Context: an optimization exercise on an open-source flow, tuned for small area. The choices shown serve that exercise and are no tape-out recipe.
Where RTL was checked, it was by simulation tests only, not by an equivalence proof against the original.
The series may have gaps, and a smaller design here may also do less where the tests do not look.
For runs 3 to 5, only the layout was checked, not whether the RTL still works.

File: flow/config.mk
export PLATFORM = sky130hd
export DESIGN_NAME = Main
export DESIGN_NICKNAME = Main
export VERILOG_FILES = /design/flow/design.v
export SDC_FILE = /design/flow/constraint.sdc
export NUM_CORES = 4
export LEC_CHECK = 0
export CAP_MARGIN = 20
export CORE_MARGIN = 2
export CORE_UTILIZATION = 40
export SLEW_MARGIN = 20
export SYNTH_MEMORY_MAX_BITS = 16384
File: flow/constraint.sdc
create_clock -name core_clock -period 20.0 [get_ports {clk}]
set_input_delay 4.0000 -clock core_clock [delete_from_list [all_inputs] [get_ports {clk}]]
set_output_delay 4.0000 -clock core_clock [all_outputs]
set_load 0.01 [all_outputs]
File: flow/design.v
`timescale 1ns / 1ps
module Ducks_Rom(
	input [10:0] address,
	output reg [5:0] data
	);
	reg [5:0] rom_content [0:2047];
	always @(address)
		data = rom_content[address];
	initial begin
		$readmemh("duck_rom.hex",rom_content,0,2047);
	end
endmodule
`timescale 1ns / 1ps
module Ducks_Drawer(
	input clk,
	input en,
	input reset,
	input collision,
	input tickX,
	input tickY,
	input flipY,
	input [9:0] hcount,
	input [9:0] vcount,
	output reg [10:0] address,
	output reg draw,
	output reg signed [10:0] pos_x,
	output reg signed [9:0] pos_y
	);
	parameter
		initial_posY = 10'sd150,
		initial_posX = 11'sd594,
		start_down = 1;
	reg down;           
	reg shouldStop;
	wire down_n = down ^ (tickY & (flipY ^ shouldStop));
	wire signed [9:0] py_n = tickY ? (down_n ? pos_y + 10'sd1 : pos_y - 10'sd1) : pos_y;
	wire stop_n = (tickY ? 1'b0 : shouldStop) | (py_n >= 10'sd200) | (py_n <= -10'sd40);
	wire signed [10:0] px_d = tickX ? pos_x - 11'sd1 : pos_x;
	wire signed [10:0] px_n = (px_d < -11'sd46 || collision) ? 11'sd640 : px_d;
	wire signed [10:0] dy = {vcount[9], vcount} - {py_n[9], py_n};
	wire signed [11:0] dx = {2'b00, hcount} - {px_n[10], px_n};
	wire inY = !dy[10] && (dy < 11'sd40);
	wire inX = !dx[11] && (dx < 12'sd46);
	always @(posedge clk) if (en) begin
		if (reset) begin
			address <= 11'd0;
			draw <= 1'b0;
			pos_x <= initial_posX;
			pos_y <= initial_posY;
			down <= start_down;
			shouldStop <= 1'b0;
		end else begin
			down <= down_n;
			shouldStop <= stop_n;
			pos_x <= px_n;
			pos_y <= py_n;
			draw <= inY & inX;
			if (!inY)
				address <= 11'd0;
			else if (inX)
				address <= address + 11'd1;
		end
	end
endmodule
`timescale 1ns / 1ps
module Gun(
	input clk,
	input en,
	input reset,
	input tick,
	input [9:0] hcount,
	input [9:0] vcount,
	input izq,
	input der,
	input [2:0] bullet_counter,
	output reg data,       
	output reg draw,
	output reg [9:0] pos_x
	);
	reg [9:0] offset;
	wire signed [10:0] d = {1'b0, hcount} - {1'b0, offset};
	wire barrelV = vcount > 10'd434 && vcount <= 10'd465;
	wire bodyV = vcount > 10'd465 && vcount < 10'd480;
	wire indV = vcount > 10'd470 && vcount < 10'd475;
	wire barrel = barrelV && d >= 11'sd26 && d <= 11'sd36;
	wire body = bodyV && d >= 11'sd0 && d <= 11'sd62;
	wire ind = indV && (
		(bullet_counter > 3'd0 && d >= 11'sd14 && d <= 11'sd19) ||
		(bullet_counter > 3'd1 && d >= 11'sd24 && d <= 11'sd29) ||
		(bullet_counter > 3'd2 && d >= 11'sd34 && d <= 11'sd39) ||
		(bullet_counter > 3'd3 && d >= 11'sd44 && d <= 11'sd49));
	always @(posedge clk) if (en) begin
		if (reset) begin
			offset <= 10'd0;
			draw <= 1'b0;
			data <= 1'b0;
			pos_x <= 10'd26;
		end else begin
			draw <= barrel | body | ind;
			data <= ind;
			if (barrel)
				pos_x <= offset + 10'd26;
			if (tick) begin
				if (izq) begin
					if (offset != 10'd0)
						offset <= offset - 10'd1;
				end else if (der) begin
					if (offset < 10'd578)
						offset <= offset + 10'd1;
				end
			end
		end
	end
endmodule
`timescale 1ns / 1ps
module Shot_Builder(
	input clk,
	input en,
	input fire,
	input reset,
	input tick,
	input [9:0] pos_x,
	output [79:0] pos_y_all,
	output [79:0] pos_x_all
	);
	reg [2:0] new_address;
	reg instantiate;
	reg shouldInstantiate;
	reg [7:0] valid;
	reg signed [9:0] Y [0:7];
	reg [9:0] X [0:7];
	wire adv = instantiate && valid[new_address];
	wire [2:0] na = adv ? new_address + 3'd1 : new_address;
	wire launch = !fire && shouldInstantiate;
	genvar g;
	generate for (g = 0; g < 8; g = g + 1) begin : slot
		assign pos_y_all[g*10 +: 10] = Y[g];
		assign pos_x_all[g*10 +: 10] = X[g];
		wire sel = launch && na == g;
		wire alive = Y[g] >= -10'sd10;
		always @(posedge clk) if (en) begin
			if (reset) begin
				valid[g] <= 1'b0;
				Y[g] <= -10'sd11;
				X[g] <= 10'd0;
			end else begin
				if (tick && alive)
					Y[g] <= Y[g] - 10'sd1;
				else if (sel)
					Y[g] <= 10'sd424;
				if (tick && !alive)
					valid[g] <= 1'b0;
				else if (sel)
					valid[g] <= 1'b1;
				if (sel)
					X[g] <= pos_x;
			end
		end
	end endgenerate
	always @(posedge clk) if (en) begin
		if (reset) begin
			new_address <= 3'd0;
			instantiate <= 1'b0;
			shouldInstantiate <= 1'b0;
		end else begin
			new_address <= na;
			instantiate <= launch | (instantiate & !adv);
			shouldInstantiate <= fire;
		end
	end
endmodule
`timescale 1ns / 1ps
module Bullet_Drawer(
	input clk,
	input en,
	input reset,
	input [9:0] hcount,
	input [9:0] vcount,
	input [9:0] pos_x,
	input signed [9:0] pos_y,
	output reg draw
	);
	wire signed [10:0] dy = {vcount[9], vcount} - {pos_y[9], pos_y};
	wire signed [10:0] dx = {1'b0, hcount} - {1'b0, pos_x};
	wire inY = !dy[10] && dy <= 11'sd10;
	wire inX = !dx[10] && dx < 11'sd8;
	always @(posedge clk) if (en)
		draw <= !reset && inY && inX;
endmodule
`timescale 1ns / 1ps
module Collision_Control(
	input clk,
	input reset,
	input [79:0] pos_y_all,
	input [79:0] pos_x_all,
	output reg signed [9:0] bulletPosition_y,
	output reg [9:0] bulletPosition_x
	);
	reg [2:0] contador;
	wire [2:0] c1 = contador + 3'd1;
	always @(posedge clk) begin
		contador <= reset ? 3'd0 : c1;
		bulletPosition_y <= pos_y_all[c1*10 +: 10];
		bulletPosition_x <= pos_x_all[c1*10 +: 10];
	end
endmodule
`timescale 1ns / 1ps
module Comparator(
	input signed [10:0] duckPos_x,
	input signed [9:0] duckPos_y,
	input signed [9:0] bulletPosition_y,
	input [9:0] bulletPosition_x,
	output collision
	);
	wire signed [11:0] dx = {duckPos_x[10], duckPos_x} - {2'b00, bulletPosition_x};
	wire signed [10:0] dy = {duckPos_y[9], duckPos_y} - {bulletPosition_y[9], bulletPosition_y};
	assign collision = (dx >= 12'sd0 && dx <= 12'sd8 && dy >= 11'sd0 && dy <= 11'sd10) ||
	                   (dx <= 12'sd0 && dx >= -12'sd46 && dy <= 11'sd0 && dy >= -11'sd40);
endmodule
`timescale 1ns / 1ps
module CLK_Divider(
	input clk,
	input reset,
	output reg clk1hz
	);
	parameter counter_limit = 12'hbaa;
	localparam [10:0] LAST = counter_limit/2 - 1;
	reg [10:0] counter;
	always @(posedge clk) begin
		if (reset) begin
			counter <= 11'd0;
			clk1hz <= 1'b0;
		end else if (counter == LAST) begin
			counter <= 11'd0;
			clk1hz <= !clk1hz;
		end else
			counter <= counter + 11'd1;
	end
endmodule
`timescale 1ns / 1ps
module SineWave(
    input [4:0] address,
	 output reg[3:0] data
	 );
	always @(address)
	begin
		case (address)
			5'h0: data = 4'h8;
			5'h1: data = 4'h9;
			5'h2: data = 4'ha;
			5'h3: data = 4'hc;
			5'h4: data = 4'hd;
			5'h5: data = 4'he;
			5'h6: data = 4'he;
			5'h7: data = 4'hf;
			5'h8: data = 4'hf;
			5'h9: data = 4'hf;
			5'ha: data = 4'he;
			5'hb: data = 4'he;
			5'hc: data = 4'hd;
			5'hd: data = 4'hc;
			5'he: data = 4'ha;
			5'hf: data = 4'h9;
			5'h10: data = 4'h7;
			5'h11: data = 4'h6;
			5'h12: data = 4'h5;
			5'h13: data = 4'h3;
			5'h14: data = 4'h2;
			5'h15: data = 4'h1;
			5'h16: data = 4'h1;
			5'h17: data = 4'h0;
			5'h18: data = 4'h0;
			5'h19: data = 4'h0;
			5'h1a: data = 4'h1;
			5'h1b: data = 4'h1;
			5'h1c: data = 4'h2;
			5'h1d: data = 4'h3;
			5'h1e: data = 4'h5;
			5'h1f: data = 4'h6;
			default:
				data = 4'hX;
		endcase
	end
endmodule
`timescale 1ns / 1ps
module Control_Drawer(
	input clk,
	input duck_draw1,
	input duck_draw2,
	input duck_draw3,
	input duck_draw4,
	input gun_drawer,
	input [7:0] shot_draw,
	input [10:0] address1,
	input [10:0] address2,
	input [10:0] address3,
	input [10:0] address4,
	input gun_data,
	output reg [5:0] data,
	output reg draw
	);
	wire [10:0] address = duck_draw1 ? address1 : duck_draw2 ? address2 : duck_draw3 ? address3 : address4;
	wire [5:0] duck_data;
	Ducks_Rom rom(address, duck_data);
	wire duck = duck_draw1 | duck_draw2 | duck_draw3 | duck_draw4;
	always @(posedge clk) begin
		draw <= duck | gun_drawer | (|shot_draw);
		data <= duck ? duck_data : gun_drawer ? {1'b0, gun_data, 1'b0, gun_data, 2'b00} : 6'b101010;
	end
endmodule
`timescale 1ns / 1ps
module VGA_LOGIC(
	input clk,
	input reset,
	input [5:0]rgb_in,
	input draw,
	output reg [1:0]red_out,
	output reg [1:0]green_out,
	output reg [1:0]blue_out,
	output reg hsync,
	output reg vsync,
	output [9:0]hor_count,
	output [9:0]ver_count
	);
	reg [9:0] hcount;
	reg [9:0] vcount;
	reg [5:0] color;
	assign hor_count = hcount;
	assign ver_count = vcount;
	wire hwrap = (hcount == 10'd799);
	wire vwrap = (vcount == 10'd524);
	wire [9:0] hn = hwrap ? 10'd0 : hcount + 10'd1;
	wire [9:0] vn = hwrap ? (vwrap ? 10'd0 : vcount + 10'd1) : vcount;
	wire vis = (hn < 10'd640) && (vn < 10'd480);
	always @(posedge clk) begin
		vsync <= !(vn >= 10'd490 && vn < 10'd492);
		hsync <= !(hn >= 10'd656 && hn < 10'd752);
		{red_out, green_out, blue_out} <= vis ? color : 6'b0;
		if (reset) begin
			hcount <= 10'd0;
			vcount <= 10'd0;
			color <= 6'b0;
		end else begin
			hcount <= hn;
			vcount <= vn;
			if (vis)
				color <= draw ? rgb_in : (vn < 10'd240) ? 6'b001111 : (vn < 10'd264) ? 6'b001100 : 6'b001000;
		end
	end
endmodule
`timescale 1ns / 1ps
module Main(
	input clk,
	input reset,
	input izq,
	input der,
	input fire,
	input reload,
	output [1:0]red_out,
	output [1:0]green_out,
	output [1:0]blue_out,
	output hsync,
	output vsync,
	output reg [7:0]led,
	output shouldFinish,
	output [3:0]data_sound
	);
	wire [9:0] hcount;
	wire [9:0] vcount;
	reg [16:0] contador;
	reg [4:0] segs;
	assign shouldFinish = (segs == 5'd30);
	wire en = !shouldFinish;
	wire sec = (contador == 17'd79999);
	always @(posedge clk) begin
		if (reset) begin
			contador <= 17'd0;
			segs <= 5'd0;
		end else begin
			contador <= sec ? 17'd0 : contador + 17'd1;
			if (sec && segs < 5'd30)
				segs <= segs + 5'd1;
		end
	end
	reg [13:0] contY;      
	reg [4:0]  contI;      
	reg [10:0] contX1;     
	reg [11:0] contX3;     
	reg [11:0] contX4;     
	reg [10:0] contG;      
	reg [10:0] contS;      
	wire tickY = (contY == 14'd8666);
	wire flipY = tickY && (contI == 5'd29);
	wire tickX1 = (contX1 == 11'd2000);
	wire tickX3 = (contX3 == 12'd2333);
	wire tickX4 = (contX4 == 12'd2667);
	wire tickG = (contG == 11'd1666);
	wire tickS = (contS == 11'd1999);
	always @(posedge clk) if (en) begin
		if (reset) begin
			contY <= 14'd0;
			contI <= 5'd0;
			contX1 <= 11'd0;
			contX3 <= 12'd0;
			contX4 <= 12'd0;
			contG <= 11'd0;
			contS <= 11'd0;
		end else begin
			contY <= tickY ? 14'd0 : contY + 14'd1;
			if (tickY)
				contI <= flipY ? 5'd0 : contI + 5'd1;
			contX1 <= tickX1 ? 11'd0 : contX1 + 11'd1;
			contX3 <= tickX3 ? 12'd0 : contX3 + 12'd1;
			contX4 <= tickX4 ? 12'd0 : contX4 + 12'd1;
			contG <= tickG ? 11'd0 : contG + 11'd1;
			contS <= tickS ? 11'd0 : contS + 11'd1;
		end
	end
	wire collision1, collision2, collision3, collision4;
	wire draw1, draw2, draw3, draw4;
	wire [10:0] addr1, addr2, addr3, addr4;
	wire signed [10:0] dx1, dx2, dx3, dx4;
	wire signed [9:0] dy1, dy2, dy3, dy4;
	Ducks_Drawer #(.initial_posY(10'sd0),   .initial_posX(-11'sd100), .start_down(1))
		DD (clk, en, reset, collision1, tickX1, tickY, 1'b0, hcount, vcount, addr1, draw1, dx1, dy1);
	Ducks_Drawer #(.initial_posY(10'sd180), .initial_posX(-11'sd200), .start_down(0))
		DD2(clk, en, reset, collision2, tickX1, tickY, 1'b0, hcount, vcount, addr2, draw2, dx2, dy2);
	Ducks_Drawer #(.initial_posY(10'sd110), .initial_posX(-11'sd50),  .start_down(0))
		DD3(clk, en, reset, collision3, tickX3, tickY, flipY, hcount, vcount, addr3, draw3, dx3, dy3);
	Ducks_Drawer #(.initial_posY(10'sd70),  .initial_posX(-11'sd400), .start_down(0))
		DD4(clk, en, reset, collision4, tickX4, tickY, flipY, hcount, vcount, addr4, draw4, dx4, dy4);
	reg [2:0] bullet_counter;
	reg fired;
	wire fire_up = (bullet_counter != 3'd0) && fire;
	always @(posedge clk) begin
		if (reset) begin
			fired <= 1'b0;
			bullet_counter <= 3'd4;
		end else begin
			fired <= fire;
			if (!fire && fired && (reload || bullet_counter != 3'd0))
				bullet_counter <= reload ? 3'd3 : bullet_counter - 3'd1;
			else if (reload)
				bullet_counter <= 3'd4;
		end
	end
	wire gun_data, gun_draw;
	wire [9:0] gun_x;
	Gun g(clk, en, reset, tickG, hcount, vcount, izq, der, bullet_counter, gun_data, gun_draw, gun_x);
	wire [79:0] bul_y, bul_x;
	Shot_Builder SB(clk, en, fire_up, reset, tickS, gun_x, bul_y, bul_x);
	wire [7:0] shot_draw;
	genvar b;
	generate for (b = 0; b < 8; b = b + 1) begin : bd
		Bullet_Drawer BD(clk, en, reset, hcount, vcount, bul_x[b*10 +: 10], bul_y[b*10 +: 10], shot_draw[b]);
	end endgenerate
	wire signed [9:0] bulletPosition_y;
	wire [9:0] bulletPosition_x;
	Collision_Control CC(clk, reset, bul_y, bul_x, bulletPosition_y, bulletPosition_x);
	Comparator C (dx1, dy1, bulletPosition_y, bulletPosition_x, collision1);
	Comparator C2(dx2, dy2, bulletPosition_y, bulletPosition_x, collision2);
	Comparator C3(dx3, dy3, bulletPosition_y, bulletPosition_x, collision3);
	Comparator C4(dx4, dy4, bulletPosition_y, bulletPosition_x, collision4);
	wire collisions = collision1 | collision2 | collision3 | collision4;
	reg hasCollisioned;
	always @(posedge clk) begin
		if (reset) begin
			hasCollisioned <= 1'b0;
			led <= 8'd0;
		end else begin
			hasCollisioned <= collisions;
			if (!collisions && hasCollisioned)
				led <= led + 8'd1;
		end
	end
	wire clk_c, clk_g;
	CLK_Divider #(.counter_limit(12'hbaa)) clk_div_c(.clk(clk), .reset(reset), .clk1hz(clk_c));
	CLK_Divider #(.counter_limit(12'h7c9)) clk_div_g(.clk(clk), .reset(reset), .clk1hz(clk_g));
	reg [4:0] address_sineWave;
	reg temp, temp_q;
	always @(posedge clk) begin
		temp_q <= temp;
		if (reset)
			address_sineWave <= 5'd0;
		else if (temp && !temp_q)
			address_sineWave <= address_sineWave + 5'd1;
		if (reset)
			temp <= 1'b0;
		else
			temp <= collisions ? clk_g : fire_up ? clk_c : 1'b0;
	end
	SineWave rom(address_sineWave, data_sound);
	wire draw;
	wire [5:0] data;
	Control_Drawer CD(clk, draw1, draw2, draw3, draw4, gun_draw, shot_draw,
		addr1, addr2, addr3, addr4, gun_data, data, draw);
	VGA_LOGIC vga(clk, reset, data, draw, red_out, green_out, blue_out, hsync, vsync, hcount, vcount);
endmodule
File: flow/duck_rom.hex
F
F
F
F
F
F
F
F
F
F
F
F
F
F
F
F
F
F
2
2
F
F
F
F
F
F
F
F
F
F
F
F
F
F
F
F
F
F
F
F
F
F
F
F
F
F
F
F
F
F
F
F
F
F
F
F
F
F
F
F
F
F
F
F
2
2
2
2
F
2
F
F
F
F
F
F
F
F
F
F
F
F
F
F
F
F
F
F
F
F
F
F
F
F
F
F
F
F
F
F
F
F
F
F
F
F
F
F
F
F
2
2
2
2
F
2
F
F
F
F
F
F
F
F
F
F
F
F
F
F
F
F
F
F
F
F
F
F
F
F
F
F
F
F
F
F
F
F
F
F
F
F
F
F
F
F
2
2
3F
3F
2
2
2
2
F
F
F
F
F
F
F
F
F
F
F
F
F
F
F
F
F
F
F
F
F
F
F
F
F
F
F
F
F
F
F
F
F
F
F
F
F
F
2
2
3F
3F
3F
2
3F
3F
2
F
F
F
F
F
F
F
F
F
F
F
F
F
F
F
F
F
F
F
F
F
F
F
F
F
F
F
F
F
F
F
F
F
F
F
F
F
F
2
2
2
3F
3F
3F
3F
3F
2
3F
3F
F
F
F
F
F
F
F
F
F
F
F
F
F
F
F
F
F
F
F
F
F
F
F
F
F
F
F
F
F
F
F
F
F
F
F
2
2
2
3F
3F
3F
3F
3F
2
3F
3F
F
F
F
F
F
F
F
F
F
F
F
F
F
F
F
F
F
F
F
F
F
F
F
F
F
F
F
F
F
F
F
F
F
F
F
2
2
2
3F
3F
3F
3F
3F
3F
3F
3F
2
F
F
F
F
F
F
F
F
F
F
F
F
F
F
F
F
F
F
F
F
F
F
F
F
F
F
F
F
F
F
F
F
F
F
F
2
2
3F
3F
3F
3F
3F
3F
3F
3F
2
F
F
F
F
F
F
F
F
F
F
F
F
F
F
F
F
F
F
F
F
F
F
F
F
F
F
F
F
F
F
F
F
F
F
F
2
2
2
3F
3F
3F
3F
3F
3F
3F
3F
F
F
F
F
F
F
F
F
F
F
F
F
F
F
F
F
F
F
F
F
F
F
F
F
F
F
F
F
F
F
F
F
F
F
F
2
2
2
3F
3F
3F
3F
3F
3F
3F
3F
F
F
F
F
F
F
F
F
F
F
F
F
F
F
F
F
F
F
F
F
F
F
F
F
F
F
F
F
F
F
F
F
F
F
F
F
F
2
3F
3F
3F
3F
3F
3F
3F
3F
F
F
F
F
F
F
F
F
F
F
F
F
F
F
F
F
F
F
F
F
F
F
F
22
3F
3F
22
22
22
F
F
F
F
F
F
F
F
2
3F
3F
3F
3F
3F
3F
3F
3F
F
F
F
F
F
F
F
F
F
F
F
F
F
F
F
F
F
F
F
F
F
F
F
22
3F
3F
22
22
22
F
F
F
F
F
F
F
F
2
3F
3F
3F
3F
3F
3F
3F
3F
F
F
F
F
F
F
F
F
F
F
F
F
F
F
F
F
F
F
F
F
F
F
22
3F
3F
3F
3F
22
22
22
F
F
F
F
F
F
F
2
3F
3F
3F
3F
3F
3F
3F
3F
3F
F
F
F
F
F
F
F
F
F
F
F
F
F
F
F
F
F
F
F
F
F
22
2
3F
3F
3F
22
22
22
22
F
F
F
F
F
F
2
2
3F
3F
3F
3F
3F
3F
3F
3F
F
F
F
F
F
F
F
F
F
F
F
F
F
F
F
F
F
F
F
35
35
22
2
3F
3F
3F
22
22
22
22
22
22
F
F
F
F
F
2
3F
3F
3F
3F
3F
3F
3F
3F
F
F
F
F
F
F
F
F
F
F
F
F
F
F
F
F
F
F
F
35
35
22
2
3F
3F
3F
22
22
22
22
22
22
F
F
F
F
F
2
3F
3F
3F
3F
3F
3F
3F
3F
F
F
F
F
F
F
F
F
F
F
F
F
F
F
F
35
35
35
35
35
35
22
3F
3F
3F
3F
22
22
22
22
22
22
3F
2
F
F
F
2
3F
3F
3F
3F
3F
3F
3F
3F
F
F
F
F
F
F
F
F
F
F
F
F
F
F
35
35
35
35
35
35
35
22
22
3F
3F
22
22
22
22
22
22
22
3F
2
2
2
2
2
3F
3F
3F
3F
3F
3F
3F
3F
2
2
2
F
F
F
F
F
F
F
F
F
F
F
35
35
35
35
35
35
35
22
22
22
22
22
22
22
22
22
22
22
3F
2
2
2
2
2
2
2
3F
3F
3F
3F
3F
3F
2
2
2
2
2
2
2
F
F
F
F
F
F
F
35
35
35
35
35
35
35
22
22
22
22
22
22
22
22
22
22
22
3F
2
2
2
2
2
2
2
3F
3F
3F
3F
3F
3F
2
2
2
2
2
2
2
F
F
F
F
F
F
F
F
F
F
F
F
F
F
F
22
22
22
22
22
22
22
22
3F
3F
3F
2
2
2
2
2
2
2
3F
3F
3F
3F
3F
3F
2
2
2
2
2
2
2
2
2
2
2
F
F
2
F
F
F
F
F
F
F
F
F
F
F
F
F
F
F
22
3F
3F
2
2
2
2
2
2
2
2
3F
3F
3F
3F
3F
3F
2
2
2
2
2
2
2
2
2
2
2
2
2
F
F
F
F
F
F
F
F
F
F
F
F
F
F
F
F
F
F
F
2
2
2
2
2
3F
3F
3F
3F
3F
3F
3F
3F
3F
2
2
2
2
2
2
2
2
2
2
3F
F
F
F
F
F
F
F
F
F
F
F
F
F
F
F
F
F
F
F
F
F
2
2
2
2
2
3F
3F
3F
3F
3F
3F
3F
3F
3F
2
2
2
2
2
2
2
2
2
2
3F
F
F
F
F
F
F
F
F
F
F
F
F
F
F
F
F
F
F
F
F
F
F
F
3F
3F
3F
3F
3F
3F
3F
3F
3F
3F
3F
3F
2
2
2
2
2
2
2
2
2
3F
F
F
F
F
F
F
F
F
F
F
F
F
F
F
F
F
F
F
F
F
F
F
F
F
F
F
3F
3F
3F
3F
3F
3F
3F
3F
3F
3F
3F
3F
2
2
2
2
3F
3F
3F
F
F
F
F
F
F
F
F
F
F
F
F
F
F
F
F
F
F
F
F
F
F
F
F
F
F
F
F
3F
3F
3F
3F
3F
3F
3F
3F
3F
3F
3F
3F
3F
3F
3F
3F
3F
3F
F
F
F
F
F
F
F
F
F
F
F
F
F
F
F
F
F
F
F
F
F
F
F
F
F
F
F
F
3F
3F
3F
3F
3F
3F
3F
3F
3F
3F
3F
3F
3F
3F
3F
3F
3F
3F
F
F
F
F
F
F
F
F
F
F
F
F
F
F
F
F
F
F
F
F
F
F
F
F
F
F
F
F
F
F
F
3F
3F
3F
3F
3F
3F
3F
3F
3F
3F
3F
3F
3F
F
F
F
F
F
F
F
F
F
F
F
F
F
F
F
F
F
F
F
F
F
F
F
F
F
F
F
F
F
F
F
F
F
F
F
3F
3F
3F
3F
3F
3F
3F
3F
3F
3F
F
F
F
F
F
F
F
F
F
F
F
F
F
F
F
F
F
F
F
F
F
F
F
F
F
F
F
F
F
F
F
F
F
F
F
F
3F
3F
3F
3F
3F
3F
3F
3F
3F
3F
F
F
F
F
F
F
F
F
F
F
F
F
F
F
F
F
F
F
F
F
F
F
F
F
F
F
F
F
F
F
F
F
F
F
F
F
F
F
F
3F
3F
3F
35
F
F
F
F
F
F
F
F
F
F
F
F
F
F
F
F
F
F
F
F
F
F
F
F
F
F
F
F
F
F
F
F
F
F
F
F
F
F
F
F
F
F
F
35
35
35
35
35
35
35
F
F
F
F
F
F
F
F
F
F
F
F
F
F
F
F
F
F
F
F
F
F
F
F
F
F
F
F
F
F
F
F
F
F
F
F
F
F
F
F
F
35
35
35
35
35
F
F
F
F
F
F
F
F
F
F
F
F
F
F
F
F
F
F
F
F
F
F
F
F
F
F
F
F
F
F
F
F
F
F
F
F
F
F
F
F
F
35
35
35
35
35
F
F
F
F
F
F
F
F
F
F
F
F
F
F
F
F
F
F
F
F
F
F
F
F
F
F
F
F
F
F
F
F
F
F
F
F
F
F
F
F
F
F
35
35
35
35
F
F
F
F
F
F
F
F
F
F
F
F
F
F
F
F
F
F
F
F
F
F
F
F
F
F
F
F
F
F
F
F
F
F
F
F
F
F
F
F
F
F
F
F
35
F
F
F
F
F
F
F
F
F
F
F
F
F
F
F
F
F
F
F
F
F
F
F
F
F
F
F
F
F
F
F
F
F
F
F
F
F
F
F
F
F
F
F
F
F
F
F
F
F
F
F
F
F
F
0
0
0
0
0
0
0
0
0
0
0
0
0
0
0
0
0
0
0
0
0
0
0
0
0
0
0
0
0
0
0
0
0
0
0
0
0
0
0
0
0
0
0
0
0
0
0
0
0
0
0
0
0
0
0
0
0
0
0
0
0
0
0
0
0
0
0
0
0
0
0
0
0
0
0
0
0
0
0
0
0
0
0
0
0
0
0
0
0
0
0
0
0
0
0
0
0
0
0
0
0
0
0
0
0
0
0
0
0
0
0
0
0
0
0
0
0
0
0
0
0
0
0
0
0
0
0
0
0
0
0
0
0
0
0
0
0
0
0
0
0
0
0
0
0
0
0
0
0
0
0
0
0
0
0
0
0
0
0
0
0
0
0
0
0
0
0
0
0
0
0
0
0
0
0
0
0
0
0
0
0
0
0
0
0
0
0
0
0
0
0
0
0
0
0
0
0
0
0
0
0
0
0
0
0
0
0
0
File: flow/run.sh
#!/bin/bash
# synth_recipe.tcl (not shown) runs the flow's synth.tcl, then flattens the netlist and writes it again
# the make line also repeats each setting of config.mk as NAME=value (left out here)
make -C /OpenROAD-flow-scripts/flow DESIGN_CONFIG=/design/flow/config.mk WORK_HOME=/design/flow/orfs CLKGATE_MAP_FILE= SYNTH_SCRIPT=/design/flow/synth_recipe.tcl finish
run_1/met1.png
The bar under the picture is 100 µm long. Supply wires on this layer in gray.
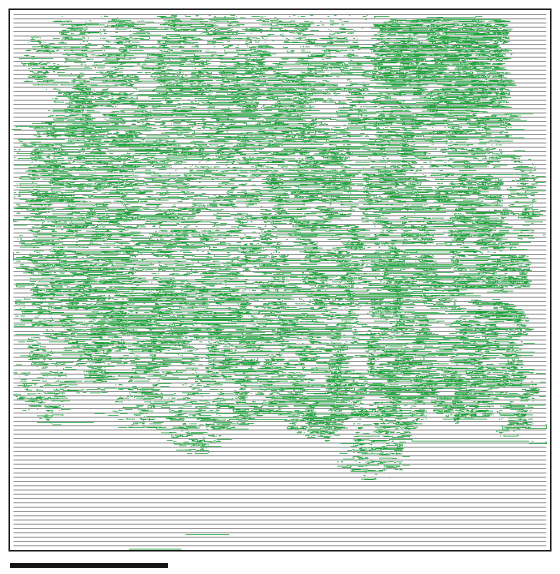
- main direction: horizontal
- wire length on this layer: 62.0 mm
- longest straight run: 76.8 µm
- nets with wire on the layer: 5445
- share of all routed wire: 47%
vias after detailed routing: 39.23k
met1 Resource Use GR: 0.3148
final WL: 132500 µm

run_1/met2.png
The bar under the picture is 100 µm long.
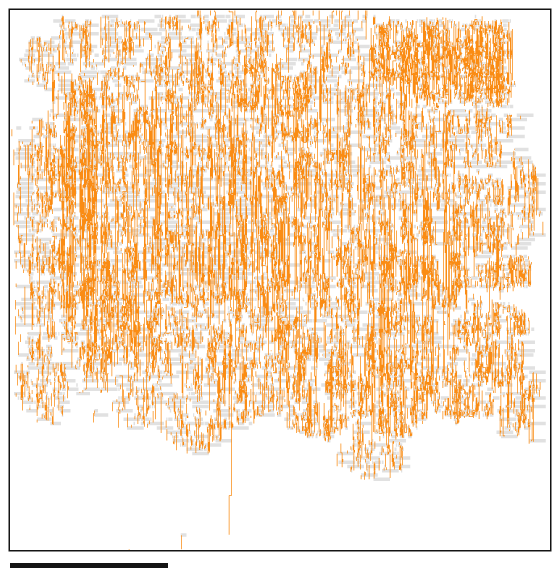
- share of all routed wire: 44%
- wire length on this layer: 58.7 mm
- nets with wire on the layer: 4658
- main direction: vertical
- longest straight run: 123 µm
met2 usage: 0.3492

==> impl_metrics.toml, run 1 <==
[detailed_routing]
drc = 0
detail-route-antenna-nets = 0
first_pass_iters = 7
viasPerCell = 5.803
wl_per_cell_um = 19.60
drt_iter0_drc = 3567

[floorplan]
die_h_um = 342.8
die_area_mm2 = 0.1175
coreArea_mm2 = 0.1140
die_w_um = 342.8
start_util = 0.4027
io-pin-count = 27
rows = 124

[logic_synthesis]
yosysTopAreaCellShare = 0.2740
syn_avg_cell_area_um2 = 8.823
synth_edf_count = 419
synth_cell_types = 98
synth_most_common_cell = "nor2_1"
yosysWarnings = 17
syn_inst = 5205
synthArstFlopShare = 0
synthTopCellsByArea = "edfxtp_1 (27%), ha_1 (12%), dfxtp_1 (5.8%)"
seq_area_frac_synth = 0.3324
syn_area_mm2 = 0.04592
yosysTopAreaCell = "edfxtp_1"
synth_flop_cell = "edfxtp_1"
synth_seq_cells = 553
yosys-top-cells-count = "nor2_1 (598), ha_1 (441), edfxtp_1 (419)"

[sta]
finalHoldViolCount = 0
skew_ns = 0.02526
slew_headroom = 0.2476
final-setup-viol-count = 0
worst_pin_slew_ns = 1.129
clock.fmax_mhz = 132.1
min_period_over_period = 0.3784
slew_viol_final = 0
fin_tns_setup_ns = 0
finalCriticalPeriod_ns = 7.568
rsz0062_at_grt = "no"

[global_route]
grt_pass1_wl_um = 208800
track_usage = 0.2220
overflow = 0
grt_pass1_vias = 36960
antenna_found_initial = 6
grt_start_max_net_pins = 73

[worst_setup_path]
critical_path_peak_fanout = 11
crit_type = "reg -> reg"
crit_path_max_incr_delay_ns = 0.88
cp_num_buf_inv = 2
reg2regPathDepth = 25
cp_top_family = "compound AO/OA/AOI/OAI gates"
worst_path_max_delay_cell = "a21oi_1"
arrival_ns = 7.82
r2r_start = "DD4.pos_x[0]"
crit_required_ns = 20.25
regToRegEndpoint = "DD4.address[6]"
startpoint_type = "flip-flop"
rrSetupSlack_ns = 12.43
critPathLaunch = "DD4.pos_x[0]"
crit_path_frequent_cell = "a21oi_1"
crit_cells = 25
setup.worst_path.end_class = "flip-flop"

[clock_network]
cts_made_buffers = 69
htree_num_levels = 3
hold_buffers = 0
clock-sinks = 553
clkTransAtPathRegs_ns = 0.06
root_buffer = "clkbuf_16"
cts_resized = 0
clock_path_buffers = 3
clock_latency_ns = 0.65
post_cts_buffers = 0
cts_tree = "built"

[worst_hold_path]
whs_path_depth = 0
min-delay-start = "temp"
worstHoldPathType = "reg -> reg"
min_to = "temp_q"

[run_status]
outcome = "finished clean"

[finish]
nets = 5664
final_cell_mix = "nor2_1 (597), ha_1 (440), edfxtp_1 (419)"
final_common_cell = "nor2_1"
syn_to_final_growth_pct = 9.465
fillCellCount = 11130
diodes = 0
final_layout_size_suffix_gt1_frac = 0.05850

[place]
place_congestion = 0.9439
port_buffers = 26
dp_hpwl_um = 95920

[run]
maxCapViolCount = 0
run_1/met3.png
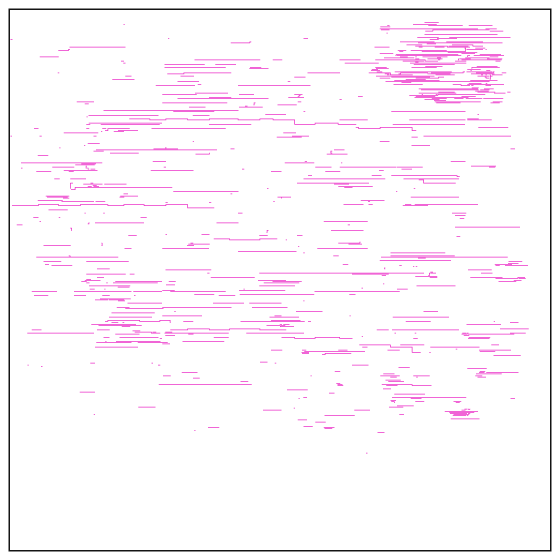
- longest straight run: 104 µm
- main direction: horizontal
- wire length on this layer: 8410 µm
- nets with wire on the layer: 351
met3 Use GR: 0.03668

run_1/met4.png
Supply wires on this layer in gray.
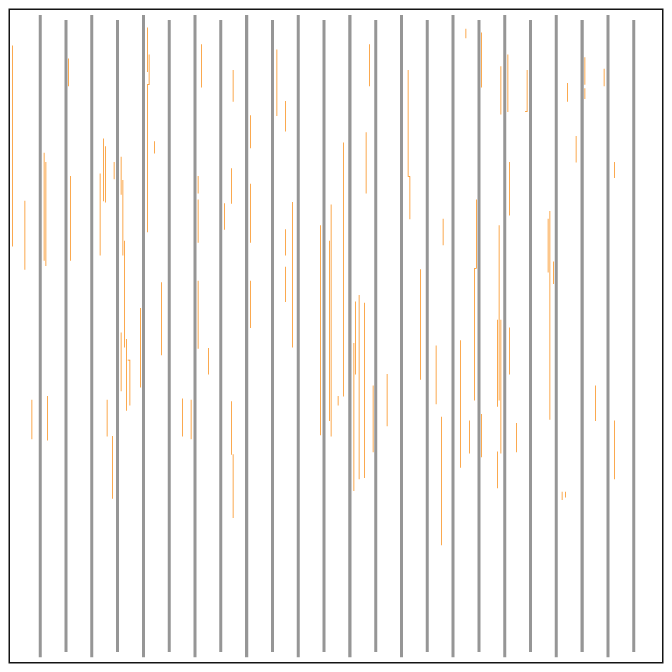
- longest straight run: 133 µm
- nets with wire on the layer: 59
- wire length on this layer: 3430 µm

-- run 1: layout make-up --
cell class / count / area [µm²] / share of cell area
timing repair buffer: 86 / 711.9 / 0.01416
tap: 1512 / 1892 / 0.03763
inverter: 357 / 1343 / 0.02671
clock buffer: 91 / 1944 / 0.03868
multi-input combinational: 4124 / 28750 / 0.5718
sequential: 553 / 15270 / 0.3037
clock inverter: 37 / 366.6 / 0.007293
-- run 1: per-stage QoR --
step | area [µm²] | cells | utilization | hold slack, ns | setup slack (ns)
3_3_place_gp | 47930 | 6631 | 0.4203 | 0.3296 | 12.24
6_report | 50270 | 6760 | 0.4408 | 0.3525 | 12.43
2_1_floorplan | 45920 | 5205 | - | 0.3235 | 10.66
3_5_place_dp | 47940 | 6632 | 0.4204 | 0.3361 | 12.19
4_1_cts | 50250 | 6760 | 0.4407 | 0.3499 | 12.50
5_1_grt | 50270 | 6760 | 0.4408 | 0.3533 | 11.80
-- run 1: kinds of logic (layout without fill, tap and decap cells) --
| logic type | Yosys count | in the layout | synth area share |
|---|---|---|---|
| AO/OA/AOI/OAI | 1277 | 1277 | 0.1793 |
| XOR/XNOR | 416 | 416 | 0.07934 |
| adder cells (fa/ha/maj) | 467 | 467 | 0.1315 |
| buffers and inverters | 528 | 571 | 0.04329 |
| flip-flops | 553 | 553 | 0.3324 |
| multiplexers | 121 | 121 | 0.03855 |
| AND/OR/NAND/NOR | 1843 | 1843 | 0.1957 |
-- run 1: worst max-delay path by stage --
| stage | slack, ns | end |
|---|---|---|
| after floorplan | 10.66 | shouldFinish |
| after global placement | 12.24 | g.offset[2] |
| after detailed placement | 12.19 | g.offset[2] |
| after CTS | 12.50 | DD4.address[8] |
| after global routing | 11.80 | DD4.address[6] |
| final | 12.43 | DD4.address[6] |
-- run 1: metal layers --
layer  up-vias  part of all wire  GRT usage
li1      19100                 -          -
met1     18760              0.47     0.3148
met2      1161              0.44     0.3492
met3       207             0.063    0.03668
met4         2             0.026    0.05939
met5         -          0.000060          0
-- run 1: registers in the layout (all words and copies together), names as in the netlist, 12 cells and up --
signal and flops:
SB.X 80, SB.Y 80, contX3 12, contX4 12, contY 14, contador 17
==> inputs of run 2 (changes only) <==
--- a/flow/design.v
+++ b/flow/design.v
@@ -21,8 +21,10 @@
 	input flipY,
-	input [9:0] hcount,
-	input [9:0] vcount,
+	input [10:0] sv,       
+	input [10:0] svm40,    
+	input [11:0] h,        
+	input [11:0] hm46,     
 	output reg [10:0] address,
 	output reg draw,
-	output reg signed [10:0] pos_x,
-	output reg signed [9:0] pos_y
+	output signed [10:0] nxt_x,    
+	output signed [9:0] nxt_y
 	);
@@ -32,2 +34,4 @@
 		start_down = 1;
+	reg signed [10:0] pos_x;
+	reg signed [9:0] pos_y;
 	reg down;           
@@ -35,28 +39,34 @@
 	wire down_n = down ^ (tickY & (flipY ^ shouldStop));
-	wire signed [9:0] py_n = tickY ? (down_n ? pos_y + 10'sd1 : pos_y - 10'sd1) : pos_y;
-	wire stop_n = (tickY ? 1'b0 : shouldStop) | (py_n >= 10'sd200) | (py_n <= -10'sd40);
-	wire signed [10:0] px_d = tickX ? pos_x - 11'sd1 : pos_x;
-	wire signed [10:0] px_n = (px_d < -11'sd46 || collision) ? 11'sd640 : px_d;
-	wire signed [10:0] dy = {vcount[9], vcount} - {py_n[9], py_n};
-	wire signed [11:0] dx = {2'b00, hcount} - {px_n[10], px_n};
-	wire inY = !dy[10] && (dy < 11'sd40);
-	wire inX = !dx[11] && (dx < 12'sd46);
-	always @(posedge clk) if (en) begin
-		if (reset) begin
-			address <= 11'd0;
-			draw <= 1'b0;
-			pos_x <= initial_posX;
-			pos_y <= initial_posY;
-			down <= start_down;
-			shouldStop <= 1'b0;
-		end else begin
-			down <= down_n;
-			shouldStop <= stop_n;
-			pos_x <= px_n;
-			pos_y <= py_n;
-			draw <= inY & inX;
-			if (!inY)
+	wire [9:0] py_n;
+	RAdd #(10) ay(pos_y, tickY ? {{9{~down_n}}, 1'b1} : 10'd0, 1'b0, py_n);
+	wire stop_n = (tickY ? 1'b0 : shouldStop) | ($signed(py_n) >= 10'sd200) | ($signed(py_n) <= -10'sd40);
+	wire [10:0] px_d;
+	RAdd #(11) ax(pos_x, {11{tickX}}, 1'b0, px_d);
+	wire [10:0] px_n = ($signed(px_d) < -11'sd46 || collision) ? 11'sd640 : px_d;
+	wire ge_y0, ge_y1, ge_x0, ge_x1;
+	RGe #(11) cy0(sv, {py_n[9], py_n}, ge_y0);                
+	RGe #(11) cy1(svm40, {py_n[9], py_n}, ge_y1);             
+	RGe #(12) cx0(h, {px_n[10], px_n}, ge_x0);                
+	RGe #(12) cx1(hm46, {px_n[10], px_n}, ge_x1);             
+	wire inY = ge_y0 & ~ge_y1;
+	wire inX = ge_x0 & ~ge_x1;
+	wire [10:0] addr_i;
+	RAdd #(11) aa(address, 11'd0, inX, addr_i);
+	assign nxt_x = !en ? pos_x : reset ? initial_posX : px_n;
+	assign nxt_y = !en ? pos_y : reset ? initial_posY : py_n;
+	always @(posedge clk) begin
+		pos_x <= nxt_x;
+		pos_y <= nxt_y;
+		if (en) begin
+			if (reset) begin
 				address <= 11'd0;
-			else if (inX)
-				address <= address + 11'd1;
+				draw <= 1'b0;
+				down <= start_down;
+				shouldStop <= 1'b0;
+			end else begin
+				down <= down_n;
+				shouldStop <= stop_n;
+				draw <= inY & inX;
+				address <= inY ? addr_i : 11'd0;
+			end
 		end
@@ -80,3 +90,5 @@
 	reg [9:0] offset;
-	wire signed [10:0] d = {1'b0, hcount} - {1'b0, offset};
+	wire [10:0] du;
+	RAdd #(11) sd({1'b0, hcount}, ~{1'b0, offset}, 1'b1, du);
+	wire signed [10:0] d = du;
 	wire barrelV = vcount > 10'd434 && vcount <= 10'd465;
@@ -91,2 +103,8 @@
 		(bullet_counter > 3'd3 && d >= 11'sd44 && d <= 11'sd49));
+	wire left = tick && izq && offset != 10'd0;
+	wire right = tick && !izq && der && offset < 10'd578;
+	wire [9:0] off_n;
+	RAdd #(10) ao(offset, {{9{left}}, left | right}, 1'b0, off_n);
+	wire [9:0] barrel_x;
+	RAdd #(10) ab(offset, 10'd26, 1'b0, barrel_x);
 	always @(posedge clk) if (en) begin
@@ -101,12 +119,4 @@
 			if (barrel)
-				pos_x <= offset + 10'd26;
-			if (tick) begin
-				if (izq) begin
-					if (offset != 10'd0)
-						offset <= offset - 10'd1;
-				end else if (der) begin
-					if (offset < 10'd578)
-						offset <= offset + 10'd1;
-				end
-			end
+				pos_x <= barrel_x;
+			offset <= off_n;
 		end
@@ -122,4 +132,10 @@
 	input [9:0] pos_x,
-	output [79:0] pos_y_all,
-	output [79:0] pos_x_all
+	input [10:0] h,       
+	input [10:0] hm8,     
+	input [10:0] sv,      
+	input [10:0] svm10,   
+	input [2:0] sel_slot,
+	output [9:0] sel_y,
+	output [9:0] sel_x,
+	output reg draw
 	);
@@ -129,3 +145,3 @@
 	reg [7:0] valid;
-	reg signed [9:0] Y [0:7];
+	reg [9:0] Y [0:7];
 	reg [9:0] X [0:7];
@@ -134,8 +150,17 @@
 	wire launch = !fire && shouldInstantiate;
+	assign sel_y = Y[sel_slot];
+	assign sel_x = X[sel_slot];
+	wire [7:0] in_shot;
 	genvar g;
 	generate for (g = 0; g < 8; g = g + 1) begin : slot
-		assign pos_y_all[g*10 +: 10] = Y[g];
-		assign pos_x_all[g*10 +: 10] = X[g];
 		wire sel = launch && na == g;
-		wire alive = Y[g] >= -10'sd10;
+		wire alive = Y[g] != 10'h3f5;    
+		wire [9:0] y_d;
+		RAdd #(10) ad(Y[g], 10'h3ff, 1'b0, y_d);
+		wire gx0, gx1, gy0, gy1;
+		RGe #(11) cx0(h, {1'b0, X[g]}, gx0);         
+		RGe #(11) cx1(hm8, {1'b0, X[g]}, gx1);       
+		RGe #(11) cy0(sv, {Y[g][9], Y[g]}, gy0);     
+		RGe #(11) cy1({Y[g][9], Y[g]}, svm10, gy1);  
+		assign in_shot[g] = gx0 & ~gx1 & gy0 & gy1;
 		always @(posedge clk) if (en) begin
@@ -143,3 +168,3 @@
 				valid[g] <= 1'b0;
-				Y[g] <= -10'sd11;
+				Y[g] <= 10'h3f5;
 				X[g] <= 10'd0;
@@ -147,5 +172,5 @@
 				if (tick && alive)
-					Y[g] <= Y[g] - 10'sd1;
+					Y[g] <= y_d;
 				else if (sel)
-					Y[g] <= 10'sd424;
+					Y[g] <= 10'd424;
 				if (tick && !alive)
@@ -164,2 +189,3 @@
 			shouldInstantiate <= 1'b0;
+			draw <= 1'b0;
 		end else begin
@@ -168,2 +194,3 @@
 			shouldInstantiate <= fire;
+			draw <= |in_shot;
 		end
@@ -172,18 +199,14 @@
 `timescale 1ns / 1ps
-module Bullet_Drawer(
-	input clk,
-	input en,
-	input reset,
-	input [9:0] hcount,
-	input [9:0] vcount,
-	input [9:0] pos_x,
-	input signed [9:0] pos_y,
-	output reg draw
+module RGe #(parameter W = 8) (
+	input [W-1:0] a,
+	input [W-1:0] b,
+	output ge
 	);
-	wire signed [10:0] dy = {vcount[9], vcount} - {pos_y[9], pos_y};
-	wire signed [10:0] dx = {1'b0, hcount} - {1'b0, pos_x};
-	wire inY = !dy[10] && dy <= 11'sd10;
-	wire inX = !dx[10] && dx < 11'sd8;
-	always @(posedge clk) if (en)
-		draw <= !reset && inY && inX;
+	wire [W-1:0] c;
+	assign c[0] = a[0] | ~b[0];
+	genvar i;
+	generate for (i = 1; i < W - 1; i = i + 1) begin : bit_
+		assign c[i] = (a[i] & ~b[i]) | ((a[i] | ~b[i]) & c[i-1]);
+	end endgenerate
+	assign ge = (~a[W-1] & b[W-1]) | ((~a[W-1] | b[W-1]) & c[W-2]);
 endmodule
@@ -193,17 +216,26 @@
 	input reset,
-	input [79:0] pos_y_all,
-	input [79:0] pos_x_all,
-	output reg signed [9:0] bulletPosition_y,
-	output reg [9:0] bulletPosition_x
+	output [2:0] next_slot
 	);
 	reg [2:0] contador;
-	wire [2:0] c1 = contador + 3'd1;
-	always @(posedge clk) begin
-		contador <= reset ? 3'd0 : c1;
-		bulletPosition_y <= pos_y_all[c1*10 +: 10];
-		bulletPosition_x <= pos_x_all[c1*10 +: 10];
-	end
+	assign next_slot = contador + 3'd1;
+	always @(posedge clk)
+		contador <= reset ? 3'd0 : next_slot;
 endmodule
 `timescale 1ns / 1ps
+module RAdd #(parameter W = 8) (
+	input [W-1:0] a,
+	input [W-1:0] b,
+	input ci,
+	output [W-1:0] s
+	);
+	wire [W:0] c;
+	assign c[0] = ci;
+	genvar i;
+	generate for (i = 0; i < W; i = i + 1) begin : bit_
+		assign s[i] = a[i] ^ b[i] ^ c[i];
+		assign c[i+1] = (a[i] & b[i]) | (a[i] & c[i]) | (b[i] & c[i]);
+	end endgenerate
+endmodule
 module Comparator(
+	input clk,
 	input signed [10:0] duckPos_x,
@@ -212,8 +244,16 @@
 	input [9:0] bulletPosition_x,
-	output collision
+	output reg collision
 	);
-	wire signed [11:0] dx = {duckPos_x[10], duckPos_x} - {2'b00, bulletPosition_x};
-	wire signed [10:0] dy = {duckPos_y[9], duckPos_y} - {bulletPosition_y[9], bulletPosition_y};
-	assign collision = (dx >= 12'sd0 && dx <= 12'sd8 && dy >= 11'sd0 && dy <= 11'sd10) ||
-	                   (dx <= 12'sd0 && dx >= -12'sd46 && dy <= 11'sd0 && dy >= -11'sd40);
+	wire [11:0] dx;
+	wire [10:0] dy;
+	RAdd #(12) sx({duckPos_x[10], duckPos_x}, ~{2'b00, bulletPosition_x}, 1'b1, dx);
+	RAdd #(11) sy({duckPos_y[9], duckPos_y}, ~{bulletPosition_y[9], bulletPosition_y}, 1'b1, dy);
+	wire dxz = ~|dx;
+	wire dyz = ~|dy;
+	wire dx_p = !dx[11] && dx[10:4] == 7'd0 && (dx[3:0] <= 4'd8);
+	wire dy_p = !dy[10] && dy[9:4] == 6'd0 && (dy[3:0] <= 4'd10);
+	wire dx_n = dx[11] && (&dx[10:6]) && (dx[5:0] >= 6'd18);
+	wire dy_n = dy[10] && (&dy[9:6]) && (dy[5:0] >= 6'd24);
+	always @(posedge clk)
+		collision <= (dx_p && dy_p) || ((dx_n || dxz) && (dy_n || dyz));
 endmodule
@@ -228,11 +268,9 @@
 	reg [10:0] counter;
+	wire last = (counter == LAST);
 	always @(posedge clk) begin
-		if (reset) begin
-			counter <= 11'd0;
+		counter <= (reset | last) ? 11'd0 : counter + 11'd1;
+		if (reset)
 			clk1hz <= 1'b0;
-		end else if (counter == LAST) begin
-			counter <= 11'd0;
+		else if (last)
 			clk1hz <= !clk1hz;
-		end else
-			counter <= counter + 11'd1;
 	end
@@ -292,3 +330,3 @@
 	input gun_drawer,
-	input [7:0] shot_draw,
+	input shot_drawer,
 	input [10:0] address1,
@@ -306,3 +344,3 @@
 	always @(posedge clk) begin
-		draw <= duck | gun_drawer | (|shot_draw);
+		draw <= duck | gun_drawer | shot_drawer;
 		data <= duck ? duck_data : gun_drawer ? {1'b0, gun_data, 1'b0, gun_data, 2'b00} : 6'b101010;
@@ -398,3 +436,3 @@
 	wire tickS = (contS == 11'd1999);
-	always @(posedge clk) if (en) begin
+	always @(posedge clk) begin
 		if (reset) begin
@@ -418,2 +456,9 @@
 	end
+	wire [10:0] sv = {vcount[9], vcount};
+	wire [10:0] svm40 = sv - 11'd40;
+	wire [10:0] svm10 = sv - 11'd10;
+	wire [10:0] h11 = {1'b0, hcount};
+	wire [10:0] hm8 = h11 - 11'd8;
+	wire [11:0] h12 = {2'b00, hcount};
+	wire [11:0] hm46 = h12 - 12'd46;
 	wire collision1, collision2, collision3, collision4;
@@ -421,12 +466,12 @@
 	wire [10:0] addr1, addr2, addr3, addr4;
-	wire signed [10:0] dx1, dx2, dx3, dx4;
-	wire signed [9:0] dy1, dy2, dy3, dy4;
+	wire [10:0] nx1, nx2, nx3, nx4;
+	wire [9:0] ny1, ny2, ny3, ny4;
 	Ducks_Drawer #(.initial_posY(10'sd0),   .initial_posX(-11'sd100), .start_down(1))
-		DD (clk, en, reset, collision1, tickX1, tickY, 1'b0, hcount, vcount, addr1, draw1, dx1, dy1);
+		DD (clk, en, reset, collision1, tickX1, tickY, 1'b0, sv, svm40, h12, hm46, addr1, draw1, nx1, ny1);
 	Ducks_Drawer #(.initial_posY(10'sd180), .initial_posX(-11'sd200), .start_down(0))
-		DD2(clk, en, reset, collision2, tickX1, tickY, 1'b0, hcount, vcount, addr2, draw2, dx2, dy2);
+		DD2(clk, en, reset, collision2, tickX1, tickY, 1'b0, sv, svm40, h12, hm46, addr2, draw2, nx2, ny2);
 	Ducks_Drawer #(.initial_posY(10'sd110), .initial_posX(-11'sd50),  .start_down(0))
-		DD3(clk, en, reset, collision3, tickX3, tickY, flipY, hcount, vcount, addr3, draw3, dx3, dy3);
+		DD3(clk, en, reset, collision3, tickX3, tickY, flipY, sv, svm40, h12, hm46, addr3, draw3, nx3, ny3);
 	Ducks_Drawer #(.initial_posY(10'sd70),  .initial_posX(-11'sd400), .start_down(0))
-		DD4(clk, en, reset, collision4, tickX4, tickY, flipY, hcount, vcount, addr4, draw4, dx4, dy4);
+		DD4(clk, en, reset, collision4, tickX4, tickY, flipY, sv, svm40, h12, hm46, addr4, draw4, nx4, ny4);
 	reg [2:0] bullet_counter;
@@ -449,16 +494,12 @@
 	Gun g(clk, en, reset, tickG, hcount, vcount, izq, der, bullet_counter, gun_data, gun_draw, gun_x);
-	wire [79:0] bul_y, bul_x;
-	Shot_Builder SB(clk, en, fire_up, reset, tickS, gun_x, bul_y, bul_x);
-	wire [7:0] shot_draw;
-	genvar b;
-	generate for (b = 0; b < 8; b = b + 1) begin : bd
-		Bullet_Drawer BD(clk, en, reset, hcount, vcount, bul_x[b*10 +: 10], bul_y[b*10 +: 10], shot_draw[b]);
-	end endgenerate
-	wire signed [9:0] bulletPosition_y;
-	wire [9:0] bulletPosition_x;
-	Collision_Control CC(clk, reset, bul_y, bul_x, bulletPosition_y, bulletPosition_x);
-	Comparator C (dx1, dy1, bulletPosition_y, bulletPosition_x, collision1);
-	Comparator C2(dx2, dy2, bulletPosition_y, bulletPosition_x, collision2);
-	Comparator C3(dx3, dy3, bulletPosition_y, bulletPosition_x, collision3);
-	Comparator C4(dx4, dy4, bulletPosition_y, bulletPosition_x, collision4);
+	wire [2:0] next_slot;
+	Collision_Control CC(clk, reset, next_slot);
+	wire [9:0] bullet_y, bullet_x;
+	wire shot_draw;
+	Shot_Builder SB(clk, en, fire_up, reset, tickS, gun_x, h11, hm8, sv, svm10,
+		next_slot, bullet_y, bullet_x, shot_draw);
+	Comparator C (clk, nx1, ny1, bullet_y, bullet_x, collision1);
+	Comparator C2(clk, nx2, ny2, bullet_y, bullet_x, collision2);
+	Comparator C3(clk, nx3, ny3, bullet_y, bullet_x, collision3);
+	Comparator C4(clk, nx4, ny4, bullet_y, bullet_x, collision4);
 	wire collisions = collision1 | collision2 | collision3 | collision4;
run_2/met1.png
The bar under the picture is 100 µm long. Supply wires on this layer in gray.
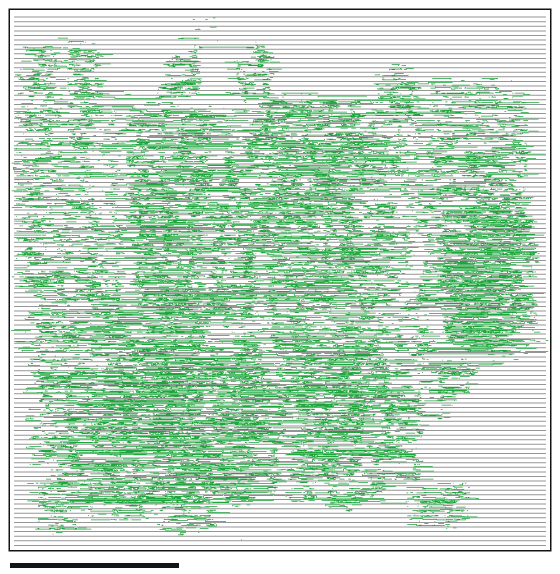
- wire length on this layer: 55.3 mm
- nets with wire on the layer: 4691
- longest straight run: 132 µm
final WL: 128500 µm
met1 Resource Use GR: 0.3294
vias after detailed routing: 35.44k

run_2/met2.png
The bar under the picture is 100 µm long.
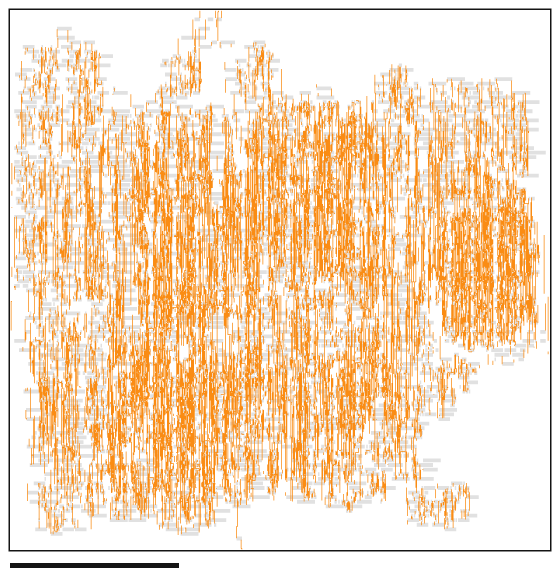
- wire length on this layer: 58.9 mm
- main direction: vertical

==> run 2 against run 1 <==
- routed wire length down 3.0%
- synthesized cell count down 12%
- synthesized area down 13%
- die area down 13%
- hold slack better by 0.017 ns
- critical path type unchanged
- register-to-register slack worse by 3.5 ns
- global-route usage up 2.5 points
- fmax down 32%
- still clean on timing, DRC and antenna
- count of clock-buffer cells in the layout down 5
==> impl_metrics.toml, run 2 <==
[logic_synthesis]
yosysTopAreaCellShare = 0.1898
synth_edf_count = 252
synthMuxAreaShare = 0.006056
yosysTopAreaCell = "edfxtp_1"
synth_flop_cell = "dfxtp_1"
syn_area_mm2 = 0.03987
synth_most_common_cell = "nor2_1"
synthTopCellsByArea = "edfxtp_1 (19%), dfxtp_1 (14%), fa_1 (7.4%)"
yosysWarnings = 19
synthAdderAreaFrac = 0.1701
syn_inst = 4604
synthXorXnorAreaFrac = 0.04459
seq_area_frac_synth = 0.3294
synth_top_family_by_area = "compound AO/OA/AOI/OAI gates"
synth_cell_types = 98
synthSimpleGateAreaFrac = 0.1886
syn_avg_cell_area_um2 = 8.660
synth_compound_area_frac = 0.2011
synthArstFlopShare = 0
synth_seq_cells = 530
yosys-top-cells-count = "nor2_1 (444), nand2_1 (415), inv_1 (351)"

[global_route]
grt_start_max_net_pins = 77
antenna_found_initial = 1
busiest_layer = "met2"
use_met2 = 0.3996
grt_pass1_vias = 33920
track_usage = 0.2471
gr-usage-met3 = 0.03742
overflow = 0
grt_pass1_wl_um = 199100

[finish]
fillCellCount = 9708
final_common_cell = "nor2_1"
syn_to_final_growth_pct = 9.954
final_layout_size_suffix_gt1_frac = 0.06266
final_cell_mix = "nor2_1 (443), nand2_1 (414), inv_1 (349)"
nets = 4929

[detailed_routing]
drt_iter0_drc = 3809
detail-route-antenna-nets = 0
wl_per_cell_um = 21.84
viasPerCell = 6.022
first_pass_iters = 9
drc = 0

[sta]
fin_tns_setup_ns = 0
clock.fmax_mhz = 90.02
min_period_over_period = 0.5554
worst_pin_slew_ns = 1.154
skew_ns = 0.05734
finalHoldViolCount = 0
slew_headroom = 0.2256
finalCriticalPeriod_ns = 11.11
final-setup-viol-count = 0
rsz0062_at_grt = "no"
layout_setup_ws_ns = 8.891
slew_viol_final = 0

[worst_setup_path]
startpoint_type = "flip-flop"
crit_required_ns = 20.59
crit_path_frequent_cell = "fa_1"
worst_path_max_delay_cell = "nand3_1"
cp_top_family = "adder cells"
arrival_ns = 11.70
crit_type = "reg -> reg"
critical_path_peak_fanout = 12
cp_num_buf_inv = 7
crit_path_max_incr_delay_ns = 0.54
setup.worst_path.end_class = "flip-flop"

[clock_network]
clkTransAtPathRegs_ns = 0.06
cts_made_buffers = 67
post_cts_buffers = 0
clock_latency_ns = 0.69
root_buffer = "clkbuf_16"
cts_tree = "built"
clock-sinks = 530
hold_buffers = 0
cts_resized = 0
htree_num_levels = 3
clock_path_buffers = 3

[floorplan]
rows = 115
coreArea_mm2 = 0.09856
io-pin-count = 27
start_util = 0.4045

[place]
dp_slack_ns = 8.900
place_congestion = 0.9788
dp_hpwl_um = 91460
port_buffers = 26

[worst_hold_path]
worstHoldPathType = "reg -> reg"

[run]
maxCapViolCount = 0

[run_status]
outcome = "finished clean"
run_2/met4.png
Supply wires on this layer in gray.
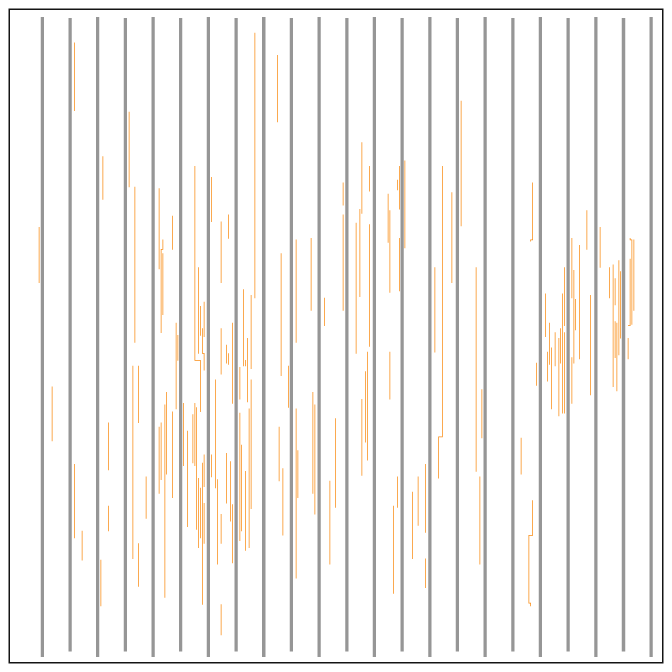
- nets with wire on the layer: 107
- longest straight run: 133 µm
- share of all routed wire: 4.0%
- main direction: vertical
- wire length on this layer: 5140 µm

run_2/final_all.png
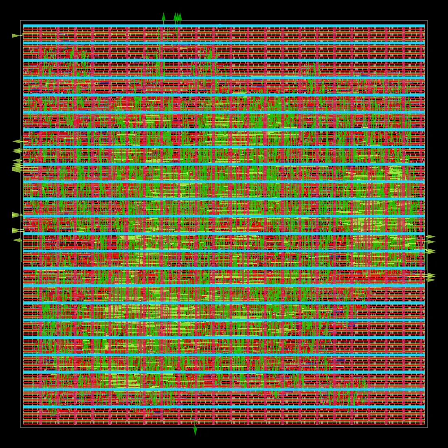
die area: 0.1022 mm²
chip height: 319.7 µm
Die X: 319.7 µm
non-filler cells, final: 5885

-- run 2: cell types whose count changed after synthesis, moves of 58 or more --
cell      previous run  this run
ha_1               441       232
edfxtp_1           419       252
nor2_1             598       444
dfxtp_1            134       278
a21oi_1            366       223
xnor2_1            250       116
fa_1                26       148
xor2_1             166        87
maj3_1               0        77
a21o_1              85        12
nand2_1            354       415
nor3_1             149        91
-- run 2: through the flow --
step	area [µm²]	util	cells	hold WS [ns]
after floorplan	39870	-	4604	0.3235
after global placement	41520	0.4213	5760	0.3353
after detailed placement	41520	0.4213	5760	0.3394
after CTS	43820	0.4446	5882	0.3818
after global routing	43840	0.4447	5883	0.3823
final	43840	0.4448	5885	0.3699
-- run 2: logic make-up (layout without fill, tap and decap cells) --
group | count (synthesis) | count (layout)
flops | 530 | 530
other cells | 0 | 2
compound gates | 1195 | 1195
fa+ha+maj | 470 | 470
mux | 21 | 21
simple gates | 1566 | 1566
xor+xnor | 203 | 203
buf+inv | 619 | 611
-- run 2: final cells by class --
| cell class | count | area (µm²) | area share |
|---|---|---|---|
| inverters | 362 | 1366 | 0.03117 |
| clock buffers | 86 | 1798 | 0.04101 |
| repair buffers | 127 | 1030 | 0.02349 |
| well taps | 1287 | 1610 | 0.03673 |
| diodes | 2 | 5.005 | 0.0001142 |
| clock inverters | 36 | 494.2 | 0.01127 |
| multi-input cells | 3455 | 24400 | 0.5567 |
| flip-flops and latches | 530 | 13130 | 0.2996 |
-- run 2: worst register-to-register path, delay by kind of cell, from the launching register on --
family	cells	cell delay (ns)
adders and majority gates	18	6.39
buffers and inverters	7	0.68
and+or+nand+nor	9	2.29
DFF	1	0.37
AOI/OAI and AO/OA	6	1.34
-- run 2: worst paths after layout --
| check | start | endpoint | slack, ns | depth (start not counted) |
|---|---|---|---|---|
| setup / recovery | contX4[0] | C4.collision | 8.89 | 40 |
| hold / removal | temp | temp_q | 0.37 | 0 |
| setup reg to reg | contX4[0] | C4.collision | 8.89 | 40 |
| hold reg to reg | temp | temp_q | 0.37 | 0 |
-- run 2: routing by layer --
metal	vias up	part of all wire
met5	-	0
met4	0	0.040
met3	317	0.071
met2	1534	0.46
met1	17110	0.43
li1	16480	-
## Run 3: files that changed since run 2, shown whole
==> flow/design.v <==
`timescale 1ns / 1ps
module Ducks_Rom(
	input [10:0] address,
	output reg [5:0] data
    );
	reg [5:0] rom_content [0:2047];
	always @(address)
		data = rom_content[address];
	initial begin
		$readmemh("duck_rom.hex",rom_content,0,2047);
	end
endmodule
`timescale 1ns / 1ps
module Ducks_Drawer(
	input clk,
	input en,
	input reset,
	input collision,
	input[9:0]hcount,
	input[9:0]vcount,
	output [5:0]data,
	output reg draw,
	output reg signed[10:0]pos_x,
	output reg signed[9:0]pos_y
    );
	reg [10:0] address;
	reg [17:0]contadorY;
	reg [16:0]contadorX;
	reg signed [4:0] offset_y;
	Ducks_Rom rom(address, data);
	wire signed [11:0]sHcount  = {3'b000,hcount};
	wire signed [9:0]sVcount = {3'b0,vcount};
	reg [4:0]cont;
	reg shouldStop;
	reg [10:0] address_v;
	reg draw_v;
	reg signed[10:0]pos_x_v;
	reg signed[9:0]pos_y_v;
	parameter 
		counterY_limit = 260000,
		counterX_limit =  60000,
		shouldIntercalate=0,
		initial_posY= 10'sd150,
		initial_posX=11'sd594,
		uPOrDown=1;
	always @(posedge clk) if(en)
	begin
		draw_v = 0;
		contadorY = contadorY +1;
		if(contadorY >= counterY_limit) begin
			contadorY = 0;
			cont = cont +1;
			if(shouldIntercalate) begin
				if(cont == 30)begin
					offset_y = -1*offset_y;
					cont = 0;
				end
			end
			if(shouldStop)begin
				offset_y = -1*offset_y;
				shouldStop=0;
			end
			pos_y_v = pos_y_v+offset_y;
		end
		if(pos_y_v>= 10'sd200 ||pos_y_v<= -10'sd40)begin 
			shouldStop=1;
		end
		contadorX = contadorX +1;
		if(contadorX > counterX_limit)begin
			contadorX=0;
			pos_x_v = pos_x_v-1;
		end
		if(pos_x_v<-11'sd46 || collision) begin
			pos_x_v = 11'sd640;
		end
		if( sVcount >=pos_y_v && sVcount < (pos_y_v+40))
		begin
			if(sHcount>= pos_x_v && sHcount < $signed(pos_x_v +46))
			begin
				draw_v = 1;
				address_v = address_v +1;
			end
		end
		else 
		begin
			address_v=0;
		end
		if(reset)begin
			address_v=0;
			draw_v = 0;
			pos_x_v = initial_posX;
			pos_y_v =initial_posY;
			offset_y=uPOrDown;
			contadorY=0;
			contadorX=0;
			cont =0;
			shouldStop=0;
		end
		address <= address_v;
		draw <= draw_v;
		pos_x <= pos_x_v;
		pos_y <= pos_y_v;
	end
endmodule
`timescale 1ns / 1ps
module Gun(
	input clk,
	input en,
	input reset,
	input[9:0]hcount,
	input[9:0]vcount,
	input izq,
	input der,
	input [2:0] bullet_counter,
	output reg [5:0]data,
	output reg draw,
	output reg [9:0] pos_x
    );
	reg [9:0] offset;
	reg [15:0]contador;
	reg [5:0]data_v;
	reg draw_v;
	reg [9:0]pos_x_v;
	always @(posedge clk) if(en)
	begin		
		draw_v = 0;
		if(vcount>434 && vcount <=465) begin
			if(hcount >= (offset + 26) && hcount <=(offset + 36))begin
				data_v = 0;
				draw_v=1;
				pos_x_v = offset + 26;
			end
		end
		if(vcount>465 && vcount <480)
		begin
			if(hcount >=(offset) && hcount <=(offset+62))
			begin
				draw_v=1;
				data_v = 0;
			end
		end
		if(vcount>470 && vcount <475)
		begin
			if(bullet_counter>0)begin
				if(hcount>=(offset +14) && hcount <=(offset+19))begin
					data_v = 6'b010100;
					draw_v=1;
				end
			end
			if(bullet_counter>1)begin
				if(hcount>=(offset +24) && hcount <=(offset+29))begin
					data_v = 6'b010100;
					draw_v=1;
				end
			end
			if(bullet_counter>2)begin
				if(hcount>=(offset +34) && hcount <=(offset+39))begin
					data_v = 6'b010100;
					draw_v=1;
				end
			end
			if(bullet_counter>3)begin
				if(hcount>=(offset +44) && hcount <=(offset+49))begin
					data_v = 6'b010100;
					draw_v=1;
				end
			end
		end
		contador = contador +1;
		if(contador >=1667) begin
			contador = 0;
			if(izq) begin
				if(offset >0) begin
					offset = offset - 1;
				end
			end else if(der) begin
				if(offset < 578) begin
					offset = offset + 1;
				end
			end
		end
		if(reset)begin
			offset =0;
			contador =0;
			draw_v =0;
			data_v =0;
			pos_x_v =26;
		end
		data <= data_v;
		draw <= draw_v;
		pos_x <= pos_x_v;
	end
endmodule
`timescale 1ns / 1ps
module Shot_Builder(
	input clk,
	input en,
	input fire, 
	input reset,
	input [9:0] pos_x,
	output signed [9:0]position_y1,
	output [9:0] position_x1,
	output signed [9:0]position_y2,
	output [9:0] position_x2,
	output signed [9:0]position_y3,
	output [9:0] position_x3,
	output signed [9:0]position_y4,
	output [9:0] position_x4,
	output signed [9:0]position_y5,
	output [9:0] position_x5,
	output signed [9:0]position_y6,
	output [9:0] position_x6,
	output signed [9:0]position_y7,
	output [9:0] position_x7,
	output signed [9:0]position_y8,
	output [9:0] position_x8,
	output reg [2:0] contador_balas
    );
	reg [2:0]new_address;
	reg [2:0]address;
	reg signed [9:0] Y_Positions[0:7];
	reg [9:0] X_Positions[0:7];
	reg valid[0:7];
	reg signed [9:0] Y_q[0:7];
	reg [9:0] X_q[0:7];
	reg shouldInstantiate;
	integer i;
	reg [2:0] debug_address;
	reg fin;
	assign position_y1 = Y_q[3'd0];
	assign position_x1 =  X_q[3'd0];
	assign position_y2 = Y_q[3'd1];
	assign position_x2 =  X_q[3'd1];
	assign position_y3 = Y_q[3'd2];
	assign position_x3 =  X_q[3'd2];
	assign position_y4 = Y_q[3'd3];
	assign position_x4 =  X_q[3'd3];
	assign position_y5 = Y_q[3'd4];
	assign position_x5 =  X_q[3'd4];
	assign position_y6 = Y_q[3'd5];
	assign position_x6 =  X_q[3'd5];
	assign position_y7 = Y_q[3'd6];
	assign position_x7 =  X_q[3'd6];
	assign position_y8 = Y_q[3'd7];
	assign position_x8 =  X_q[3'd7];
	reg instantiate;	
	reg [15:0] contador;
	reg decrementar;
	always @(posedge clk) if(en) begin
		if(valid[debug_address]) begin
			contador_balas= contador_balas+1;
		end
		if(debug_address ==7)begin
			fin = 1;
		end else begin
			debug_address = debug_address+1;
		end
		if(instantiate) begin
			if(valid[new_address]) begin
				new_address = new_address+1;
				instantiate=0;
			end
		end
		contador = contador + 1;
		if(contador >= 2000) begin
			contador = 0;
			decrementar=1;
		end
		if(fire) begin
			shouldInstantiate =1;
		end
		if(!fire && shouldInstantiate) begin
			instantiate = 1;
			valid[new_address]= 1'b1; 
			Y_Positions[new_address]=10'sd424; 
			X_Positions[new_address]=pos_x;
			shouldInstantiate =0;
		end
		if(decrementar) begin
			if(fin)begin
				debug_address=0;
				fin = 0;
			end
			for (i=0; i<8; i=i+1) begin
				if(Y_q[i] >=$signed(-10)) begin
					Y_Positions[i]=Y_q[i]-1;
				end else begin
					valid[i]= 1'b0;
				end
			end
			decrementar=0;
		end
		address= address +1;
		if(reset) begin
		fin=0;
		debug_address=0;
		contador_balas=0;
			decrementar=0;
			new_address = 0;
			shouldInstantiate=0;
			address= 0;
			instantiate = 0;
			contador = 0;
			for (i=0; i<8; i=i+1) begin
				valid[i] = 1'b0;
				Y_Positions[i] = -10'sd11;
				X_Positions[i] = 10'd0;
			end
		end
		for (i=0; i<8; i=i+1) begin
			Y_q[i] <= Y_Positions[i];
			X_q[i] <= X_Positions[i];
		end
	 end
endmodule
`timescale 1ns / 1ps
module Bullet_Drawer(
	input clk,
	input en,
	input reset,
	input [9:0] hcount, 
	input [9:0] vcount,
	input [9:0] pos_x,
	input signed [9:0] pos_y,
	output reg draw
	 );
	 reg draw_v;
	 always @(posedge clk) if(en) begin
		draw_v = 0;
		if($signed(vcount) >=pos_y && $signed(vcount)<=pos_y + 10) begin
			if(hcount>=pos_x && hcount < pos_x +8) begin
				draw_v = 1;
			end
		end
		if (reset) begin
			draw_v = 0;
		end
		draw <= draw_v;
	 end
endmodule
`timescale 1ns / 1ps
module Collision_Control(
	input clk,
	input reset,
	input signed [9:0]bulletPosition_y1,
	input signed [10:0] bulletPosition_x1,
	input signed [9:0]bulletPosition_y2,
	input signed [10:0] bulletPosition_x2,
	input signed [9:0]bulletPosition_y3,
	input signed [10:0] bulletPosition_x3,
	input signed [9:0]bulletPosition_y4,
	input signed [10:0] bulletPosition_x4,
	input signed [9:0]bulletPosition_y5,
	input signed [10:0] bulletPosition_x5,
	input signed [9:0]bulletPosition_y6,
	input signed [10:0] bulletPosition_x6,
	input signed [9:0]bulletPosition_y7,
	input signed [10:0] bulletPosition_x7,
	input signed [9:0]bulletPosition_y8,
	input signed [10:0] bulletPosition_x8,
	output reg signed [9:0]bulletPosition_y,
	output reg signed [10:0] bulletPosition_x
    );
	 reg [2:0]contador;
	 always @(posedge clk)begin
		 contador = contador +1;
		 case(contador)
					3'd0:begin
						bulletPosition_y <= bulletPosition_y1;
						bulletPosition_x <= bulletPosition_x1;
					end
					3'd1:begin
						bulletPosition_y <= bulletPosition_y2;
						bulletPosition_x <= bulletPosition_x2;
					end
					3'd2:begin
						bulletPosition_y <= bulletPosition_y3;
						bulletPosition_x <= bulletPosition_x3;
					end
					3'd3:begin
						bulletPosition_y <= bulletPosition_y4;
						bulletPosition_x <= bulletPosition_x4;
					end
					3'd4:begin
						bulletPosition_y <= bulletPosition_y5;
						bulletPosition_x <= bulletPosition_x5;
					end
					3'd5:begin
						bulletPosition_y <= bulletPosition_y6;
						bulletPosition_x <= bulletPosition_x6;
					end
					3'd6:begin
						bulletPosition_y <= bulletPosition_y7;
						bulletPosition_x <= bulletPosition_x7;
					end
					3'd7:begin
						bulletPosition_y <= bulletPosition_y8;
						bulletPosition_x <= bulletPosition_x8;
					end
					default:
						begin
						bulletPosition_y <= 0;
						bulletPosition_x <= 0;
					end
		 endcase
		 if(reset) begin
			contador = 0;
		 end
	 end
endmodule
`timescale 1ns / 1ps
module Comparator(
	input signed[10:0]duckPos_x,
	input signed[9:0]duckPos_y,
	input signed [9:0]bulletPosition_y,
	input signed [10:0] bulletPosition_x,
	output reg collision
    );
	 always @(*) begin
		if(duckPos_x >= bulletPosition_x && duckPos_x <= bulletPosition_x+8 && 
			duckPos_y >= bulletPosition_y && duckPos_y <= bulletPosition_y+10)
		begin
			collision <= 1'b1;
		end
		else if(bulletPosition_x>=duckPos_x && bulletPosition_x <= duckPos_x+46&&
				bulletPosition_y >=duckPos_y && bulletPosition_y <=duckPos_y +40)
		begin
			collision <= 1'b1;
		end else begin
			collision <= 1'b0;
		end
	 end
endmodule
`timescale 1ns / 1ps
module CLK_Divider(
    input clk,
    input reset,
	 output clk1hz
	 );
	 reg [21:0] counter;
	 reg clk1hz_buff;
	 parameter 
		counter_limit = 12'hbaa;
	 assign clk1hz = clk1hz_buff;
	 always @(posedge clk)
	 begin 
		counter = counter +1;
		if(counter == (counter_limit/2))
		begin
			clk1hz_buff <= !clk1hz_buff;
			counter = 22'h0;
		end
		if(reset)
		begin
			clk1hz_buff <= 1'b0;
			counter = 22'h0;
		end
	end
endmodule
`timescale 1ns / 1ps
module SineWave(
    input [4:0] address,
	 output reg[3:0] data
	 );
	always @(address)
	begin
		case (address)
			5'h0: data = 4'h8;
			5'h1: data = 4'h9;
			5'h2: data = 4'ha;
			5'h3: data = 4'hc;
			5'h4: data = 4'hd;
			5'h5: data = 4'he;
			5'h6: data = 4'he;
			5'h7: data = 4'hf;
			5'h8: data = 4'hf;
			5'h9: data = 4'hf;
			5'ha: data = 4'he;
			5'hb: data = 4'he;
			5'hc: data = 4'hd;
			5'hd: data = 4'hc;
			5'he: data = 4'ha;
			5'hf: data = 4'h9;
			5'h10: data = 4'h7;
			5'h11: data = 4'h6;
			5'h12: data = 4'h5;
			5'h13: data = 4'h3;
			5'h14: data = 4'h2;
			5'h15: data = 4'h1;
			5'h16: data = 4'h1;
			5'h17: data = 4'h0;
			5'h18: data = 4'h0;
			5'h19: data = 4'h0;
			5'h1a: data = 4'h1;
			5'h1b: data = 4'h1;
			5'h1c: data = 4'h2;
			5'h1d: data = 4'h3;
			5'h1e: data = 4'h5;
			5'h1f: data = 4'h6;
			default:
				data = 4'hX;
		endcase
	end
endmodule
`timescale 1ns / 1ps
module Control_Drawer(
	input clk, 
	input duck_drawer,
	input duck_draw2,
	input duck_draw3,
	input duck_draw4, 
	input gun_drawer,
	input shot_drawer1,
	input shot_drawer2,
	input shot_drawer3,
	input shot_drawer4,
	input shot_drawer5,
	input shot_drawer6,
	input shot_drawer7,
	input shot_drawer8,
	input [5:0]duck_data,
	input [5:0]duck_data2,
	input [5:0]duck_data3,
	input [5:0]duck_data4, 
	input [5:0]gun_data,
	output reg [5:0]data,
	output reg draw
    );
	always @(posedge clk)
	begin
		if(duck_drawer) begin
			draw <= 1;
			data <= duck_data;
		end else if(duck_draw2) begin
			draw <= 1;
			data <= duck_data2;
		end else if(duck_draw3) begin
			draw <= 1;
			data <= duck_data3;
		end else if(duck_draw4) begin
			draw <= 1;
			data <= duck_data4;
		end 
		else if (gun_drawer) begin
			draw <= 1;
			data <= gun_data;
		end else if(shot_drawer1 ||shot_drawer2 ||shot_drawer3 ||shot_drawer4 ||shot_drawer5 ||shot_drawer6 ||shot_drawer7 ||shot_drawer8)begin
			draw <= 1;
			data <= 6'b101010;
		end else begin
			draw <= 0;
		end
	end
endmodule
`timescale 1ns / 1ps
	module VGA_LOGIC(
	input clk,
	input reset,
   input [5:0]rgb_in,
	input draw,
	output reg [1:0]red_out,
   output reg [1:0]green_out,
   output reg [1:0]blue_out,
	output reg hsync,
	output reg vsync,
	output [9:0]hor_count,
	output [9:0]ver_count
	);
 reg [9:0]hcount;
 reg [9:0]vcount;
 reg [5:0]color;
 reg [9:0]hcount_q;
 reg [9:0]vcount_q;
 assign hor_count = hcount_q;
 assign ver_count = vcount_q;
 always @(posedge clk)
 begin 
	if(hcount == 799)
	begin
		hcount =0;
		if(vcount ==524)
		begin
			vcount =0;
		end else begin
			vcount = vcount+1;
		end
	end else begin
		hcount = hcount +1;
	end
	if(vcount >= 490 && vcount <492) begin
		vsync <=0;
	end else begin
		vsync <=1;
	end
	if(hcount >=656 && hcount <752) begin
		hsync <=0;
	end else begin
		hsync <=1;
	end
	if(hcount < 640 && vcount <480) begin
		red_out <={color[5], color[4]};
		green_out <= {color[3], color[2]};
		blue_out<={color[1], color[0]};
	end else begin
		red_out <=2'b0;
		green_out <= 2'b0;
		blue_out<=2'b0;
	end
	if(hcount < 640 && vcount <480)
	begin
		if(vcount < 240) begin
			color = 6'b001111;
		end
		else if(vcount < 264)begin
			color = 6'b001100;
		end else begin
			color = 6'b001000;
		end
		if(draw)
		begin
			color = rgb_in;
		end
	end
	if(reset)
	begin
	hcount = 0;
	vcount=0;
	color = 6'b0;
	end
	hcount_q <= hcount;
	vcount_q <= vcount;
 end
endmodule
`timescale 1ns / 1ps
module Main(
	input clk,
	input reset,
	input izq,
	input der,
	input fire,
	input reload,
	output [1:0]red_out,
   output [1:0]green_out,
   output [1:0]blue_out,
	output hsync,
	output vsync,
	output reg [7:0]led, 
	output shouldFinish,
	output [3:0]data_sound
    );
   wire vga_clk = clk;
	wire [9:0]hcount;
	wire [9:0]vcount;
	reg [24:0]contador;
	reg [4:0]segs;
	assign shouldFinish = segs == 30? 1:0;
	wire logicEn = !shouldFinish;
	wire duck_draw;
	wire [5:0] duck_data;
	wire [10:0] duckPos_x;
	wire [9:0] duckPos_y;
	wire collision;
	Ducks_Drawer #(
		.counterY_limit(8667),
		.counterX_limit(2000),
		.shouldIntercalate(0),
		.initial_posY(10'sd0),
		.initial_posX(-11'sd100),
		.uPOrDown(1)
		)DD(vga_clk, logicEn, reset,collision, hcount, vcount,duck_data, duck_draw, duckPos_x,duckPos_y);
	wire duck_draw2;
	wire [5:0] duck_data2;
	wire [10:0] duckPos_x2;
	wire [9:0] duckPos_y2;
	wire collision2;
	Ducks_Drawer #(
		.counterY_limit(8667),
		.counterX_limit(2000),
		.shouldIntercalate(0),
		.initial_posY(10'sd180),
		.initial_posX(-11'sd200),
		.uPOrDown(-1'sd1)
		)DD2(vga_clk, logicEn, reset,collision2, hcount, vcount,duck_data2, duck_draw2, duckPos_x2,duckPos_y2);
	wire duck_draw3;
	wire [5:0] duck_data3;
	wire [10:0] duckPos_x3;
	wire [9:0] duckPos_y3;
	wire collision3;
	Ducks_Drawer #(
		.counterY_limit(8667),
		.counterX_limit(2333),
		.shouldIntercalate(1),
		.initial_posY(10'sd110),
		.initial_posX(-11'sd50),
		.uPOrDown(1'sd1)
		)DD3(vga_clk, logicEn, reset,collision3, hcount, vcount,duck_data3, duck_draw3, duckPos_x3,duckPos_y3);
	wire duck_draw4;
	wire [5:0] duck_data4;
	wire [10:0] duckPos_x4;
	wire [9:0] duckPos_y4;
	wire collision4;
	Ducks_Drawer #(
		.counterY_limit(8667),
		.counterX_limit(2667),
		.shouldIntercalate(1),
		.initial_posY(10'sd70),
		.initial_posX(-11'sd400),
		.uPOrDown(1'sd1)
		)DD4(vga_clk, logicEn, reset,collision4, hcount, vcount,duck_data4, duck_draw4, duckPos_x4,duckPos_y4);
	wire [5:0] gun_data;
	wire gun_drawer;
	wire [9:0] pos_x;
	wire [2:0] contador_led;
	reg [2:0]bullet_counter;
	Gun g(vga_clk, logicEn, reset, hcount, vcount, izq, der,bullet_counter, gun_data, gun_drawer, pos_x);
	wire [5:0] shot_data; 
	wire shot_drawer;
	wire [9:0]position_y1;
	wire [9:0]position_x1;
	wire [9:0]position_y2;
	wire [9:0]position_x2;
	wire [9:0]position_y3;
	wire [9:0]position_x3;
	wire [9:0]position_y4;
	wire [9:0]position_x4;
	wire [9:0]position_y5;
	wire [9:0]position_x5;
	wire [9:0]position_y6;
	wire [9:0]position_x6;
	wire [9:0]position_y7;
	wire [9:0]position_x7;
	wire [9:0]position_y8;
	wire [9:0]position_x8;
	wire fire_up= bullet_counter==0? 0: fire;
	Shot_Builder SB(vga_clk, logicEn, fire_up,reset, pos_x, position_y1, position_x1,position_y2, position_x2,position_y3, position_x3,position_y4, position_x4,position_y5, position_x5,position_y6, position_x6,position_y7, position_x7,position_y8, position_x8,contador_led);
	wire shot_drawer2;
	wire shot_drawer3;	 
	wire shot_drawer4; 
	wire shot_drawer5; 
	wire shot_drawer6; 
	wire shot_drawer7; 
	wire shot_drawer8;
	Bullet_Drawer BD1(vga_clk, logicEn, reset, hcount, vcount, position_x1, position_y1, shot_drawer);
	Bullet_Drawer BD2(vga_clk, logicEn, reset, hcount, vcount, position_x2, position_y2, shot_drawer2);
	Bullet_Drawer BD3(vga_clk, logicEn, reset, hcount, vcount, position_x3, position_y3, shot_drawer3);
	Bullet_Drawer BD4(vga_clk, logicEn, reset, hcount, vcount, position_x4, position_y4, shot_drawer4);
	Bullet_Drawer BD5(vga_clk, logicEn, reset, hcount, vcount, position_x5, position_y5, shot_drawer5);
	Bullet_Drawer BD6(vga_clk, logicEn, reset, hcount, vcount, position_x6, position_y6, shot_drawer6);
	Bullet_Drawer BD7(vga_clk, logicEn, reset, hcount, vcount, position_x7, position_y7, shot_drawer7);
	Bullet_Drawer BD8(vga_clk, logicEn, reset, hcount, vcount, position_x8, position_y8, shot_drawer8);
	wire [9:0]bulletPosition_y;
	wire [10:0] bulletPosition_x;
	Collision_Control CC(vga_clk, reset, 
	position_y1,
	position_x1,
	position_y2,
	position_x2,
	position_y3,
	position_x3,
	position_y4,
	position_x4,
	position_y5,
	position_x5,
	position_y6,
	position_x6,
	position_y7,
	position_x7,
	position_y8,
	position_x8,
	bulletPosition_y,
	bulletPosition_x);
	Comparator C(duckPos_x, duckPos_y, bulletPosition_y, bulletPosition_x, collision);
	Comparator C2(duckPos_x2, duckPos_y2, bulletPosition_y, bulletPosition_x, collision2);
	Comparator C3(duckPos_x3, duckPos_y3, bulletPosition_y, bulletPosition_x, collision3);
	Comparator C4(duckPos_x4, duckPos_y4, bulletPosition_y, bulletPosition_x, collision4);
	wire collisions = collision || collision2 ||collision3 ||collision4; 
	reg[4:0] address_sineWave;
	wire clk_c;
	wire clk_g;
	reg temp;
	CLK_Divider #(.counter_limit(12'hbaa))clk_div_c(.clk(vga_clk),.reset(reset),.clk1hz(clk_c));
	CLK_Divider #(.counter_limit(12'h7c9))clk_div_g(.clk(vga_clk),.reset(reset),.clk1hz(clk_g));
	SineWave rom(address_sineWave,data_sound);
	reg temp_q;
	always @(posedge vga_clk)begin
		temp_q <= temp;
		if(temp && !temp_q)begin
			address_sineWave <= address_sineWave+1;
		end
		if(reset)begin
			address_sineWave <= 0;
		end
	end
	always @(posedge vga_clk)begin
		if(collisions)begin
			temp <= clk_g;
		end else if(fire_up)begin
			temp <= clk_c;
		end else begin
			temp <= 0;
		end
		if(reset)begin
			temp <= 0;
		end
	end
	wire draw;
	wire [5:0]data;
	Control_Drawer CD(vga_clk, 
	duck_draw,duck_draw2,duck_draw3,duck_draw4, 
	gun_drawer,
	shot_drawer,shot_drawer2,shot_drawer3,shot_drawer4,shot_drawer5,shot_drawer6,shot_drawer7,shot_drawer8, 
	duck_data,duck_data2,duck_data3,duck_data4, gun_data,
	data, draw);
	VGA_LOGIC vga(vga_clk,reset,data,draw,red_out,green_out,blue_out,hsync,vsync,hcount, vcount);
	reg hasCollisioned;
	reg fired;
	reg [7:0]led_v;
	reg [4:0]segs_v;
	reg [2:0]bullet_counter_v;
	always @(posedge vga_clk)
	begin	
		if(collisions) begin
			hasCollisioned=1;
		end
		if(!collisions && hasCollisioned)begin
			hasCollisioned=0;
			led_v = led_v+1;
		end
		contador = contador+1;
		if(contador >=80000)begin
			if(segs_v<30)begin
				segs_v = segs_v+1;
			end
			contador=0;
		end
		if(reload) begin
			bullet_counter_v=4;
		end
		if(fire) begin
			fired = 1;
		end
		if(!fire && fired)begin
			fired=0;
			if(bullet_counter_v>0)begin
				bullet_counter_v = bullet_counter_v-1;
			end
		end
		if(reset)begin
			fired=0;
			bullet_counter_v=4;
			segs_v=0;
			led_v=0;
			hasCollisioned=0;
			contador=0;
		end
		led <= led_v;
		segs <= segs_v;
		bullet_counter <= bullet_counter_v;
	end
endmodule
run_3/met4.png
Supply wires on this layer in gray.
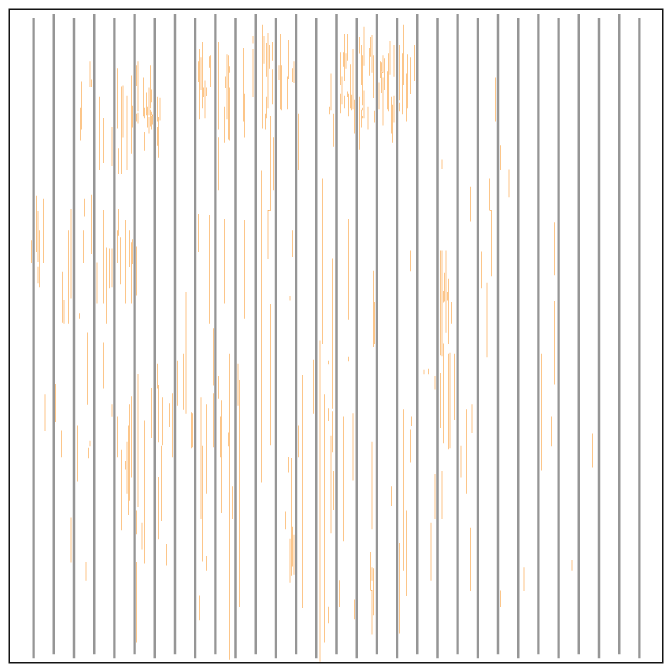
- nets with wire on the layer: 208
- wire length on this layer: 9700 µm
vias after detailed routing: 70.39k
final WL: 249600 µm

run_3/met2.png
The bar under the picture is 100 µm long.
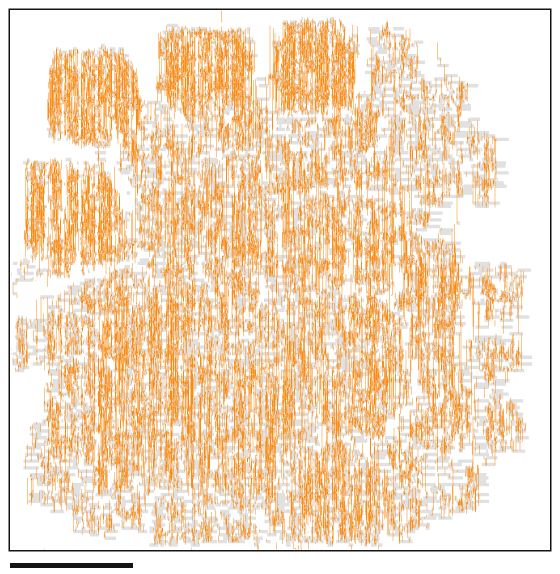
- longest straight run: 84.7 µm
- wire length on this layer: 110 mm
- share of all routed wire: 44%
- nets with wire on the layer: 7963
met2 usage: 0.3970

==> run 3 against run 2 <==
- design area is 86% higher
- sequential share of layout area is 5.4 points lower
- register-to-register slack got worse by 0.28 ns
- critical path depth unchanged
- hold slack lost 0.016 ns
- utilization shrank 1.1 points
- cell count increased by 98%
- synthesized area increased by 89%
- routed wire length increased by 94%
- die area rose by 88%
- flip-flop and latch count up 199
- critical path type unchanged
==> impl_metrics.toml, run 3 <==
[run_status]
outcome = "finished clean"

[logic_synthesis]
syn_area_mm2 = 0.07540
synth_flop_cell = "edfxtp_1"
seq_area_frac_synth = 0.2652
synthArstFlopShare = 0
yosysTopAreaCellShare = 0.2151
syn_inst = 9213
synth_cell_types = 121
syn_avg_cell_area_um2 = 8.184
synth_most_common_cell = "nor2_1"
synth_edf_count = 540
yosysTopAreaCell = "edfxtp_1"
yosys-top-cells-count = "nor2_1 (1040), ha_1 (1035), nand2_1 (780)"
synth_seq_cells = 729
synthTopCellsByArea = "edfxtp_1 (22%), ha_1 (17%), xnor2_1 (5.5%)"
yosysWarnings = 28

[place]
port_buffers = 26
place_congestion = 0.9447
dp_hpwl_um = 176700

[global_route]
track_usage = 0.2510
overflow = 0
busiest_layer = "met2"
grt_pass1_vias = 67080
grt_use_met1 = 0.3445
grt_start_max_net_pins = 111
grt_pass1_wl_um = 389900

[detailed_routing]
first_pass_iters = 7
wl_per_cell_um = 21.44
drt_iter0_drc = 7130
detail-route-antenna-nets = 0
drc = 0
viasPerCell = 6.045

[worst_setup_path]
worst_path_max_delay_cell = "nor2_1"
arrival_ns = 11.98
reg2regPathDepth = 40
crit_path_max_incr_delay_ns = 0.86
crit_required_ns = 20.59
startpoint_type = "flip-flop"
r2r_start = "CC.bulletPosition_x[4]"
crit_type = "reg -> reg"
setup.worst_path.end_class = "flip-flop"

[sta]
min_period_over_period = 0.5694
finalHoldViolCount = 0
rsz0062_at_grt = "no"
fin_tns_setup_ns = 0
finalCriticalPeriod_ns = 11.39
final-setup-viol-count = 0
slew_headroom = 0.2401
worst_pin_slew_ns = 1.134
worst_hold_slack_ns = 0.3535
slew_viol_final = 0
skew_ns = 0.05930
clock.fmax_mhz = 87.82

[clock_network]
clock-sinks = 729
cts_tree = "built"
cts_made_buffers = 95
clock_latency_ns = 0.77
hold_buffers = 0
htree_num_levels = 3
cts_resized = 0
post_cts_buffers = 0
clkTransAtPathRegs_ns = 0.06
root_buffer = "clkbuf_16"

[floorplan]
die_w_um = 438.2
start_util = 0.4019
die_h_um = 438.2

[finish]
fillCellCount = 18430
multi_input_area_mm2 = 0.05199
nets = 10110
final_cell_mix = "ha_1 (1035), nor2_1 (1034), nand2_1 (779)"
register_area_mm2 = 0.02002
final_common_cell = "ha_1"
final_layout_size_suffix_gt1_frac = 0.04996
syn_to_final_growth_pct = 8.043

[worst_hold_path]
worstHoldPathType = "reg -> reg"
run_3/met3.png
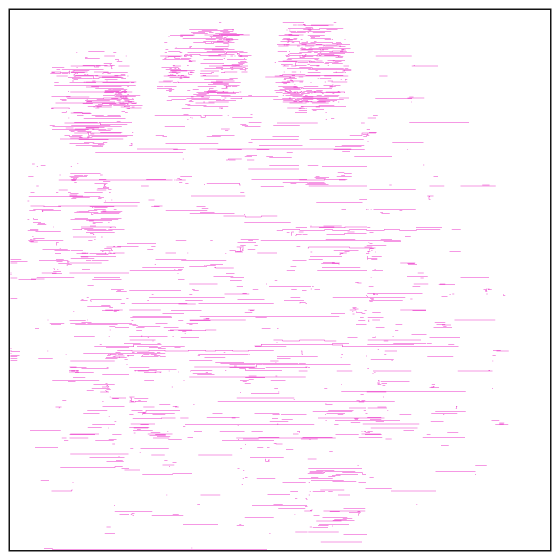
- longest straight run: 174 µm
- main direction: horizontal
met3 Use GR: 0.03635

run_3/final_all.png
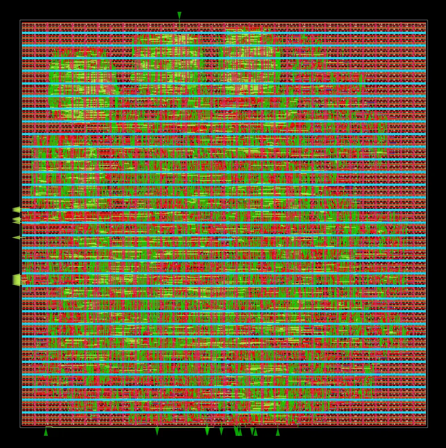
I/O pin count: 27
std cell rows: 159

## run 3: changes by cell type in the layout (fill, tap and decap cells not counted), moves of 126 or more
cell	change
o21ai_0	+251
inv_1	+145
xnor2_1	+357
nand3_1	+206
a21oi_1	+390
nand4_1	+126
ha_1	+803
nor2_1	+591
edfxtp_1	+288
fa_1	-143
nand2_1	+365
## run 3: through the flow
stage            util  std cells  instance area (µm²)  setup WS, ns
5_1_grt        0.4342      11640                81470         7.781
3_3_place_gp   0.4168      11470                78200         8.907
2_1_floorplan       -       9268                75610         1.057
4_1_cts        0.4342      11640                81460         8.754
6_report       0.4342      11640                81470         8.613
3_5_place_dp   0.4168      11470                78200         8.845
## run 3: kinds of logic after synthesis
family | count (synthesis) | synth area share
AND/OR/NAND/NOR | 3351 | 0.2122
XOR/XNOR | 649 | 0.07539
buffers and inverters | 949 | 0.05011
other | 1 | 0.00004973
AO/OA/AOI/OAI | 2356 | 0.2050
multiplexers | 137 | 0.01890
adder cells (fa/ha/maj) | 1041 | 0.1732
flip-flops | 729 | 0.2652
## run 3: area by class of cell
type / instances / area share
multi-input combinational: 7590 / 0.6382
tap: 2495 / 0.03832
antenna: 1 / 0.00003072
clock buffer: 128 / 0.03311
clock inverter: 49 / 0.006911
timing repair buffer: 140 / 0.01407
sequential: 729 / 0.2457
inverter: 512 / 0.02368
## run 3: worst min path at each step
stage	start	slack, ns	endpoint	depth (start not counted)
floorplan	temp	0.32	temp_q	0
global placement	temp	0.34	temp_q	0
detailed placement	temp	0.35	temp_q	0
CTS	temp	0.36	temp_q	0
global route	temp	0.37	temp_q	0
finish	temp	0.35	temp_q	0
## run 3: critical path, delay by kind of cell (launching register included)
family / cells / cell delay [ns]
DFF: 1 / 0.72
AOI/OAI and AO/OA: 19 / 4.62
buffers and inverters: 4 / 1.39
and+or+nand+nor: 11 / 2.70
adders and majority gates: 4 / 1.11
xor gates and xnor gates: 2 / 0.63
## run 3: metal layers
metal	part of all wire	vias up
li1	-	33370
met4	0.039	2
met3	0.071	626
met1	0.45	33530
met5	0.000052	-
met2	0.44	2862
==> run 4: too many edits to list; what changed since run 3 <==
flow/design.v: 860 -> 2391 lines; modules unchanged: 1
  Ducks_Rom: edited, 11 -> 1861 lines
  Ducks_Drawer: edited, 91 -> 67 lines
  Gun: edited, 88 -> 49 lines
  Shot_Builder: edited, 121 -> 73 lines
  RGe: new, 13 lines
  Collision_Control: edited, 69 -> 10 lines
  RAdd: new, 14 lines
  Comparator: edited, 22 -> 21 lines
  LfsrTimer: new, 11 lines
  CLK_Divider: edited, 25 -> 15 lines
  Control_Drawer: edited, 49 -> 25 lines
  VGA_LOGIC: edited, 78 -> 39 lines
  Main: edited, 226 -> 137 lines
  removed: Bullet_Drawer
==> module CLK_Divider as of run 4 <==
module CLK_Divider(
	input clk,
	input reset,
	output reg clk1hz
	);
	parameter W = 11, TAPS = 0, SEED = 1, LAST = 0;
	wire last;
	LfsrTimer #(.W(W), .TAPS(TAPS), .SEED(SEED), .LAST(LAST)) t(clk, reset, last);
	always @(posedge clk) begin
		if (reset)
			clk1hz <= 1'b0;
		else if (last)
			clk1hz <= !clk1hz;
	end
endmodule
==> module RAdd as of run 4 <==
module RAdd #(parameter W = 8) (
	input [W-1:0] a,
	input [W-1:0] b,
	input ci,
	output [W-1:0] s
	);
	wire [W:0] c;
	assign c[0] = ci;
	genvar i;
	generate for (i = 0; i < W; i = i + 1) begin : bit_
		assign s[i] = a[i] ^ b[i] ^ c[i];
		assign c[i+1] = (a[i] & b[i]) | (a[i] & c[i]) | (b[i] & c[i]);
	end endgenerate
endmodule
==> module Control_Drawer as of run 4 <==
module Control_Drawer(
	input clk,
	input duck_draw1,
	input duck_draw2,
	input duck_draw3,
	input duck_draw4,
	input gun_drawer,
	input shot_drawer,
	input [11:0] address1,
	input [11:0] address2,
	input [11:0] address3,
	input [11:0] address4,
	input gun_data,
	output reg [5:0] data,
	output reg draw
	);
	wire [11:0] address = duck_draw1 ? address1 : duck_draw2 ? address2 : duck_draw3 ? address3 : address4;
	wire [5:0] duck_data;
	Ducks_Rom rom(address[11:6], address[5:0], duck_data);
	wire duck = duck_draw1 | duck_draw2 | duck_draw3 | duck_draw4;
	always @(posedge clk) begin
		draw <= duck | gun_drawer | shot_drawer;
		data <= duck ? duck_data : gun_drawer ? {1'b0, gun_data, 1'b0, gun_data, 2'b00} : 6'b101010;
	end
endmodule
==> module Main as of run 4 <==
module Main(
	input clk,
	input reset,
	input izq,
	input der,
	input fire,
	input reload,
	output [1:0]red_out,
	output [1:0]green_out,
	output [1:0]blue_out,
	output hsync,
	output vsync,
	output reg [7:0]led,
	output shouldFinish,
	output [3:0]data_sound
	);
	wire [9:0] hcount;
	wire [9:0] vcount;
	wire tickY, tick667, tickX3, tickG, tickS;
	LfsrTimer #(.W(14), .TAPS(14'h2015), .SEED(14'h1), .LAST(14'h28d2)) tY(clk, reset, tickY);     
	LfsrTimer #(.W(10), .TAPS(10'h240), .SEED(10'h1), .LAST(10'h252)) tX(clk, reset, tick667);     
	LfsrTimer #(.W(12), .TAPS(12'h829), .SEED(12'h1), .LAST(12'hfa9)) tX3(clk, reset, tickX3);    
	LfsrTimer #(.W(11), .TAPS(11'h500), .SEED(11'h1), .LAST(11'h213)) tG(clk, reset, tickG);      
	LfsrTimer #(.W(11), .TAPS(11'h500), .SEED(11'h1), .LAST(11'h674)) tS(clk, reset, tickS);      
	reg [4:0] contI;      
	reg [1:0] m3, m4;     
	reg [5:0] c40;        
	reg [4:0] segs;
	wire flipY = tickY && (contI == 5'd29);
	wire tickX1 = tick667 && (m3 == 2'd2);
	wire tickX4 = tick667 && (m4 == 2'd3);
	wire sec = tickS && (c40 == 6'd39);
	assign shouldFinish = (segs == 5'd30);
	wire en = !shouldFinish;
	always @(posedge clk) begin
		if (reset) begin
			contI <= 5'd0;
			m3 <= 2'd0;
			m4 <= 2'd0;
			c40 <= 6'd0;
			segs <= 5'd0;
		end else begin
			if (tickY)
				contI <= flipY ? 5'd0 : contI + 5'd1;
			if (tick667) begin
				m3 <= (m3 == 2'd2) ? 2'd0 : m3 + 2'd1;
				m4 <= m4 + 2'd1;
			end
			if (tickS)
				c40 <= sec ? 6'd0 : c40 + 6'd1;
			if (sec && segs < 5'd30)
				segs <= segs + 5'd1;
		end
	end
	wire [10:0] sv = {vcount[9], vcount};
	wire [10:0] svm40 = sv - 11'd40;
	wire [10:0] svm10 = sv - 11'd10;
	wire [10:0] h11 = {1'b0, hcount};
	wire [10:0] hm8 = h11 - 11'd8;
	wire [11:0] h12 = {2'b00, hcount};
	wire [11:0] hm46 = h12 - 12'd46;
	wire collision1, collision2, collision3, collision4;
	wire draw1, draw2, draw3, draw4;
	wire [11:0] addr1, addr2, addr3, addr4;    
	wire [10:0] nx1, nx2, nx3, nx4;
	wire [9:0] ny1, ny2, ny3, ny4;
	Ducks_Drawer #(.initial_posY(10'sd0),   .initial_posX(-11'sd100), .start_down(1))
		DD (clk, en, reset, collision1, tickX1, tickY, 1'b0, sv, svm40, h12, hm46, addr1, draw1, nx1, ny1);
	Ducks_Drawer #(.initial_posY(10'sd180), .initial_posX(-11'sd200), .start_down(0))
		DD2(clk, en, reset, collision2, tickX1, tickY, 1'b0, sv, svm40, h12, hm46, addr2, draw2, nx2, ny2);
	Ducks_Drawer #(.initial_posY(10'sd110), .initial_posX(-11'sd50),  .start_down(0))
		DD3(clk, en, reset, collision3, tickX3, tickY, flipY, sv, svm40, h12, hm46, addr3, draw3, nx3, ny3);
	Ducks_Drawer #(.initial_posY(10'sd70),  .initial_posX(-11'sd400), .start_down(0))
		DD4(clk, en, reset, collision4, tickX4, tickY, flipY, sv, svm40, h12, hm46, addr4, draw4, nx4, ny4);
	reg [2:0] bullet_counter;
	reg fired;
	wire fire_up = (bullet_counter != 3'd0) && fire;
	always @(posedge clk) begin
		if (reset) begin
			fired <= 1'b0;
			bullet_counter <= 3'd4;
		end else begin
			fired <= fire;
			if (!fire && fired && (reload || bullet_counter != 3'd0))
				bullet_counter <= reload ? 3'd3 : bullet_counter - 3'd1;
			else if (reload)
				bullet_counter <= 3'd4;
		end
	end
	wire gun_data, gun_draw;
	wire [9:0] gun_x;
	Gun g(clk, en, reset, tickG, hcount, vcount, izq, der, bullet_counter, gun_data, gun_draw, gun_x);
	wire [2:0] next_slot;
	Collision_Control CC(clk, reset, next_slot);
	wire [9:0] bullet_y, bullet_x;
	wire shot_draw;
	Shot_Builder SB(clk, en, fire_up, reset, tickS, gun_x, h11, hm8, sv, svm10,
		next_slot, bullet_y, bullet_x, shot_draw);
	Comparator C (clk, nx1, ny1, bullet_y, bullet_x, collision1);
	Comparator C2(clk, nx2, ny2, bullet_y, bullet_x, collision2);
	Comparator C3(clk, nx3, ny3, bullet_y, bullet_x, collision3);
	Comparator C4(clk, nx4, ny4, bullet_y, bullet_x, collision4);
	wire collisions = collision1 | collision2 | collision3 | collision4;
	reg hasCollisioned;
	always @(posedge clk) begin
		if (reset) begin
			hasCollisioned <= 1'b0;
			led <= 8'd0;
		end else begin
			hasCollisioned <= collisions;
			if (!collisions && hasCollisioned)
				led <= led + 8'd1;
		end
	end
	wire clk_c, clk_g;
	CLK_Divider #(.W(11), .TAPS(11'h500), .SEED(11'h1), .LAST(11'h580)) clk_div_c(.clk(clk), .reset(reset), .clk1hz(clk_c));
	CLK_Divider #(.W(10), .TAPS(10'h240), .SEED(10'h1), .LAST(10'h27d)) clk_div_g(.clk(clk), .reset(reset), .clk1hz(clk_g));
	reg [4:0] address_sineWave;
	reg temp, temp_q;
	always @(posedge clk) begin
		temp_q <= temp;
		if (reset)
			address_sineWave <= 5'd0;
		else if (temp && !temp_q)
			address_sineWave <= address_sineWave + 5'd1;
		if (reset)
			temp <= 1'b0;
		else
			temp <= collisions ? clk_g : fire_up ? clk_c : 1'b0;
	end
	SineWave rom(address_sineWave, data_sound);
	wire draw;
	wire [5:0] data;
	Control_Drawer CD(clk, draw1, draw2, draw3, draw4, gun_draw, shot_draw,
		addr1, addr2, addr3, addr4, gun_data, data, draw);
	VGA_LOGIC vga(clk, reset, data, draw, red_out, green_out, blue_out, hsync, vsync, hcount, vcount);
endmodule
==> module LfsrTimer as of run 4 <==
module LfsrTimer #(parameter W = 11, parameter [W-1:0] TAPS = 0,
		parameter [W-1:0] SEED = 1, parameter [W-1:0] LAST = 0) (
	input clk,
	input reset,
	output tick
	);
	reg [W-1:0] s;
	assign tick = (s == LAST);
	always @(posedge clk)
		s <= (reset | tick) ? SEED : {s[W-2:0], ^(s & TAPS)};
endmodule
==> module Gun as of run 4 <==
module Gun(
	input clk,
	input en,
	input reset,
	input tick,
	input [9:0] hcount,
	input [9:0] vcount,
	input izq,
	input der,
	input [2:0] bullet_counter,
	output reg data,       
	output reg draw,
	output reg [9:0] pos_x
	);
	reg [9:0] offset;
	wire [10:0] du;
	RAdd #(11) sd({1'b0, hcount}, ~{1'b0, offset}, 1'b1, du);
	wire signed [10:0] d = du;
	wire barrelV = vcount > 10'd434 && vcount <= 10'd465;
	wire bodyV = vcount > 10'd465 && vcount < 10'd480;
	wire indV = vcount > 10'd470 && vcount < 10'd475;
	wire barrel = barrelV && d >= 11'sd26 && d <= 11'sd36;
	wire body = bodyV && d >= 11'sd0 && d <= 11'sd62;
	wire ind = indV && (
		(bullet_counter > 3'd0 && d >= 11'sd14 && d <= 11'sd19) ||
		(bullet_counter > 3'd1 && d >= 11'sd24 && d <= 11'sd29) ||
		(bullet_counter > 3'd2 && d >= 11'sd34 && d <= 11'sd39) ||
		(bullet_counter > 3'd3 && d >= 11'sd44 && d <= 11'sd49));
	wire left = tick && izq && offset != 10'd0;
	wire right = tick && !izq && der && offset < 10'd578;
	wire [9:0] off_n;
	RAdd #(10) ao(offset, {{9{left}}, left | right}, 1'b0, off_n);
	wire [9:0] barrel_x;
	RAdd #(10) ab(offset, 10'd26, 1'b0, barrel_x);
	always @(posedge clk) if (en) begin
		if (reset) begin
			offset <= 10'd0;
			draw <= 1'b0;
			data <= 1'b0;
			pos_x <= 10'd26;
		end else begin
			draw <= barrel | body | ind;
			data <= ind;
			if (barrel)
				pos_x <= barrel_x;
			offset <= off_n;
		end
	end
endmodule
--- a/flow/config.mk
+++ b/flow/config.mk
@@ -9,4 +9,5 @@
 export CORE_MARGIN = 2
 export CORE_UTILIZATION = 40
+export CTS_BUF_LIST = sky130_fd_sc_hd__clkbuf_4
 export SLEW_MARGIN = 20
 export SYNTH_MEMORY_MAX_BITS = 16384
removed: flow/duck_rom.hex
run_4/met1.png
The bar under the picture is 100 µm long. Supply wires on this layer in gray.
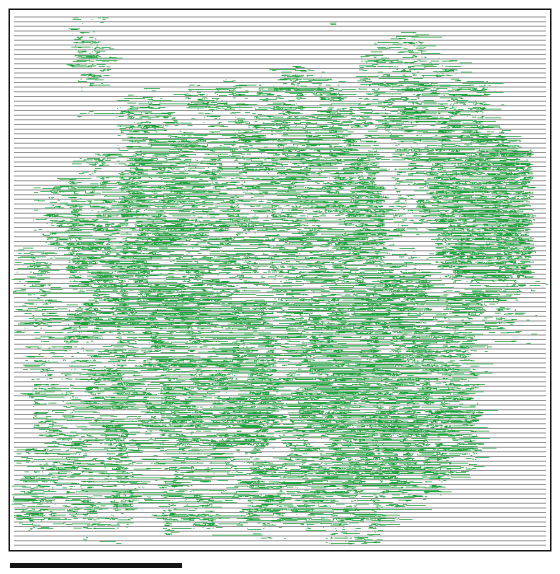
- share of all routed wire: 43%
- main direction: horizontal
- nets with wire on the layer: 4487
- longest straight run: 72.7 µm
- wire length on this layer: 53.7 mm

run_4/final_all.png
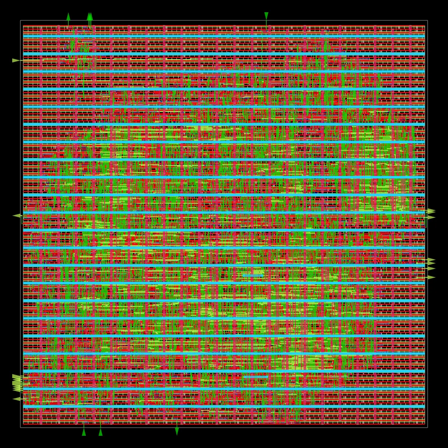
chip height: 314.1 µm
die area: 0.09868 mm²

==> run 4 against run 3 <==
- register-to-register slack improved by 0.43 ns
- die area decreased by 49%
- routed wire length decreased by 51%
- global-route usage decreased by 0.39 points
- critical endpoint is now C3.collision
- utilization increased by 0.72 points
==> impl_metrics.toml, run 4 <==
[run_status]
outcome = "finished clean"

[floorplan]
io-pin-count = 27
start_util = 0.4043

[clock_network]
clock_path_buffers = 3
hold_buffers = 0
cts_resized = 0
cts_tree = "built"
clkTransAtPathRegs_ns = 0.07

[sta]
finalHoldViolCount = 0
finalCriticalPeriod_ns = 10.96
slew_viol_final = 0
fin_tns_setup_ns = 0
min_period_over_period = 0.5480
final-setup-viol-count = 0

[finish]
register_area_mm2 = 0.01283
final_common_cell = "nor2_1"
multi_input_area_mm2 = 0.02341

[worst_setup_path]
setup.worst_path.end_class = "flip-flop"
startpoint_type = "flip-flop"
critical_path_peak_fanout = 12
worst_path_max_delay_cell = "o21ai_1"
arrival_ns = 11.89

[global_route]
grt_pass1_wl_um = 191500
grt_pass1_vias = 32220

[logic_synthesis]
synthArstFlopShare = 0
synth_flop_cell = "dfxtp_1"
synth_edf_count = 256
yosysTopAreaCell = "edfxtp_1"
synth_seq_cells = 513
seq_area_frac_synth = 0.3335
syn_inst = 4328

[detailed_routing]
detail-route-antenna-nets = 0
viasPerCell = 5.937
drc = 0

[worst_hold_path]
worstHoldPathType = "reg -> reg"

[place]
dp_hpwl_um = 89300
run_4/met3.png
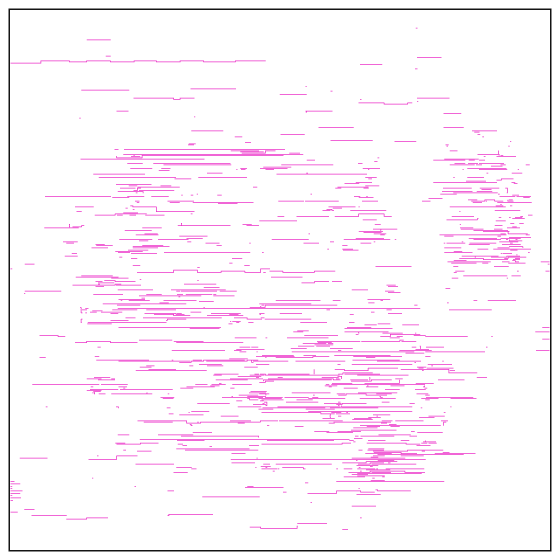
- share of all routed wire: 8.4%
- nets with wire on the layer: 471
- main direction: horizontal
met3 Use GR: 0.04960
vias after detailed routing: 34.00k
final WL: 123500 µm

run_4/met2.png
The bar under the picture is 100 µm long.
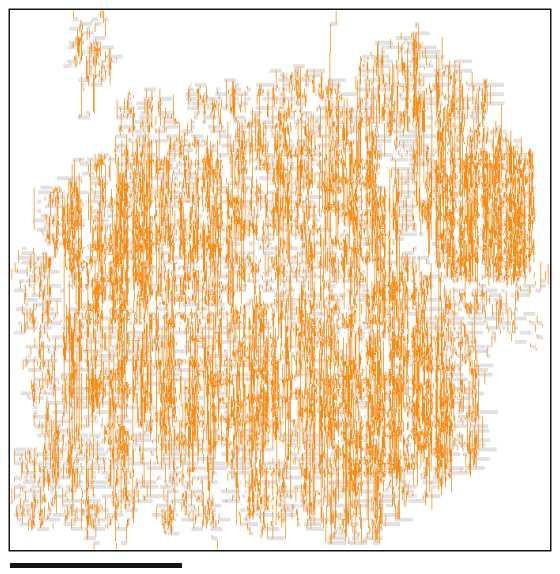
- main direction: vertical
- nets with wire on the layer: 3821

-- run 4: cell types whose count changed after synthesis, sizes merged, moves of 114 or more --
cell / previous run / this run
o21ai: 570 / 276
edfxtp: 540 / 256
xor2: 178 / 42
nor3: 217 / 90
nor2: 1051 / 372
nand3: 342 / 93
nand4: 176 / 62
inv: 504 / 351
ha: 1035 / 215
xnor2: 471 / 91
fa: 5 / 149
nand2: 786 / 334
clkbuf: 300 / 161
a21oi: 616 / 231
-- run 4: path summary, 6_finish.rpt --
path	from	to	slack, ns	cells after the start
max reg2reg	tX3.s[1]	C3.collision	9.04	37
max	tX3.s[1]	C3.collision	9.04	37
min reg2reg	SB.draw	CD.draw	0.44	1
min	SB.draw	CD.draw	0.44	1
-- run 4: through the flow --
step	setup WS, ns	utilization	hold WS (ns)	std cells	cell area [µm²]
detailed placement	8.716	0.4209	0.4307	5464	40050
CTS	9.007	0.4413	0.4273	5725	41990
global route	8.264	0.4415	0.4393	5726	42010
global placement	8.849	0.4208	0.4218	5463	40040
finish	9.040	0.4415	0.4360	5727	42010
floorplan	9.575	-	0.3235	4328	38470
-- run 4: worst max-delay path, delay by kind of cell, from the launching register on --
kind | cells | cell delay [ns]
and+or+nand+nor | 8 | 1.77
buffers and inverters | 6 | 0.72
xor gates and xnor gates | 2 | 0.43
DFF | 1 | 0.31
AOI/OAI and AO/OA | 3 | 0.85
adders and majority gates | 18 | 6.74
-- run 4: area by class of cell --
cell class              instances  area share
multi-input cells            3218      0.5572
repair buffers                108     0.02124
inverters                     360     0.03226
clock buffers                 218     0.03896
well taps                    1265     0.03768
diodes                          2   0.0001191
flip-flops and latches        513      0.3055
clock inverters                43    0.007118
-- run 4: logic make-up after synthesis --
| logic type | Yosys count | synth area share |
|---|---|---|
| buffers and inverters | 597 | 0.06013 |
| DFF | 513 | 0.3335 |
| muxes | 39 | 0.01145 |
| and+or+nand+nor | 1411 | 0.1822 |
| adders and majority gates | 478 | 0.1779 |
| AOI/OAI and AO/OA | 1155 | 0.2032 |
| xor gates and xnor gates | 135 | 0.03164 |
-- run 4: per-layer routing --
metal | global-route usage | part of all wire | up-vias
met2 | 0.3812 | 0.44 | 1562
met5 | 0 | 0.00024 | -
li1 | - | - | 15840
met4 | 0.1030 | 0.038 | 4
met1 | 0.3374 | 0.43 | 16300
met3 | 0.04960 | 0.084 | 300
==> inputs of run 5 (changes only) <==
--- a/flow/design.v
+++ b/flow/design.v
@@ -1872,5 +1872,3 @@
 	input [10:0] sv,       
-	input [10:0] svm40,    
 	input [11:0] h,        
-	input [11:0] hm46,     
 	output reg [11:0] address,    
@@ -1893,11 +1891,10 @@
 	wire [10:0] px_d;
-	RAdd #(11) ax(pos_x, {11{tickX}}, 1'b0, px_d);
+	RDec #(11) ax(pos_x, tickX, px_d);
 	wire [10:0] px_n = ($signed(px_d) < -11'sd46 || collision) ? 11'sd640 : px_d;
-	wire ge_y0, ge_y1, ge_x0, ge_x1;
-	RGe #(11) cy0(sv, {py_n[9], py_n}, ge_y0);                
-	RGe #(11) cy1(svm40, {py_n[9], py_n}, ge_y1);             
-	RGe #(12) cx0(h, {px_n[10], px_n}, ge_x0);                
-	RGe #(12) cx1(hm46, {px_n[10], px_n}, ge_x1);             
-	wire inY = ge_y0 & ~ge_y1;
-	wire inX = ge_x0 & ~ge_x1;
+	wire [10:0] dy;
+	wire [11:0] dx;
+	RAdd #(11) sy(sv, ~{py_n[9], py_n}, 1'b1, dy);     
+	RAdd #(12) sx(h, ~{px_n[10], px_n}, 1'b1, dx);      
+	wire inY = !dy[10] && dy < 11'd40;
+	wire inX = !dx[11] && dx < 12'd46;
 	wire [5:0] row = address[11:6];
@@ -1988,7 +1985,5 @@
 	input [9:0] pos_x,
-	input [10:0] h,       
-	input [10:0] hm8,     
-	input [10:0] sv,      
-	input [10:0] svm10,   
-	input [2:0] sel_slot,
+	input [9:0] hcount,
+	input [9:0] vcount,
+	input [9:0] vnext,      
 	output [9:0] sel_y,
@@ -1997,3 +1992,3 @@
 	);
-	reg [2:0] new_address;
+	reg [2:0] new_place;    
 	reg instantiate;
@@ -2003,7 +1998,15 @@
 	reg [9:0] X [0:7];
-	wire adv = instantiate && valid[new_address];
-	wire [2:0] na = adv ? new_address + 3'd1 : new_address;
+	reg [7:0] f0, f1;
+	wire adv = instantiate && valid[new_place];
+	wire [2:0] place_n = adv ? new_place : new_place - 3'd1;    
 	wire launch = !fire && shouldInstantiate;
-	assign sel_y = Y[sel_slot];
-	assign sel_x = X[sel_slot];
+	assign sel_y = Y[0];
+	assign sel_x = X[0];
+	wire n0 = vnext >= 10'd424 && vnext <= 10'd434;
+	wire n1 = vnext >= 10'd423 && vnext <= 10'd433;
+	wire [9:0] y0n;
+	wire [10:0] d0;
+	RAdd #(11) ad0({vnext[9], vnext}, ~{y0n[9], y0n}, 1'b1, d0);    
+	wire r0 = !d0[10] && d0 <= 11'd10;                           
+	wire r1 = (d0 == 11'h7ff) || (!d0[10] && d0 <= 11'd9);       
 	wire [7:0] in_shot;
@@ -2011,34 +2014,41 @@
 	generate for (g = 0; g < 8; g = g + 1) begin : slot
-		wire sel = launch && na == g;
-		wire alive = Y[g] != 10'h3f5;    
+		localparam integer N = (g + 1) % 8;    
+		wire [9:0] y = Y[N];
+		wire [9:0] x = X[N];
+		wire v = valid[N];
+		wire a0 = f0[N], a1 = f1[N];
+		wire sel = launch && place_n == g;
+		wire alive = y != 10'h3f5;    
 		wire [9:0] y_d;
-		RAdd #(10) ad(Y[g], 10'h3ff, 1'b0, y_d);
-		wire gx0, gx1, gy0, gy1;
-		RGe #(11) cx0(h, {1'b0, X[g]}, gx0);         
-		RGe #(11) cx1(hm8, {1'b0, X[g]}, gx1);       
-		RGe #(11) cy0(sv, {Y[g][9], Y[g]}, gy0);     
-		RGe #(11) cy1({Y[g][9], Y[g]}, svm10, gy1);  
-		assign in_shot[g] = gx0 & ~gx1 & gy0 & gy1;
-		always @(posedge clk) if (en) begin
-			if (reset) begin
+		RDec #(10) ad(y, 1'b1, y_d);
+		wire [9:0] yn = (en && reset) ? 10'h3f5 : (en && tick && alive) ? y_d : (en && sel) ? 10'd424 : y;
+		wire b0 = (en && reset) ? 1'b0 : (en && tick && alive) ? a1 : (en && sel) ? n0 : a0;
+		wire b1 = (en && reset) ? 1'b0 : (en && tick && alive) ? a1 : (en && sel) ? n1 : a1;
+		if (g == 0) begin : refresh
+			assign y0n = yn;
+		end
+		always @(posedge clk) begin
+			Y[g] <= yn;
+			f0[g] <= (g == 0) ? r0 : b0;
+			f1[g] <= (g == 0) ? r1 : b1;
+			if (en && reset) begin
 				valid[g] <= 1'b0;
-				Y[g] <= 10'h3f5;
 				X[g] <= 10'd0;
+			end else if (en) begin
+				valid[g] <= (tick && !alive) ? 1'b0 : sel | v;
+				X[g] <= sel ? pos_x : x;
 			end else begin
-				if (tick && alive)
-					Y[g] <= y_d;
-				else if (sel)
-					Y[g] <= 10'd424;
-				if (tick && !alive)
-					valid[g] <= 1'b0;
-				else if (sel)
-					valid[g] <= 1'b1;
-				if (sel)
-					X[g] <= pos_x;
+				valid[g] <= v;
+				X[g] <= x;
 			end
 		end
+		wire [9:0] Xc = X[g];
+		wire [10:0] dx;
+		RAdd #(11) sx({1'b0, hcount}, ~{1'b0, Xc}, 1'b1, dx);    
+		wire inX = !dx[10] && dx[9:3] == 7'd0;
+		assign in_shot[g] = inX & f0[g];
 	end endgenerate
-	always @(posedge clk) if (en) begin
-		if (reset) begin
-			new_address <= 3'd0;
+	always @(posedge clk) begin
+		if (en && reset) begin
+			new_place <= 3'd7;
 			instantiate <= 1'b0;
@@ -2046,4 +2056,4 @@
 			draw <= 1'b0;
-		end else begin
-			new_address <= na;
+		end else if (en) begin
+			new_place <= place_n;
 			instantiate <= launch | (instantiate & !adv);
@@ -2051,3 +2061,4 @@
 			draw <= |in_shot;
-		end
+		end else
+			new_place <= new_place - 3'd1;
 	end
@@ -2071,9 +2082,17 @@
 	input clk,
-	input reset,
-	output [2:0] next_slot
+	input [10:0] nx1, input [9:0] ny1,
+	input [10:0] nx2, input [9:0] ny2,
+	input [10:0] nx3, input [9:0] ny3,
+	input [10:0] nx4, input [9:0] ny4,
+	input [9:0] bullet_y,
+	input [9:0] bullet_x,
+	output collision1,
+	output collision2,
+	output collision3,
+	output collision4
 	);
-	reg [2:0] contador;
-	assign next_slot = contador + 3'd1;
-	always @(posedge clk)
-		contador <= reset ? 3'd0 : next_slot;
+	Comparator C (clk, nx1, ny1, bullet_y, bullet_x, collision1);
+	Comparator C2(clk, nx2, ny2, bullet_y, bullet_x, collision2);
+	Comparator C3(clk, nx3, ny3, bullet_y, bullet_x, collision3);
+	Comparator C4(clk, nx4, ny4, bullet_y, bullet_x, collision4);
 endmodule
@@ -2115,2 +2134,15 @@
 endmodule
+module RDec #(parameter W = 8) (
+	input [W-1:0] a,
+	input b,
+	output [W-1:0] s
+	);
+	wire [W:0] c;
+	assign c[0] = b;
+	genvar i;
+	generate for (i = 0; i < W; i = i + 1) begin : bit_
+		assign s[i] = a[i] ^ c[i];
+		assign c[i+1] = c[i] & ~a[i];
+	end endgenerate
+endmodule
 `timescale 1ns / 1ps
@@ -2225,3 +2257,4 @@
 	output [9:0]hor_count,
-	output [9:0]ver_count
+	output [9:0]ver_count,
+	output [9:0]ver_next     
 	);
@@ -2232,2 +2265,3 @@
 	assign ver_count = vcount;
+	assign ver_next = reset ? 10'd0 : vn;
 	wire hwrap = (hcount == 10'd799);
@@ -2235,3 +2269,4 @@
 	wire [9:0] hn = hwrap ? 10'd0 : hcount + 10'd1;
-	wire [9:0] vn = hwrap ? (vwrap ? 10'd0 : vcount + 10'd1) : vcount;
+	wire [9:0] vn;
+	assign vn = hwrap ? (vwrap ? 10'd0 : vcount + 10'd1) : vcount;
 	wire vis = (hn < 10'd640) && (vn < 10'd480);
@@ -2272,2 +2307,3 @@
 	wire [9:0] vcount;
+	wire [9:0] vnext;
 	wire tickY, tick667, tickX3, tickG, tickS;
@@ -2309,8 +2345,3 @@
 	wire [10:0] sv = {vcount[9], vcount};
-	wire [10:0] svm40 = sv - 11'd40;
-	wire [10:0] svm10 = sv - 11'd10;
-	wire [10:0] h11 = {1'b0, hcount};
-	wire [10:0] hm8 = h11 - 11'd8;
 	wire [11:0] h12 = {2'b00, hcount};
-	wire [11:0] hm46 = h12 - 12'd46;
 	wire collision1, collision2, collision3, collision4;
@@ -2321,9 +2352,9 @@
 	Ducks_Drawer #(.initial_posY(10'sd0),   .initial_posX(-11'sd100), .start_down(1))
-		DD (clk, en, reset, collision1, tickX1, tickY, 1'b0, sv, svm40, h12, hm46, addr1, draw1, nx1, ny1);
+		DD (clk, en, reset, collision1, tickX1, tickY, 1'b0, sv, h12, addr1, draw1, nx1, ny1);
 	Ducks_Drawer #(.initial_posY(10'sd180), .initial_posX(-11'sd200), .start_down(0))
-		DD2(clk, en, reset, collision2, tickX1, tickY, 1'b0, sv, svm40, h12, hm46, addr2, draw2, nx2, ny2);
+		DD2(clk, en, reset, collision2, tickX1, tickY, 1'b0, sv, h12, addr2, draw2, nx2, ny2);
 	Ducks_Drawer #(.initial_posY(10'sd110), .initial_posX(-11'sd50),  .start_down(0))
-		DD3(clk, en, reset, collision3, tickX3, tickY, flipY, sv, svm40, h12, hm46, addr3, draw3, nx3, ny3);
+		DD3(clk, en, reset, collision3, tickX3, tickY, flipY, sv, h12, addr3, draw3, nx3, ny3);
 	Ducks_Drawer #(.initial_posY(10'sd70),  .initial_posX(-11'sd400), .start_down(0))
-		DD4(clk, en, reset, collision4, tickX4, tickY, flipY, sv, svm40, h12, hm46, addr4, draw4, nx4, ny4);
+		DD4(clk, en, reset, collision4, tickX4, tickY, flipY, sv, h12, addr4, draw4, nx4, ny4);
 	reg [2:0] bullet_counter;
@@ -2346,12 +2377,7 @@
 	Gun g(clk, en, reset, tickG, hcount, vcount, izq, der, bullet_counter, gun_data, gun_draw, gun_x);
-	wire [2:0] next_slot;
-	Collision_Control CC(clk, reset, next_slot);
 	wire [9:0] bullet_y, bullet_x;
 	wire shot_draw;
-	Shot_Builder SB(clk, en, fire_up, reset, tickS, gun_x, h11, hm8, sv, svm10,
-		next_slot, bullet_y, bullet_x, shot_draw);
-	Comparator C (clk, nx1, ny1, bullet_y, bullet_x, collision1);
-	Comparator C2(clk, nx2, ny2, bullet_y, bullet_x, collision2);
-	Comparator C3(clk, nx3, ny3, bullet_y, bullet_x, collision3);
-	Comparator C4(clk, nx4, ny4, bullet_y, bullet_x, collision4);
+	Shot_Builder SB(clk, en, fire_up, reset, tickS, gun_x, hcount, vcount, vnext, bullet_y, bullet_x, shot_draw);
+	Collision_Control CC(clk, nx1, ny1, nx2, ny2, nx3, ny3, nx4, ny4, bullet_y, bullet_x,
+		collision1, collision2, collision3, collision4);
 	wire collisions = collision1 | collision2 | collision3 | collision4;
@@ -2389,3 +2415,3 @@
 		addr1, addr2, addr3, addr4, gun_data, data, draw);
-	VGA_LOGIC vga(clk, reset, data, draw, red_out, green_out, blue_out, hsync, vsync, hcount, vcount);
+	VGA_LOGIC vga(clk, reset, data, draw, red_out, green_out, blue_out, hsync, vsync, hcount, vcount, vnext);
 endmodule
--- a/flow/config.mk
+++ b/flow/config.mk
@@ -10,3 +10,5 @@
 export CORE_UTILIZATION = 40
-export CTS_BUF_LIST = sky130_fd_sc_hd__clkbuf_4
+export CTS_BUF_LIST = sky130_fd_sc_hd__clkbuf_8
+export CTS_CLUSTER_DIAMETER = 50
+export CTS_CLUSTER_SIZE = 20
 export SLEW_MARGIN = 20
run_5/met4.png
Supply wires on this layer in gray.
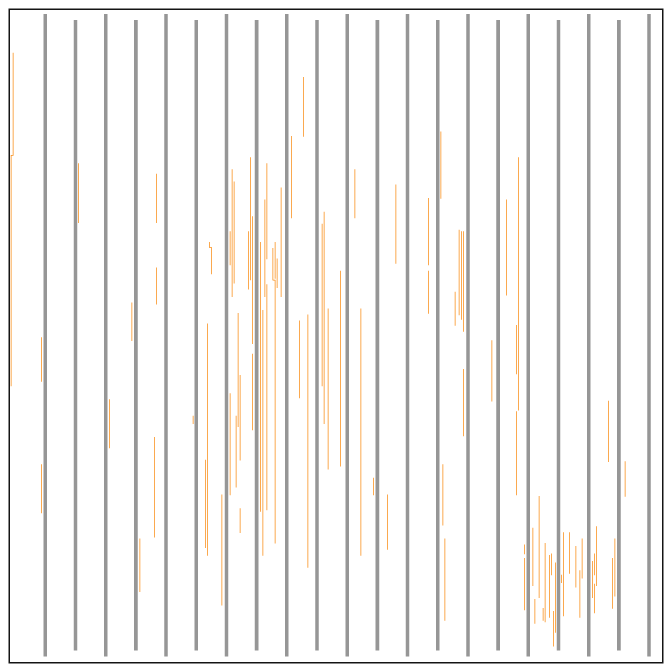
- share of all routed wire: 3.8%
- wire length on this layer: 3470 µm
- longest straight run: 121 µm
- main direction: vertical
final WL: 90770 µm
vias after detailed routing: 25.99k

run_5/met3.png
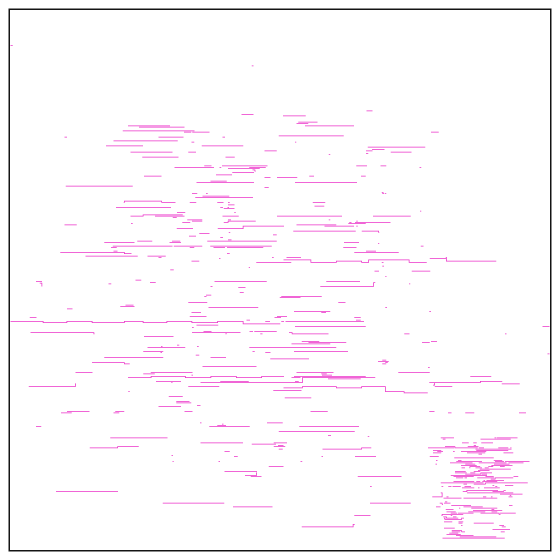
- share of all routed wire: 5.0%
- nets with wire on the layer: 233
- wire length on this layer: 4570 µm
- main direction: horizontal
- longest straight run: 55.2 µm

==> run 5 against run 4 <==
- still clean on timing, DRC and antenna
- sequential share of layout area is 0.60 points higher
- global-route usage fell by 3.5 points
- synthesized cell count down 16%
- utilization fell by 0.41 points
- first-iteration DRC count fell by 48%
- flip-flop and latch count is 12 higher
- hold slack got worse by 0.062 ns
- register-to-register slack improved by 1.2 ns
- fmax grew 13%
- worst setup slack improved by 1.2 ns
- clock skew shrank 0.050 ns
==> impl_metrics.toml, run 5 <==
[run_status]
outcome = "finished clean"

[floorplan]
die_w_um = 293.1
io-pin-count = 27
die_h_um = 293.1
coreArea_mm2 = 0.08316
die_area_mm2 = 0.08590

[finish]
final_layout_size_suffix_gt1_frac = 0.06330
fin_cells = 4762
syn_to_final_growth_pct = 8.811
final_cell_mix = "dfxtp_1 (443), nand2_1 (391), inv_1 (384)"
nets = 4105

[worst_setup_path]
crit_path_max_incr_delay_ns = 0.73
startpoint_type = "flip-flop"
cp_top_family = "adder cells"
critical_path_peak_fanout = 12
worst_path_max_delay_cell = "nor3b_1"
crit_required_ns = 20.63
arrival_ns = 10.36
crit_type = "reg -> reg"

[sta]
clock.fmax_mhz = 102.8
rsz0062_at_grt = "no"
slew_viol_final = 0
finalCriticalPeriod_ns = 9.726
worst_pin_slew_ns = 1.055
min_period_over_period = 0.4863
skew_ns = 0.06914
slew_headroom = 0.2963
finalHoldViolCount = 0
final-setup-viol-count = 0

[place]
port_buffers = 26
dp_hpwl_um = 64840
dp_cells = 4630
place_congestion = 0.9293

[worst_hold_path]
worstHoldPathType = "reg -> reg"
whs_path_depth = 0

[logic_synthesis]
synthTopCellsByArea = "dfxtp_1 (27%), fa_1 (15%), ha_1 (8.7%)"
synth_seq_cells = 525
syn_avg_cell_area_um2 = 9.189
synth_edf_count = 82
yosysTopAreaCellShare = 0.2653
yosys-top-cells-count = "dfxtp_1 (443), nand2_1 (393), inv_1 (379)"
seq_area_frac_synth = 0.3389
yosysTopAreaCell = "dfxtp_1"
yosysWarnings = 23
synthArstFlopShare = 0

[clock_network]
hold_buffers = 0
cts_tree = "built"
root_buffer = "clkbuf_8"
cts_made_buffers = 71
clkTransAtPathRegs_ns = 0.09
clock_path_buffers = 3
htree_num_levels = 3
clock_latency_ns = 0.71

[global_route]
overflow = 0
grt_pass1_wl_um = 143800
track_usage = 0.2119
grt_start_max_net_pins = 98
antenna_found_initial = 1
grt_pass1_vias = 25540

[detailed_routing]
viasPerCell = 5.457
drc = 0
drt_iter0_drc = 2135
detail-route-antenna-nets = 0
wl_per_cell_um = 19.06
run_5/met2.png
The bar under the picture is 100 µm long.
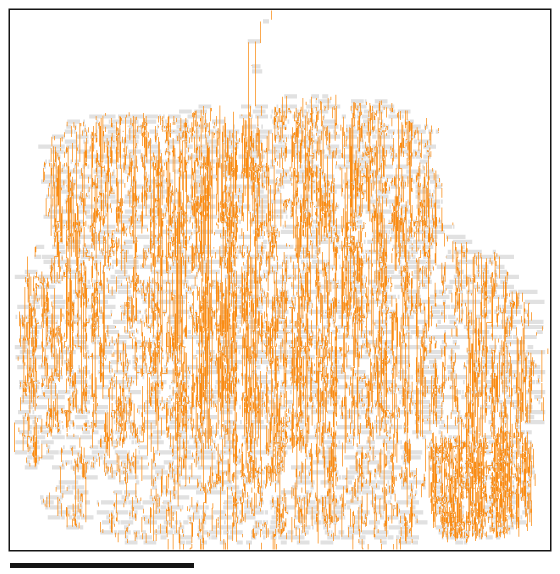
- nets with wire on the layer: 3295
- wire length on this layer: 41.4 mm
- main direction: vertical
- longest straight run: 122 µm
met2 usage: 0.3406

run_5/final_all.png
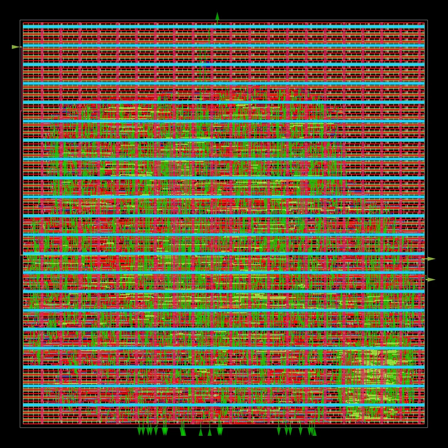
fin util: 0.4374
std cell rows: 106

-- run 5: per-layer routing --
layer,up-vias,wire (µm),track usage
li1,12450,-,-
met1,12580,41370,0.2882
met2,745,41350,0.3406
met3,202,4574,0.03185
met4,0,3472,0.08030
met5,-,0,0
-- run 5: stage by stage --
step                cell area (µm²)  hold WS [ns]  worst slack, ns    util
floorplan                     33430        0.3235            10.58       -
global placement              34680        0.3537            9.979  0.4171
detailed placement            34680        0.3543            9.781  0.4171
CTS                           36370        0.3683            10.23  0.4373
global route                  36370        0.3913            9.391  0.4374
finish                        36370        0.3743            10.27  0.4374
-- run 5: final cells by class --
type | instances | area (µm²)
multi-input cells | 2567 | 19950
inverters | 386 | 1450
clock inverters | 57 | 666.9
fillers | 8147 | 46780
diodes | 1 | 2.502
flip-flops and latches | 525 | 11330
clock buffers | 74 | 1018
repair buffers | 72 | 603.1
well taps | 1080 | 1351
-- run 5: kinds of logic (layout without fill, tap and decap cells) --
| family | after synthesis | after routing | synth area share |
|---|---|---|---|
| compound gates | 660 | 660 | 0.1304 |
| xor+xnor | 94 | 94 | 0.02463 |
| fa+ha+maj | 488 | 488 | 0.2363 |
| buf+inv | 546 | 589 | 0.06512 |
| flops | 525 | 525 | 0.3389 |
| mux | 45 | 45 | 0.01497 |
| other cells | 0 | 1 | 0 |
| simple gates | 1280 | 1280 | 0.1896 |
-- run 5: how the worst max path moves through the flow --
stage / startpoint / endpoint / slack (ns) / cells after the start
finish: tX.s[3] / CC.C.collision / 10.27 / 38
CTS: tX.s[3] / CC.C.collision / 10.23 / 38
floorplan: reset / CC.C3.collision / 10.58 / 23
detailed placement: reset / CC.C.collision / 9.78 / 24
global route: tX.s[3] / CC.C.collision / 9.39 / 38
global placement: reset / CC.C.collision / 9.98 / 24
-- run 5: worst register-to-register path, delay by kind of cell (launching register included) --
family | cells | cell delay, ns
AOI/OAI and AO/OA | 6 | 1.49
buffers and inverters | 4 | 0.24
adders and majority gates | 20 | 4.87
and+or+nand+nor | 8 | 2.81
DFF | 1 | 0.31

what the ideal ports hide:
No port has a modelled driver above. Below, the same layouts with a new extraction and two added sets of constraints. Step 1 assumes that a clkbuf_16 drives the clock port and a buf_2 every other input. Step 2, shift: input delay + t, output delay - t, t = (earliest + latest rising clock arrival at the registers) / 2. This alone moves slack from input paths to output paths. Three values: ideal, step 1, step 2; two values: the first two.
run	t (ns)	setup WS [ns]	cell pins on the clock port's net
run 1	0.704	12.432 / 12.432 / 12.183	1
run 2	0.729	8.891 / 8.891 / 8.891	1
run 3	0.820	8.613 / 8.613 / 8.613	1
run 4	1.095	9.040 / 9.040 / 8.758	1
run 5	0.740	10.274 / 10.274 / 9.617	1
After both steps setup and hold are still met in every run listed. The setup slack of run 5, which loses most, moves by 0.000 ns with the drivers and by -0.657 ns with both steps.
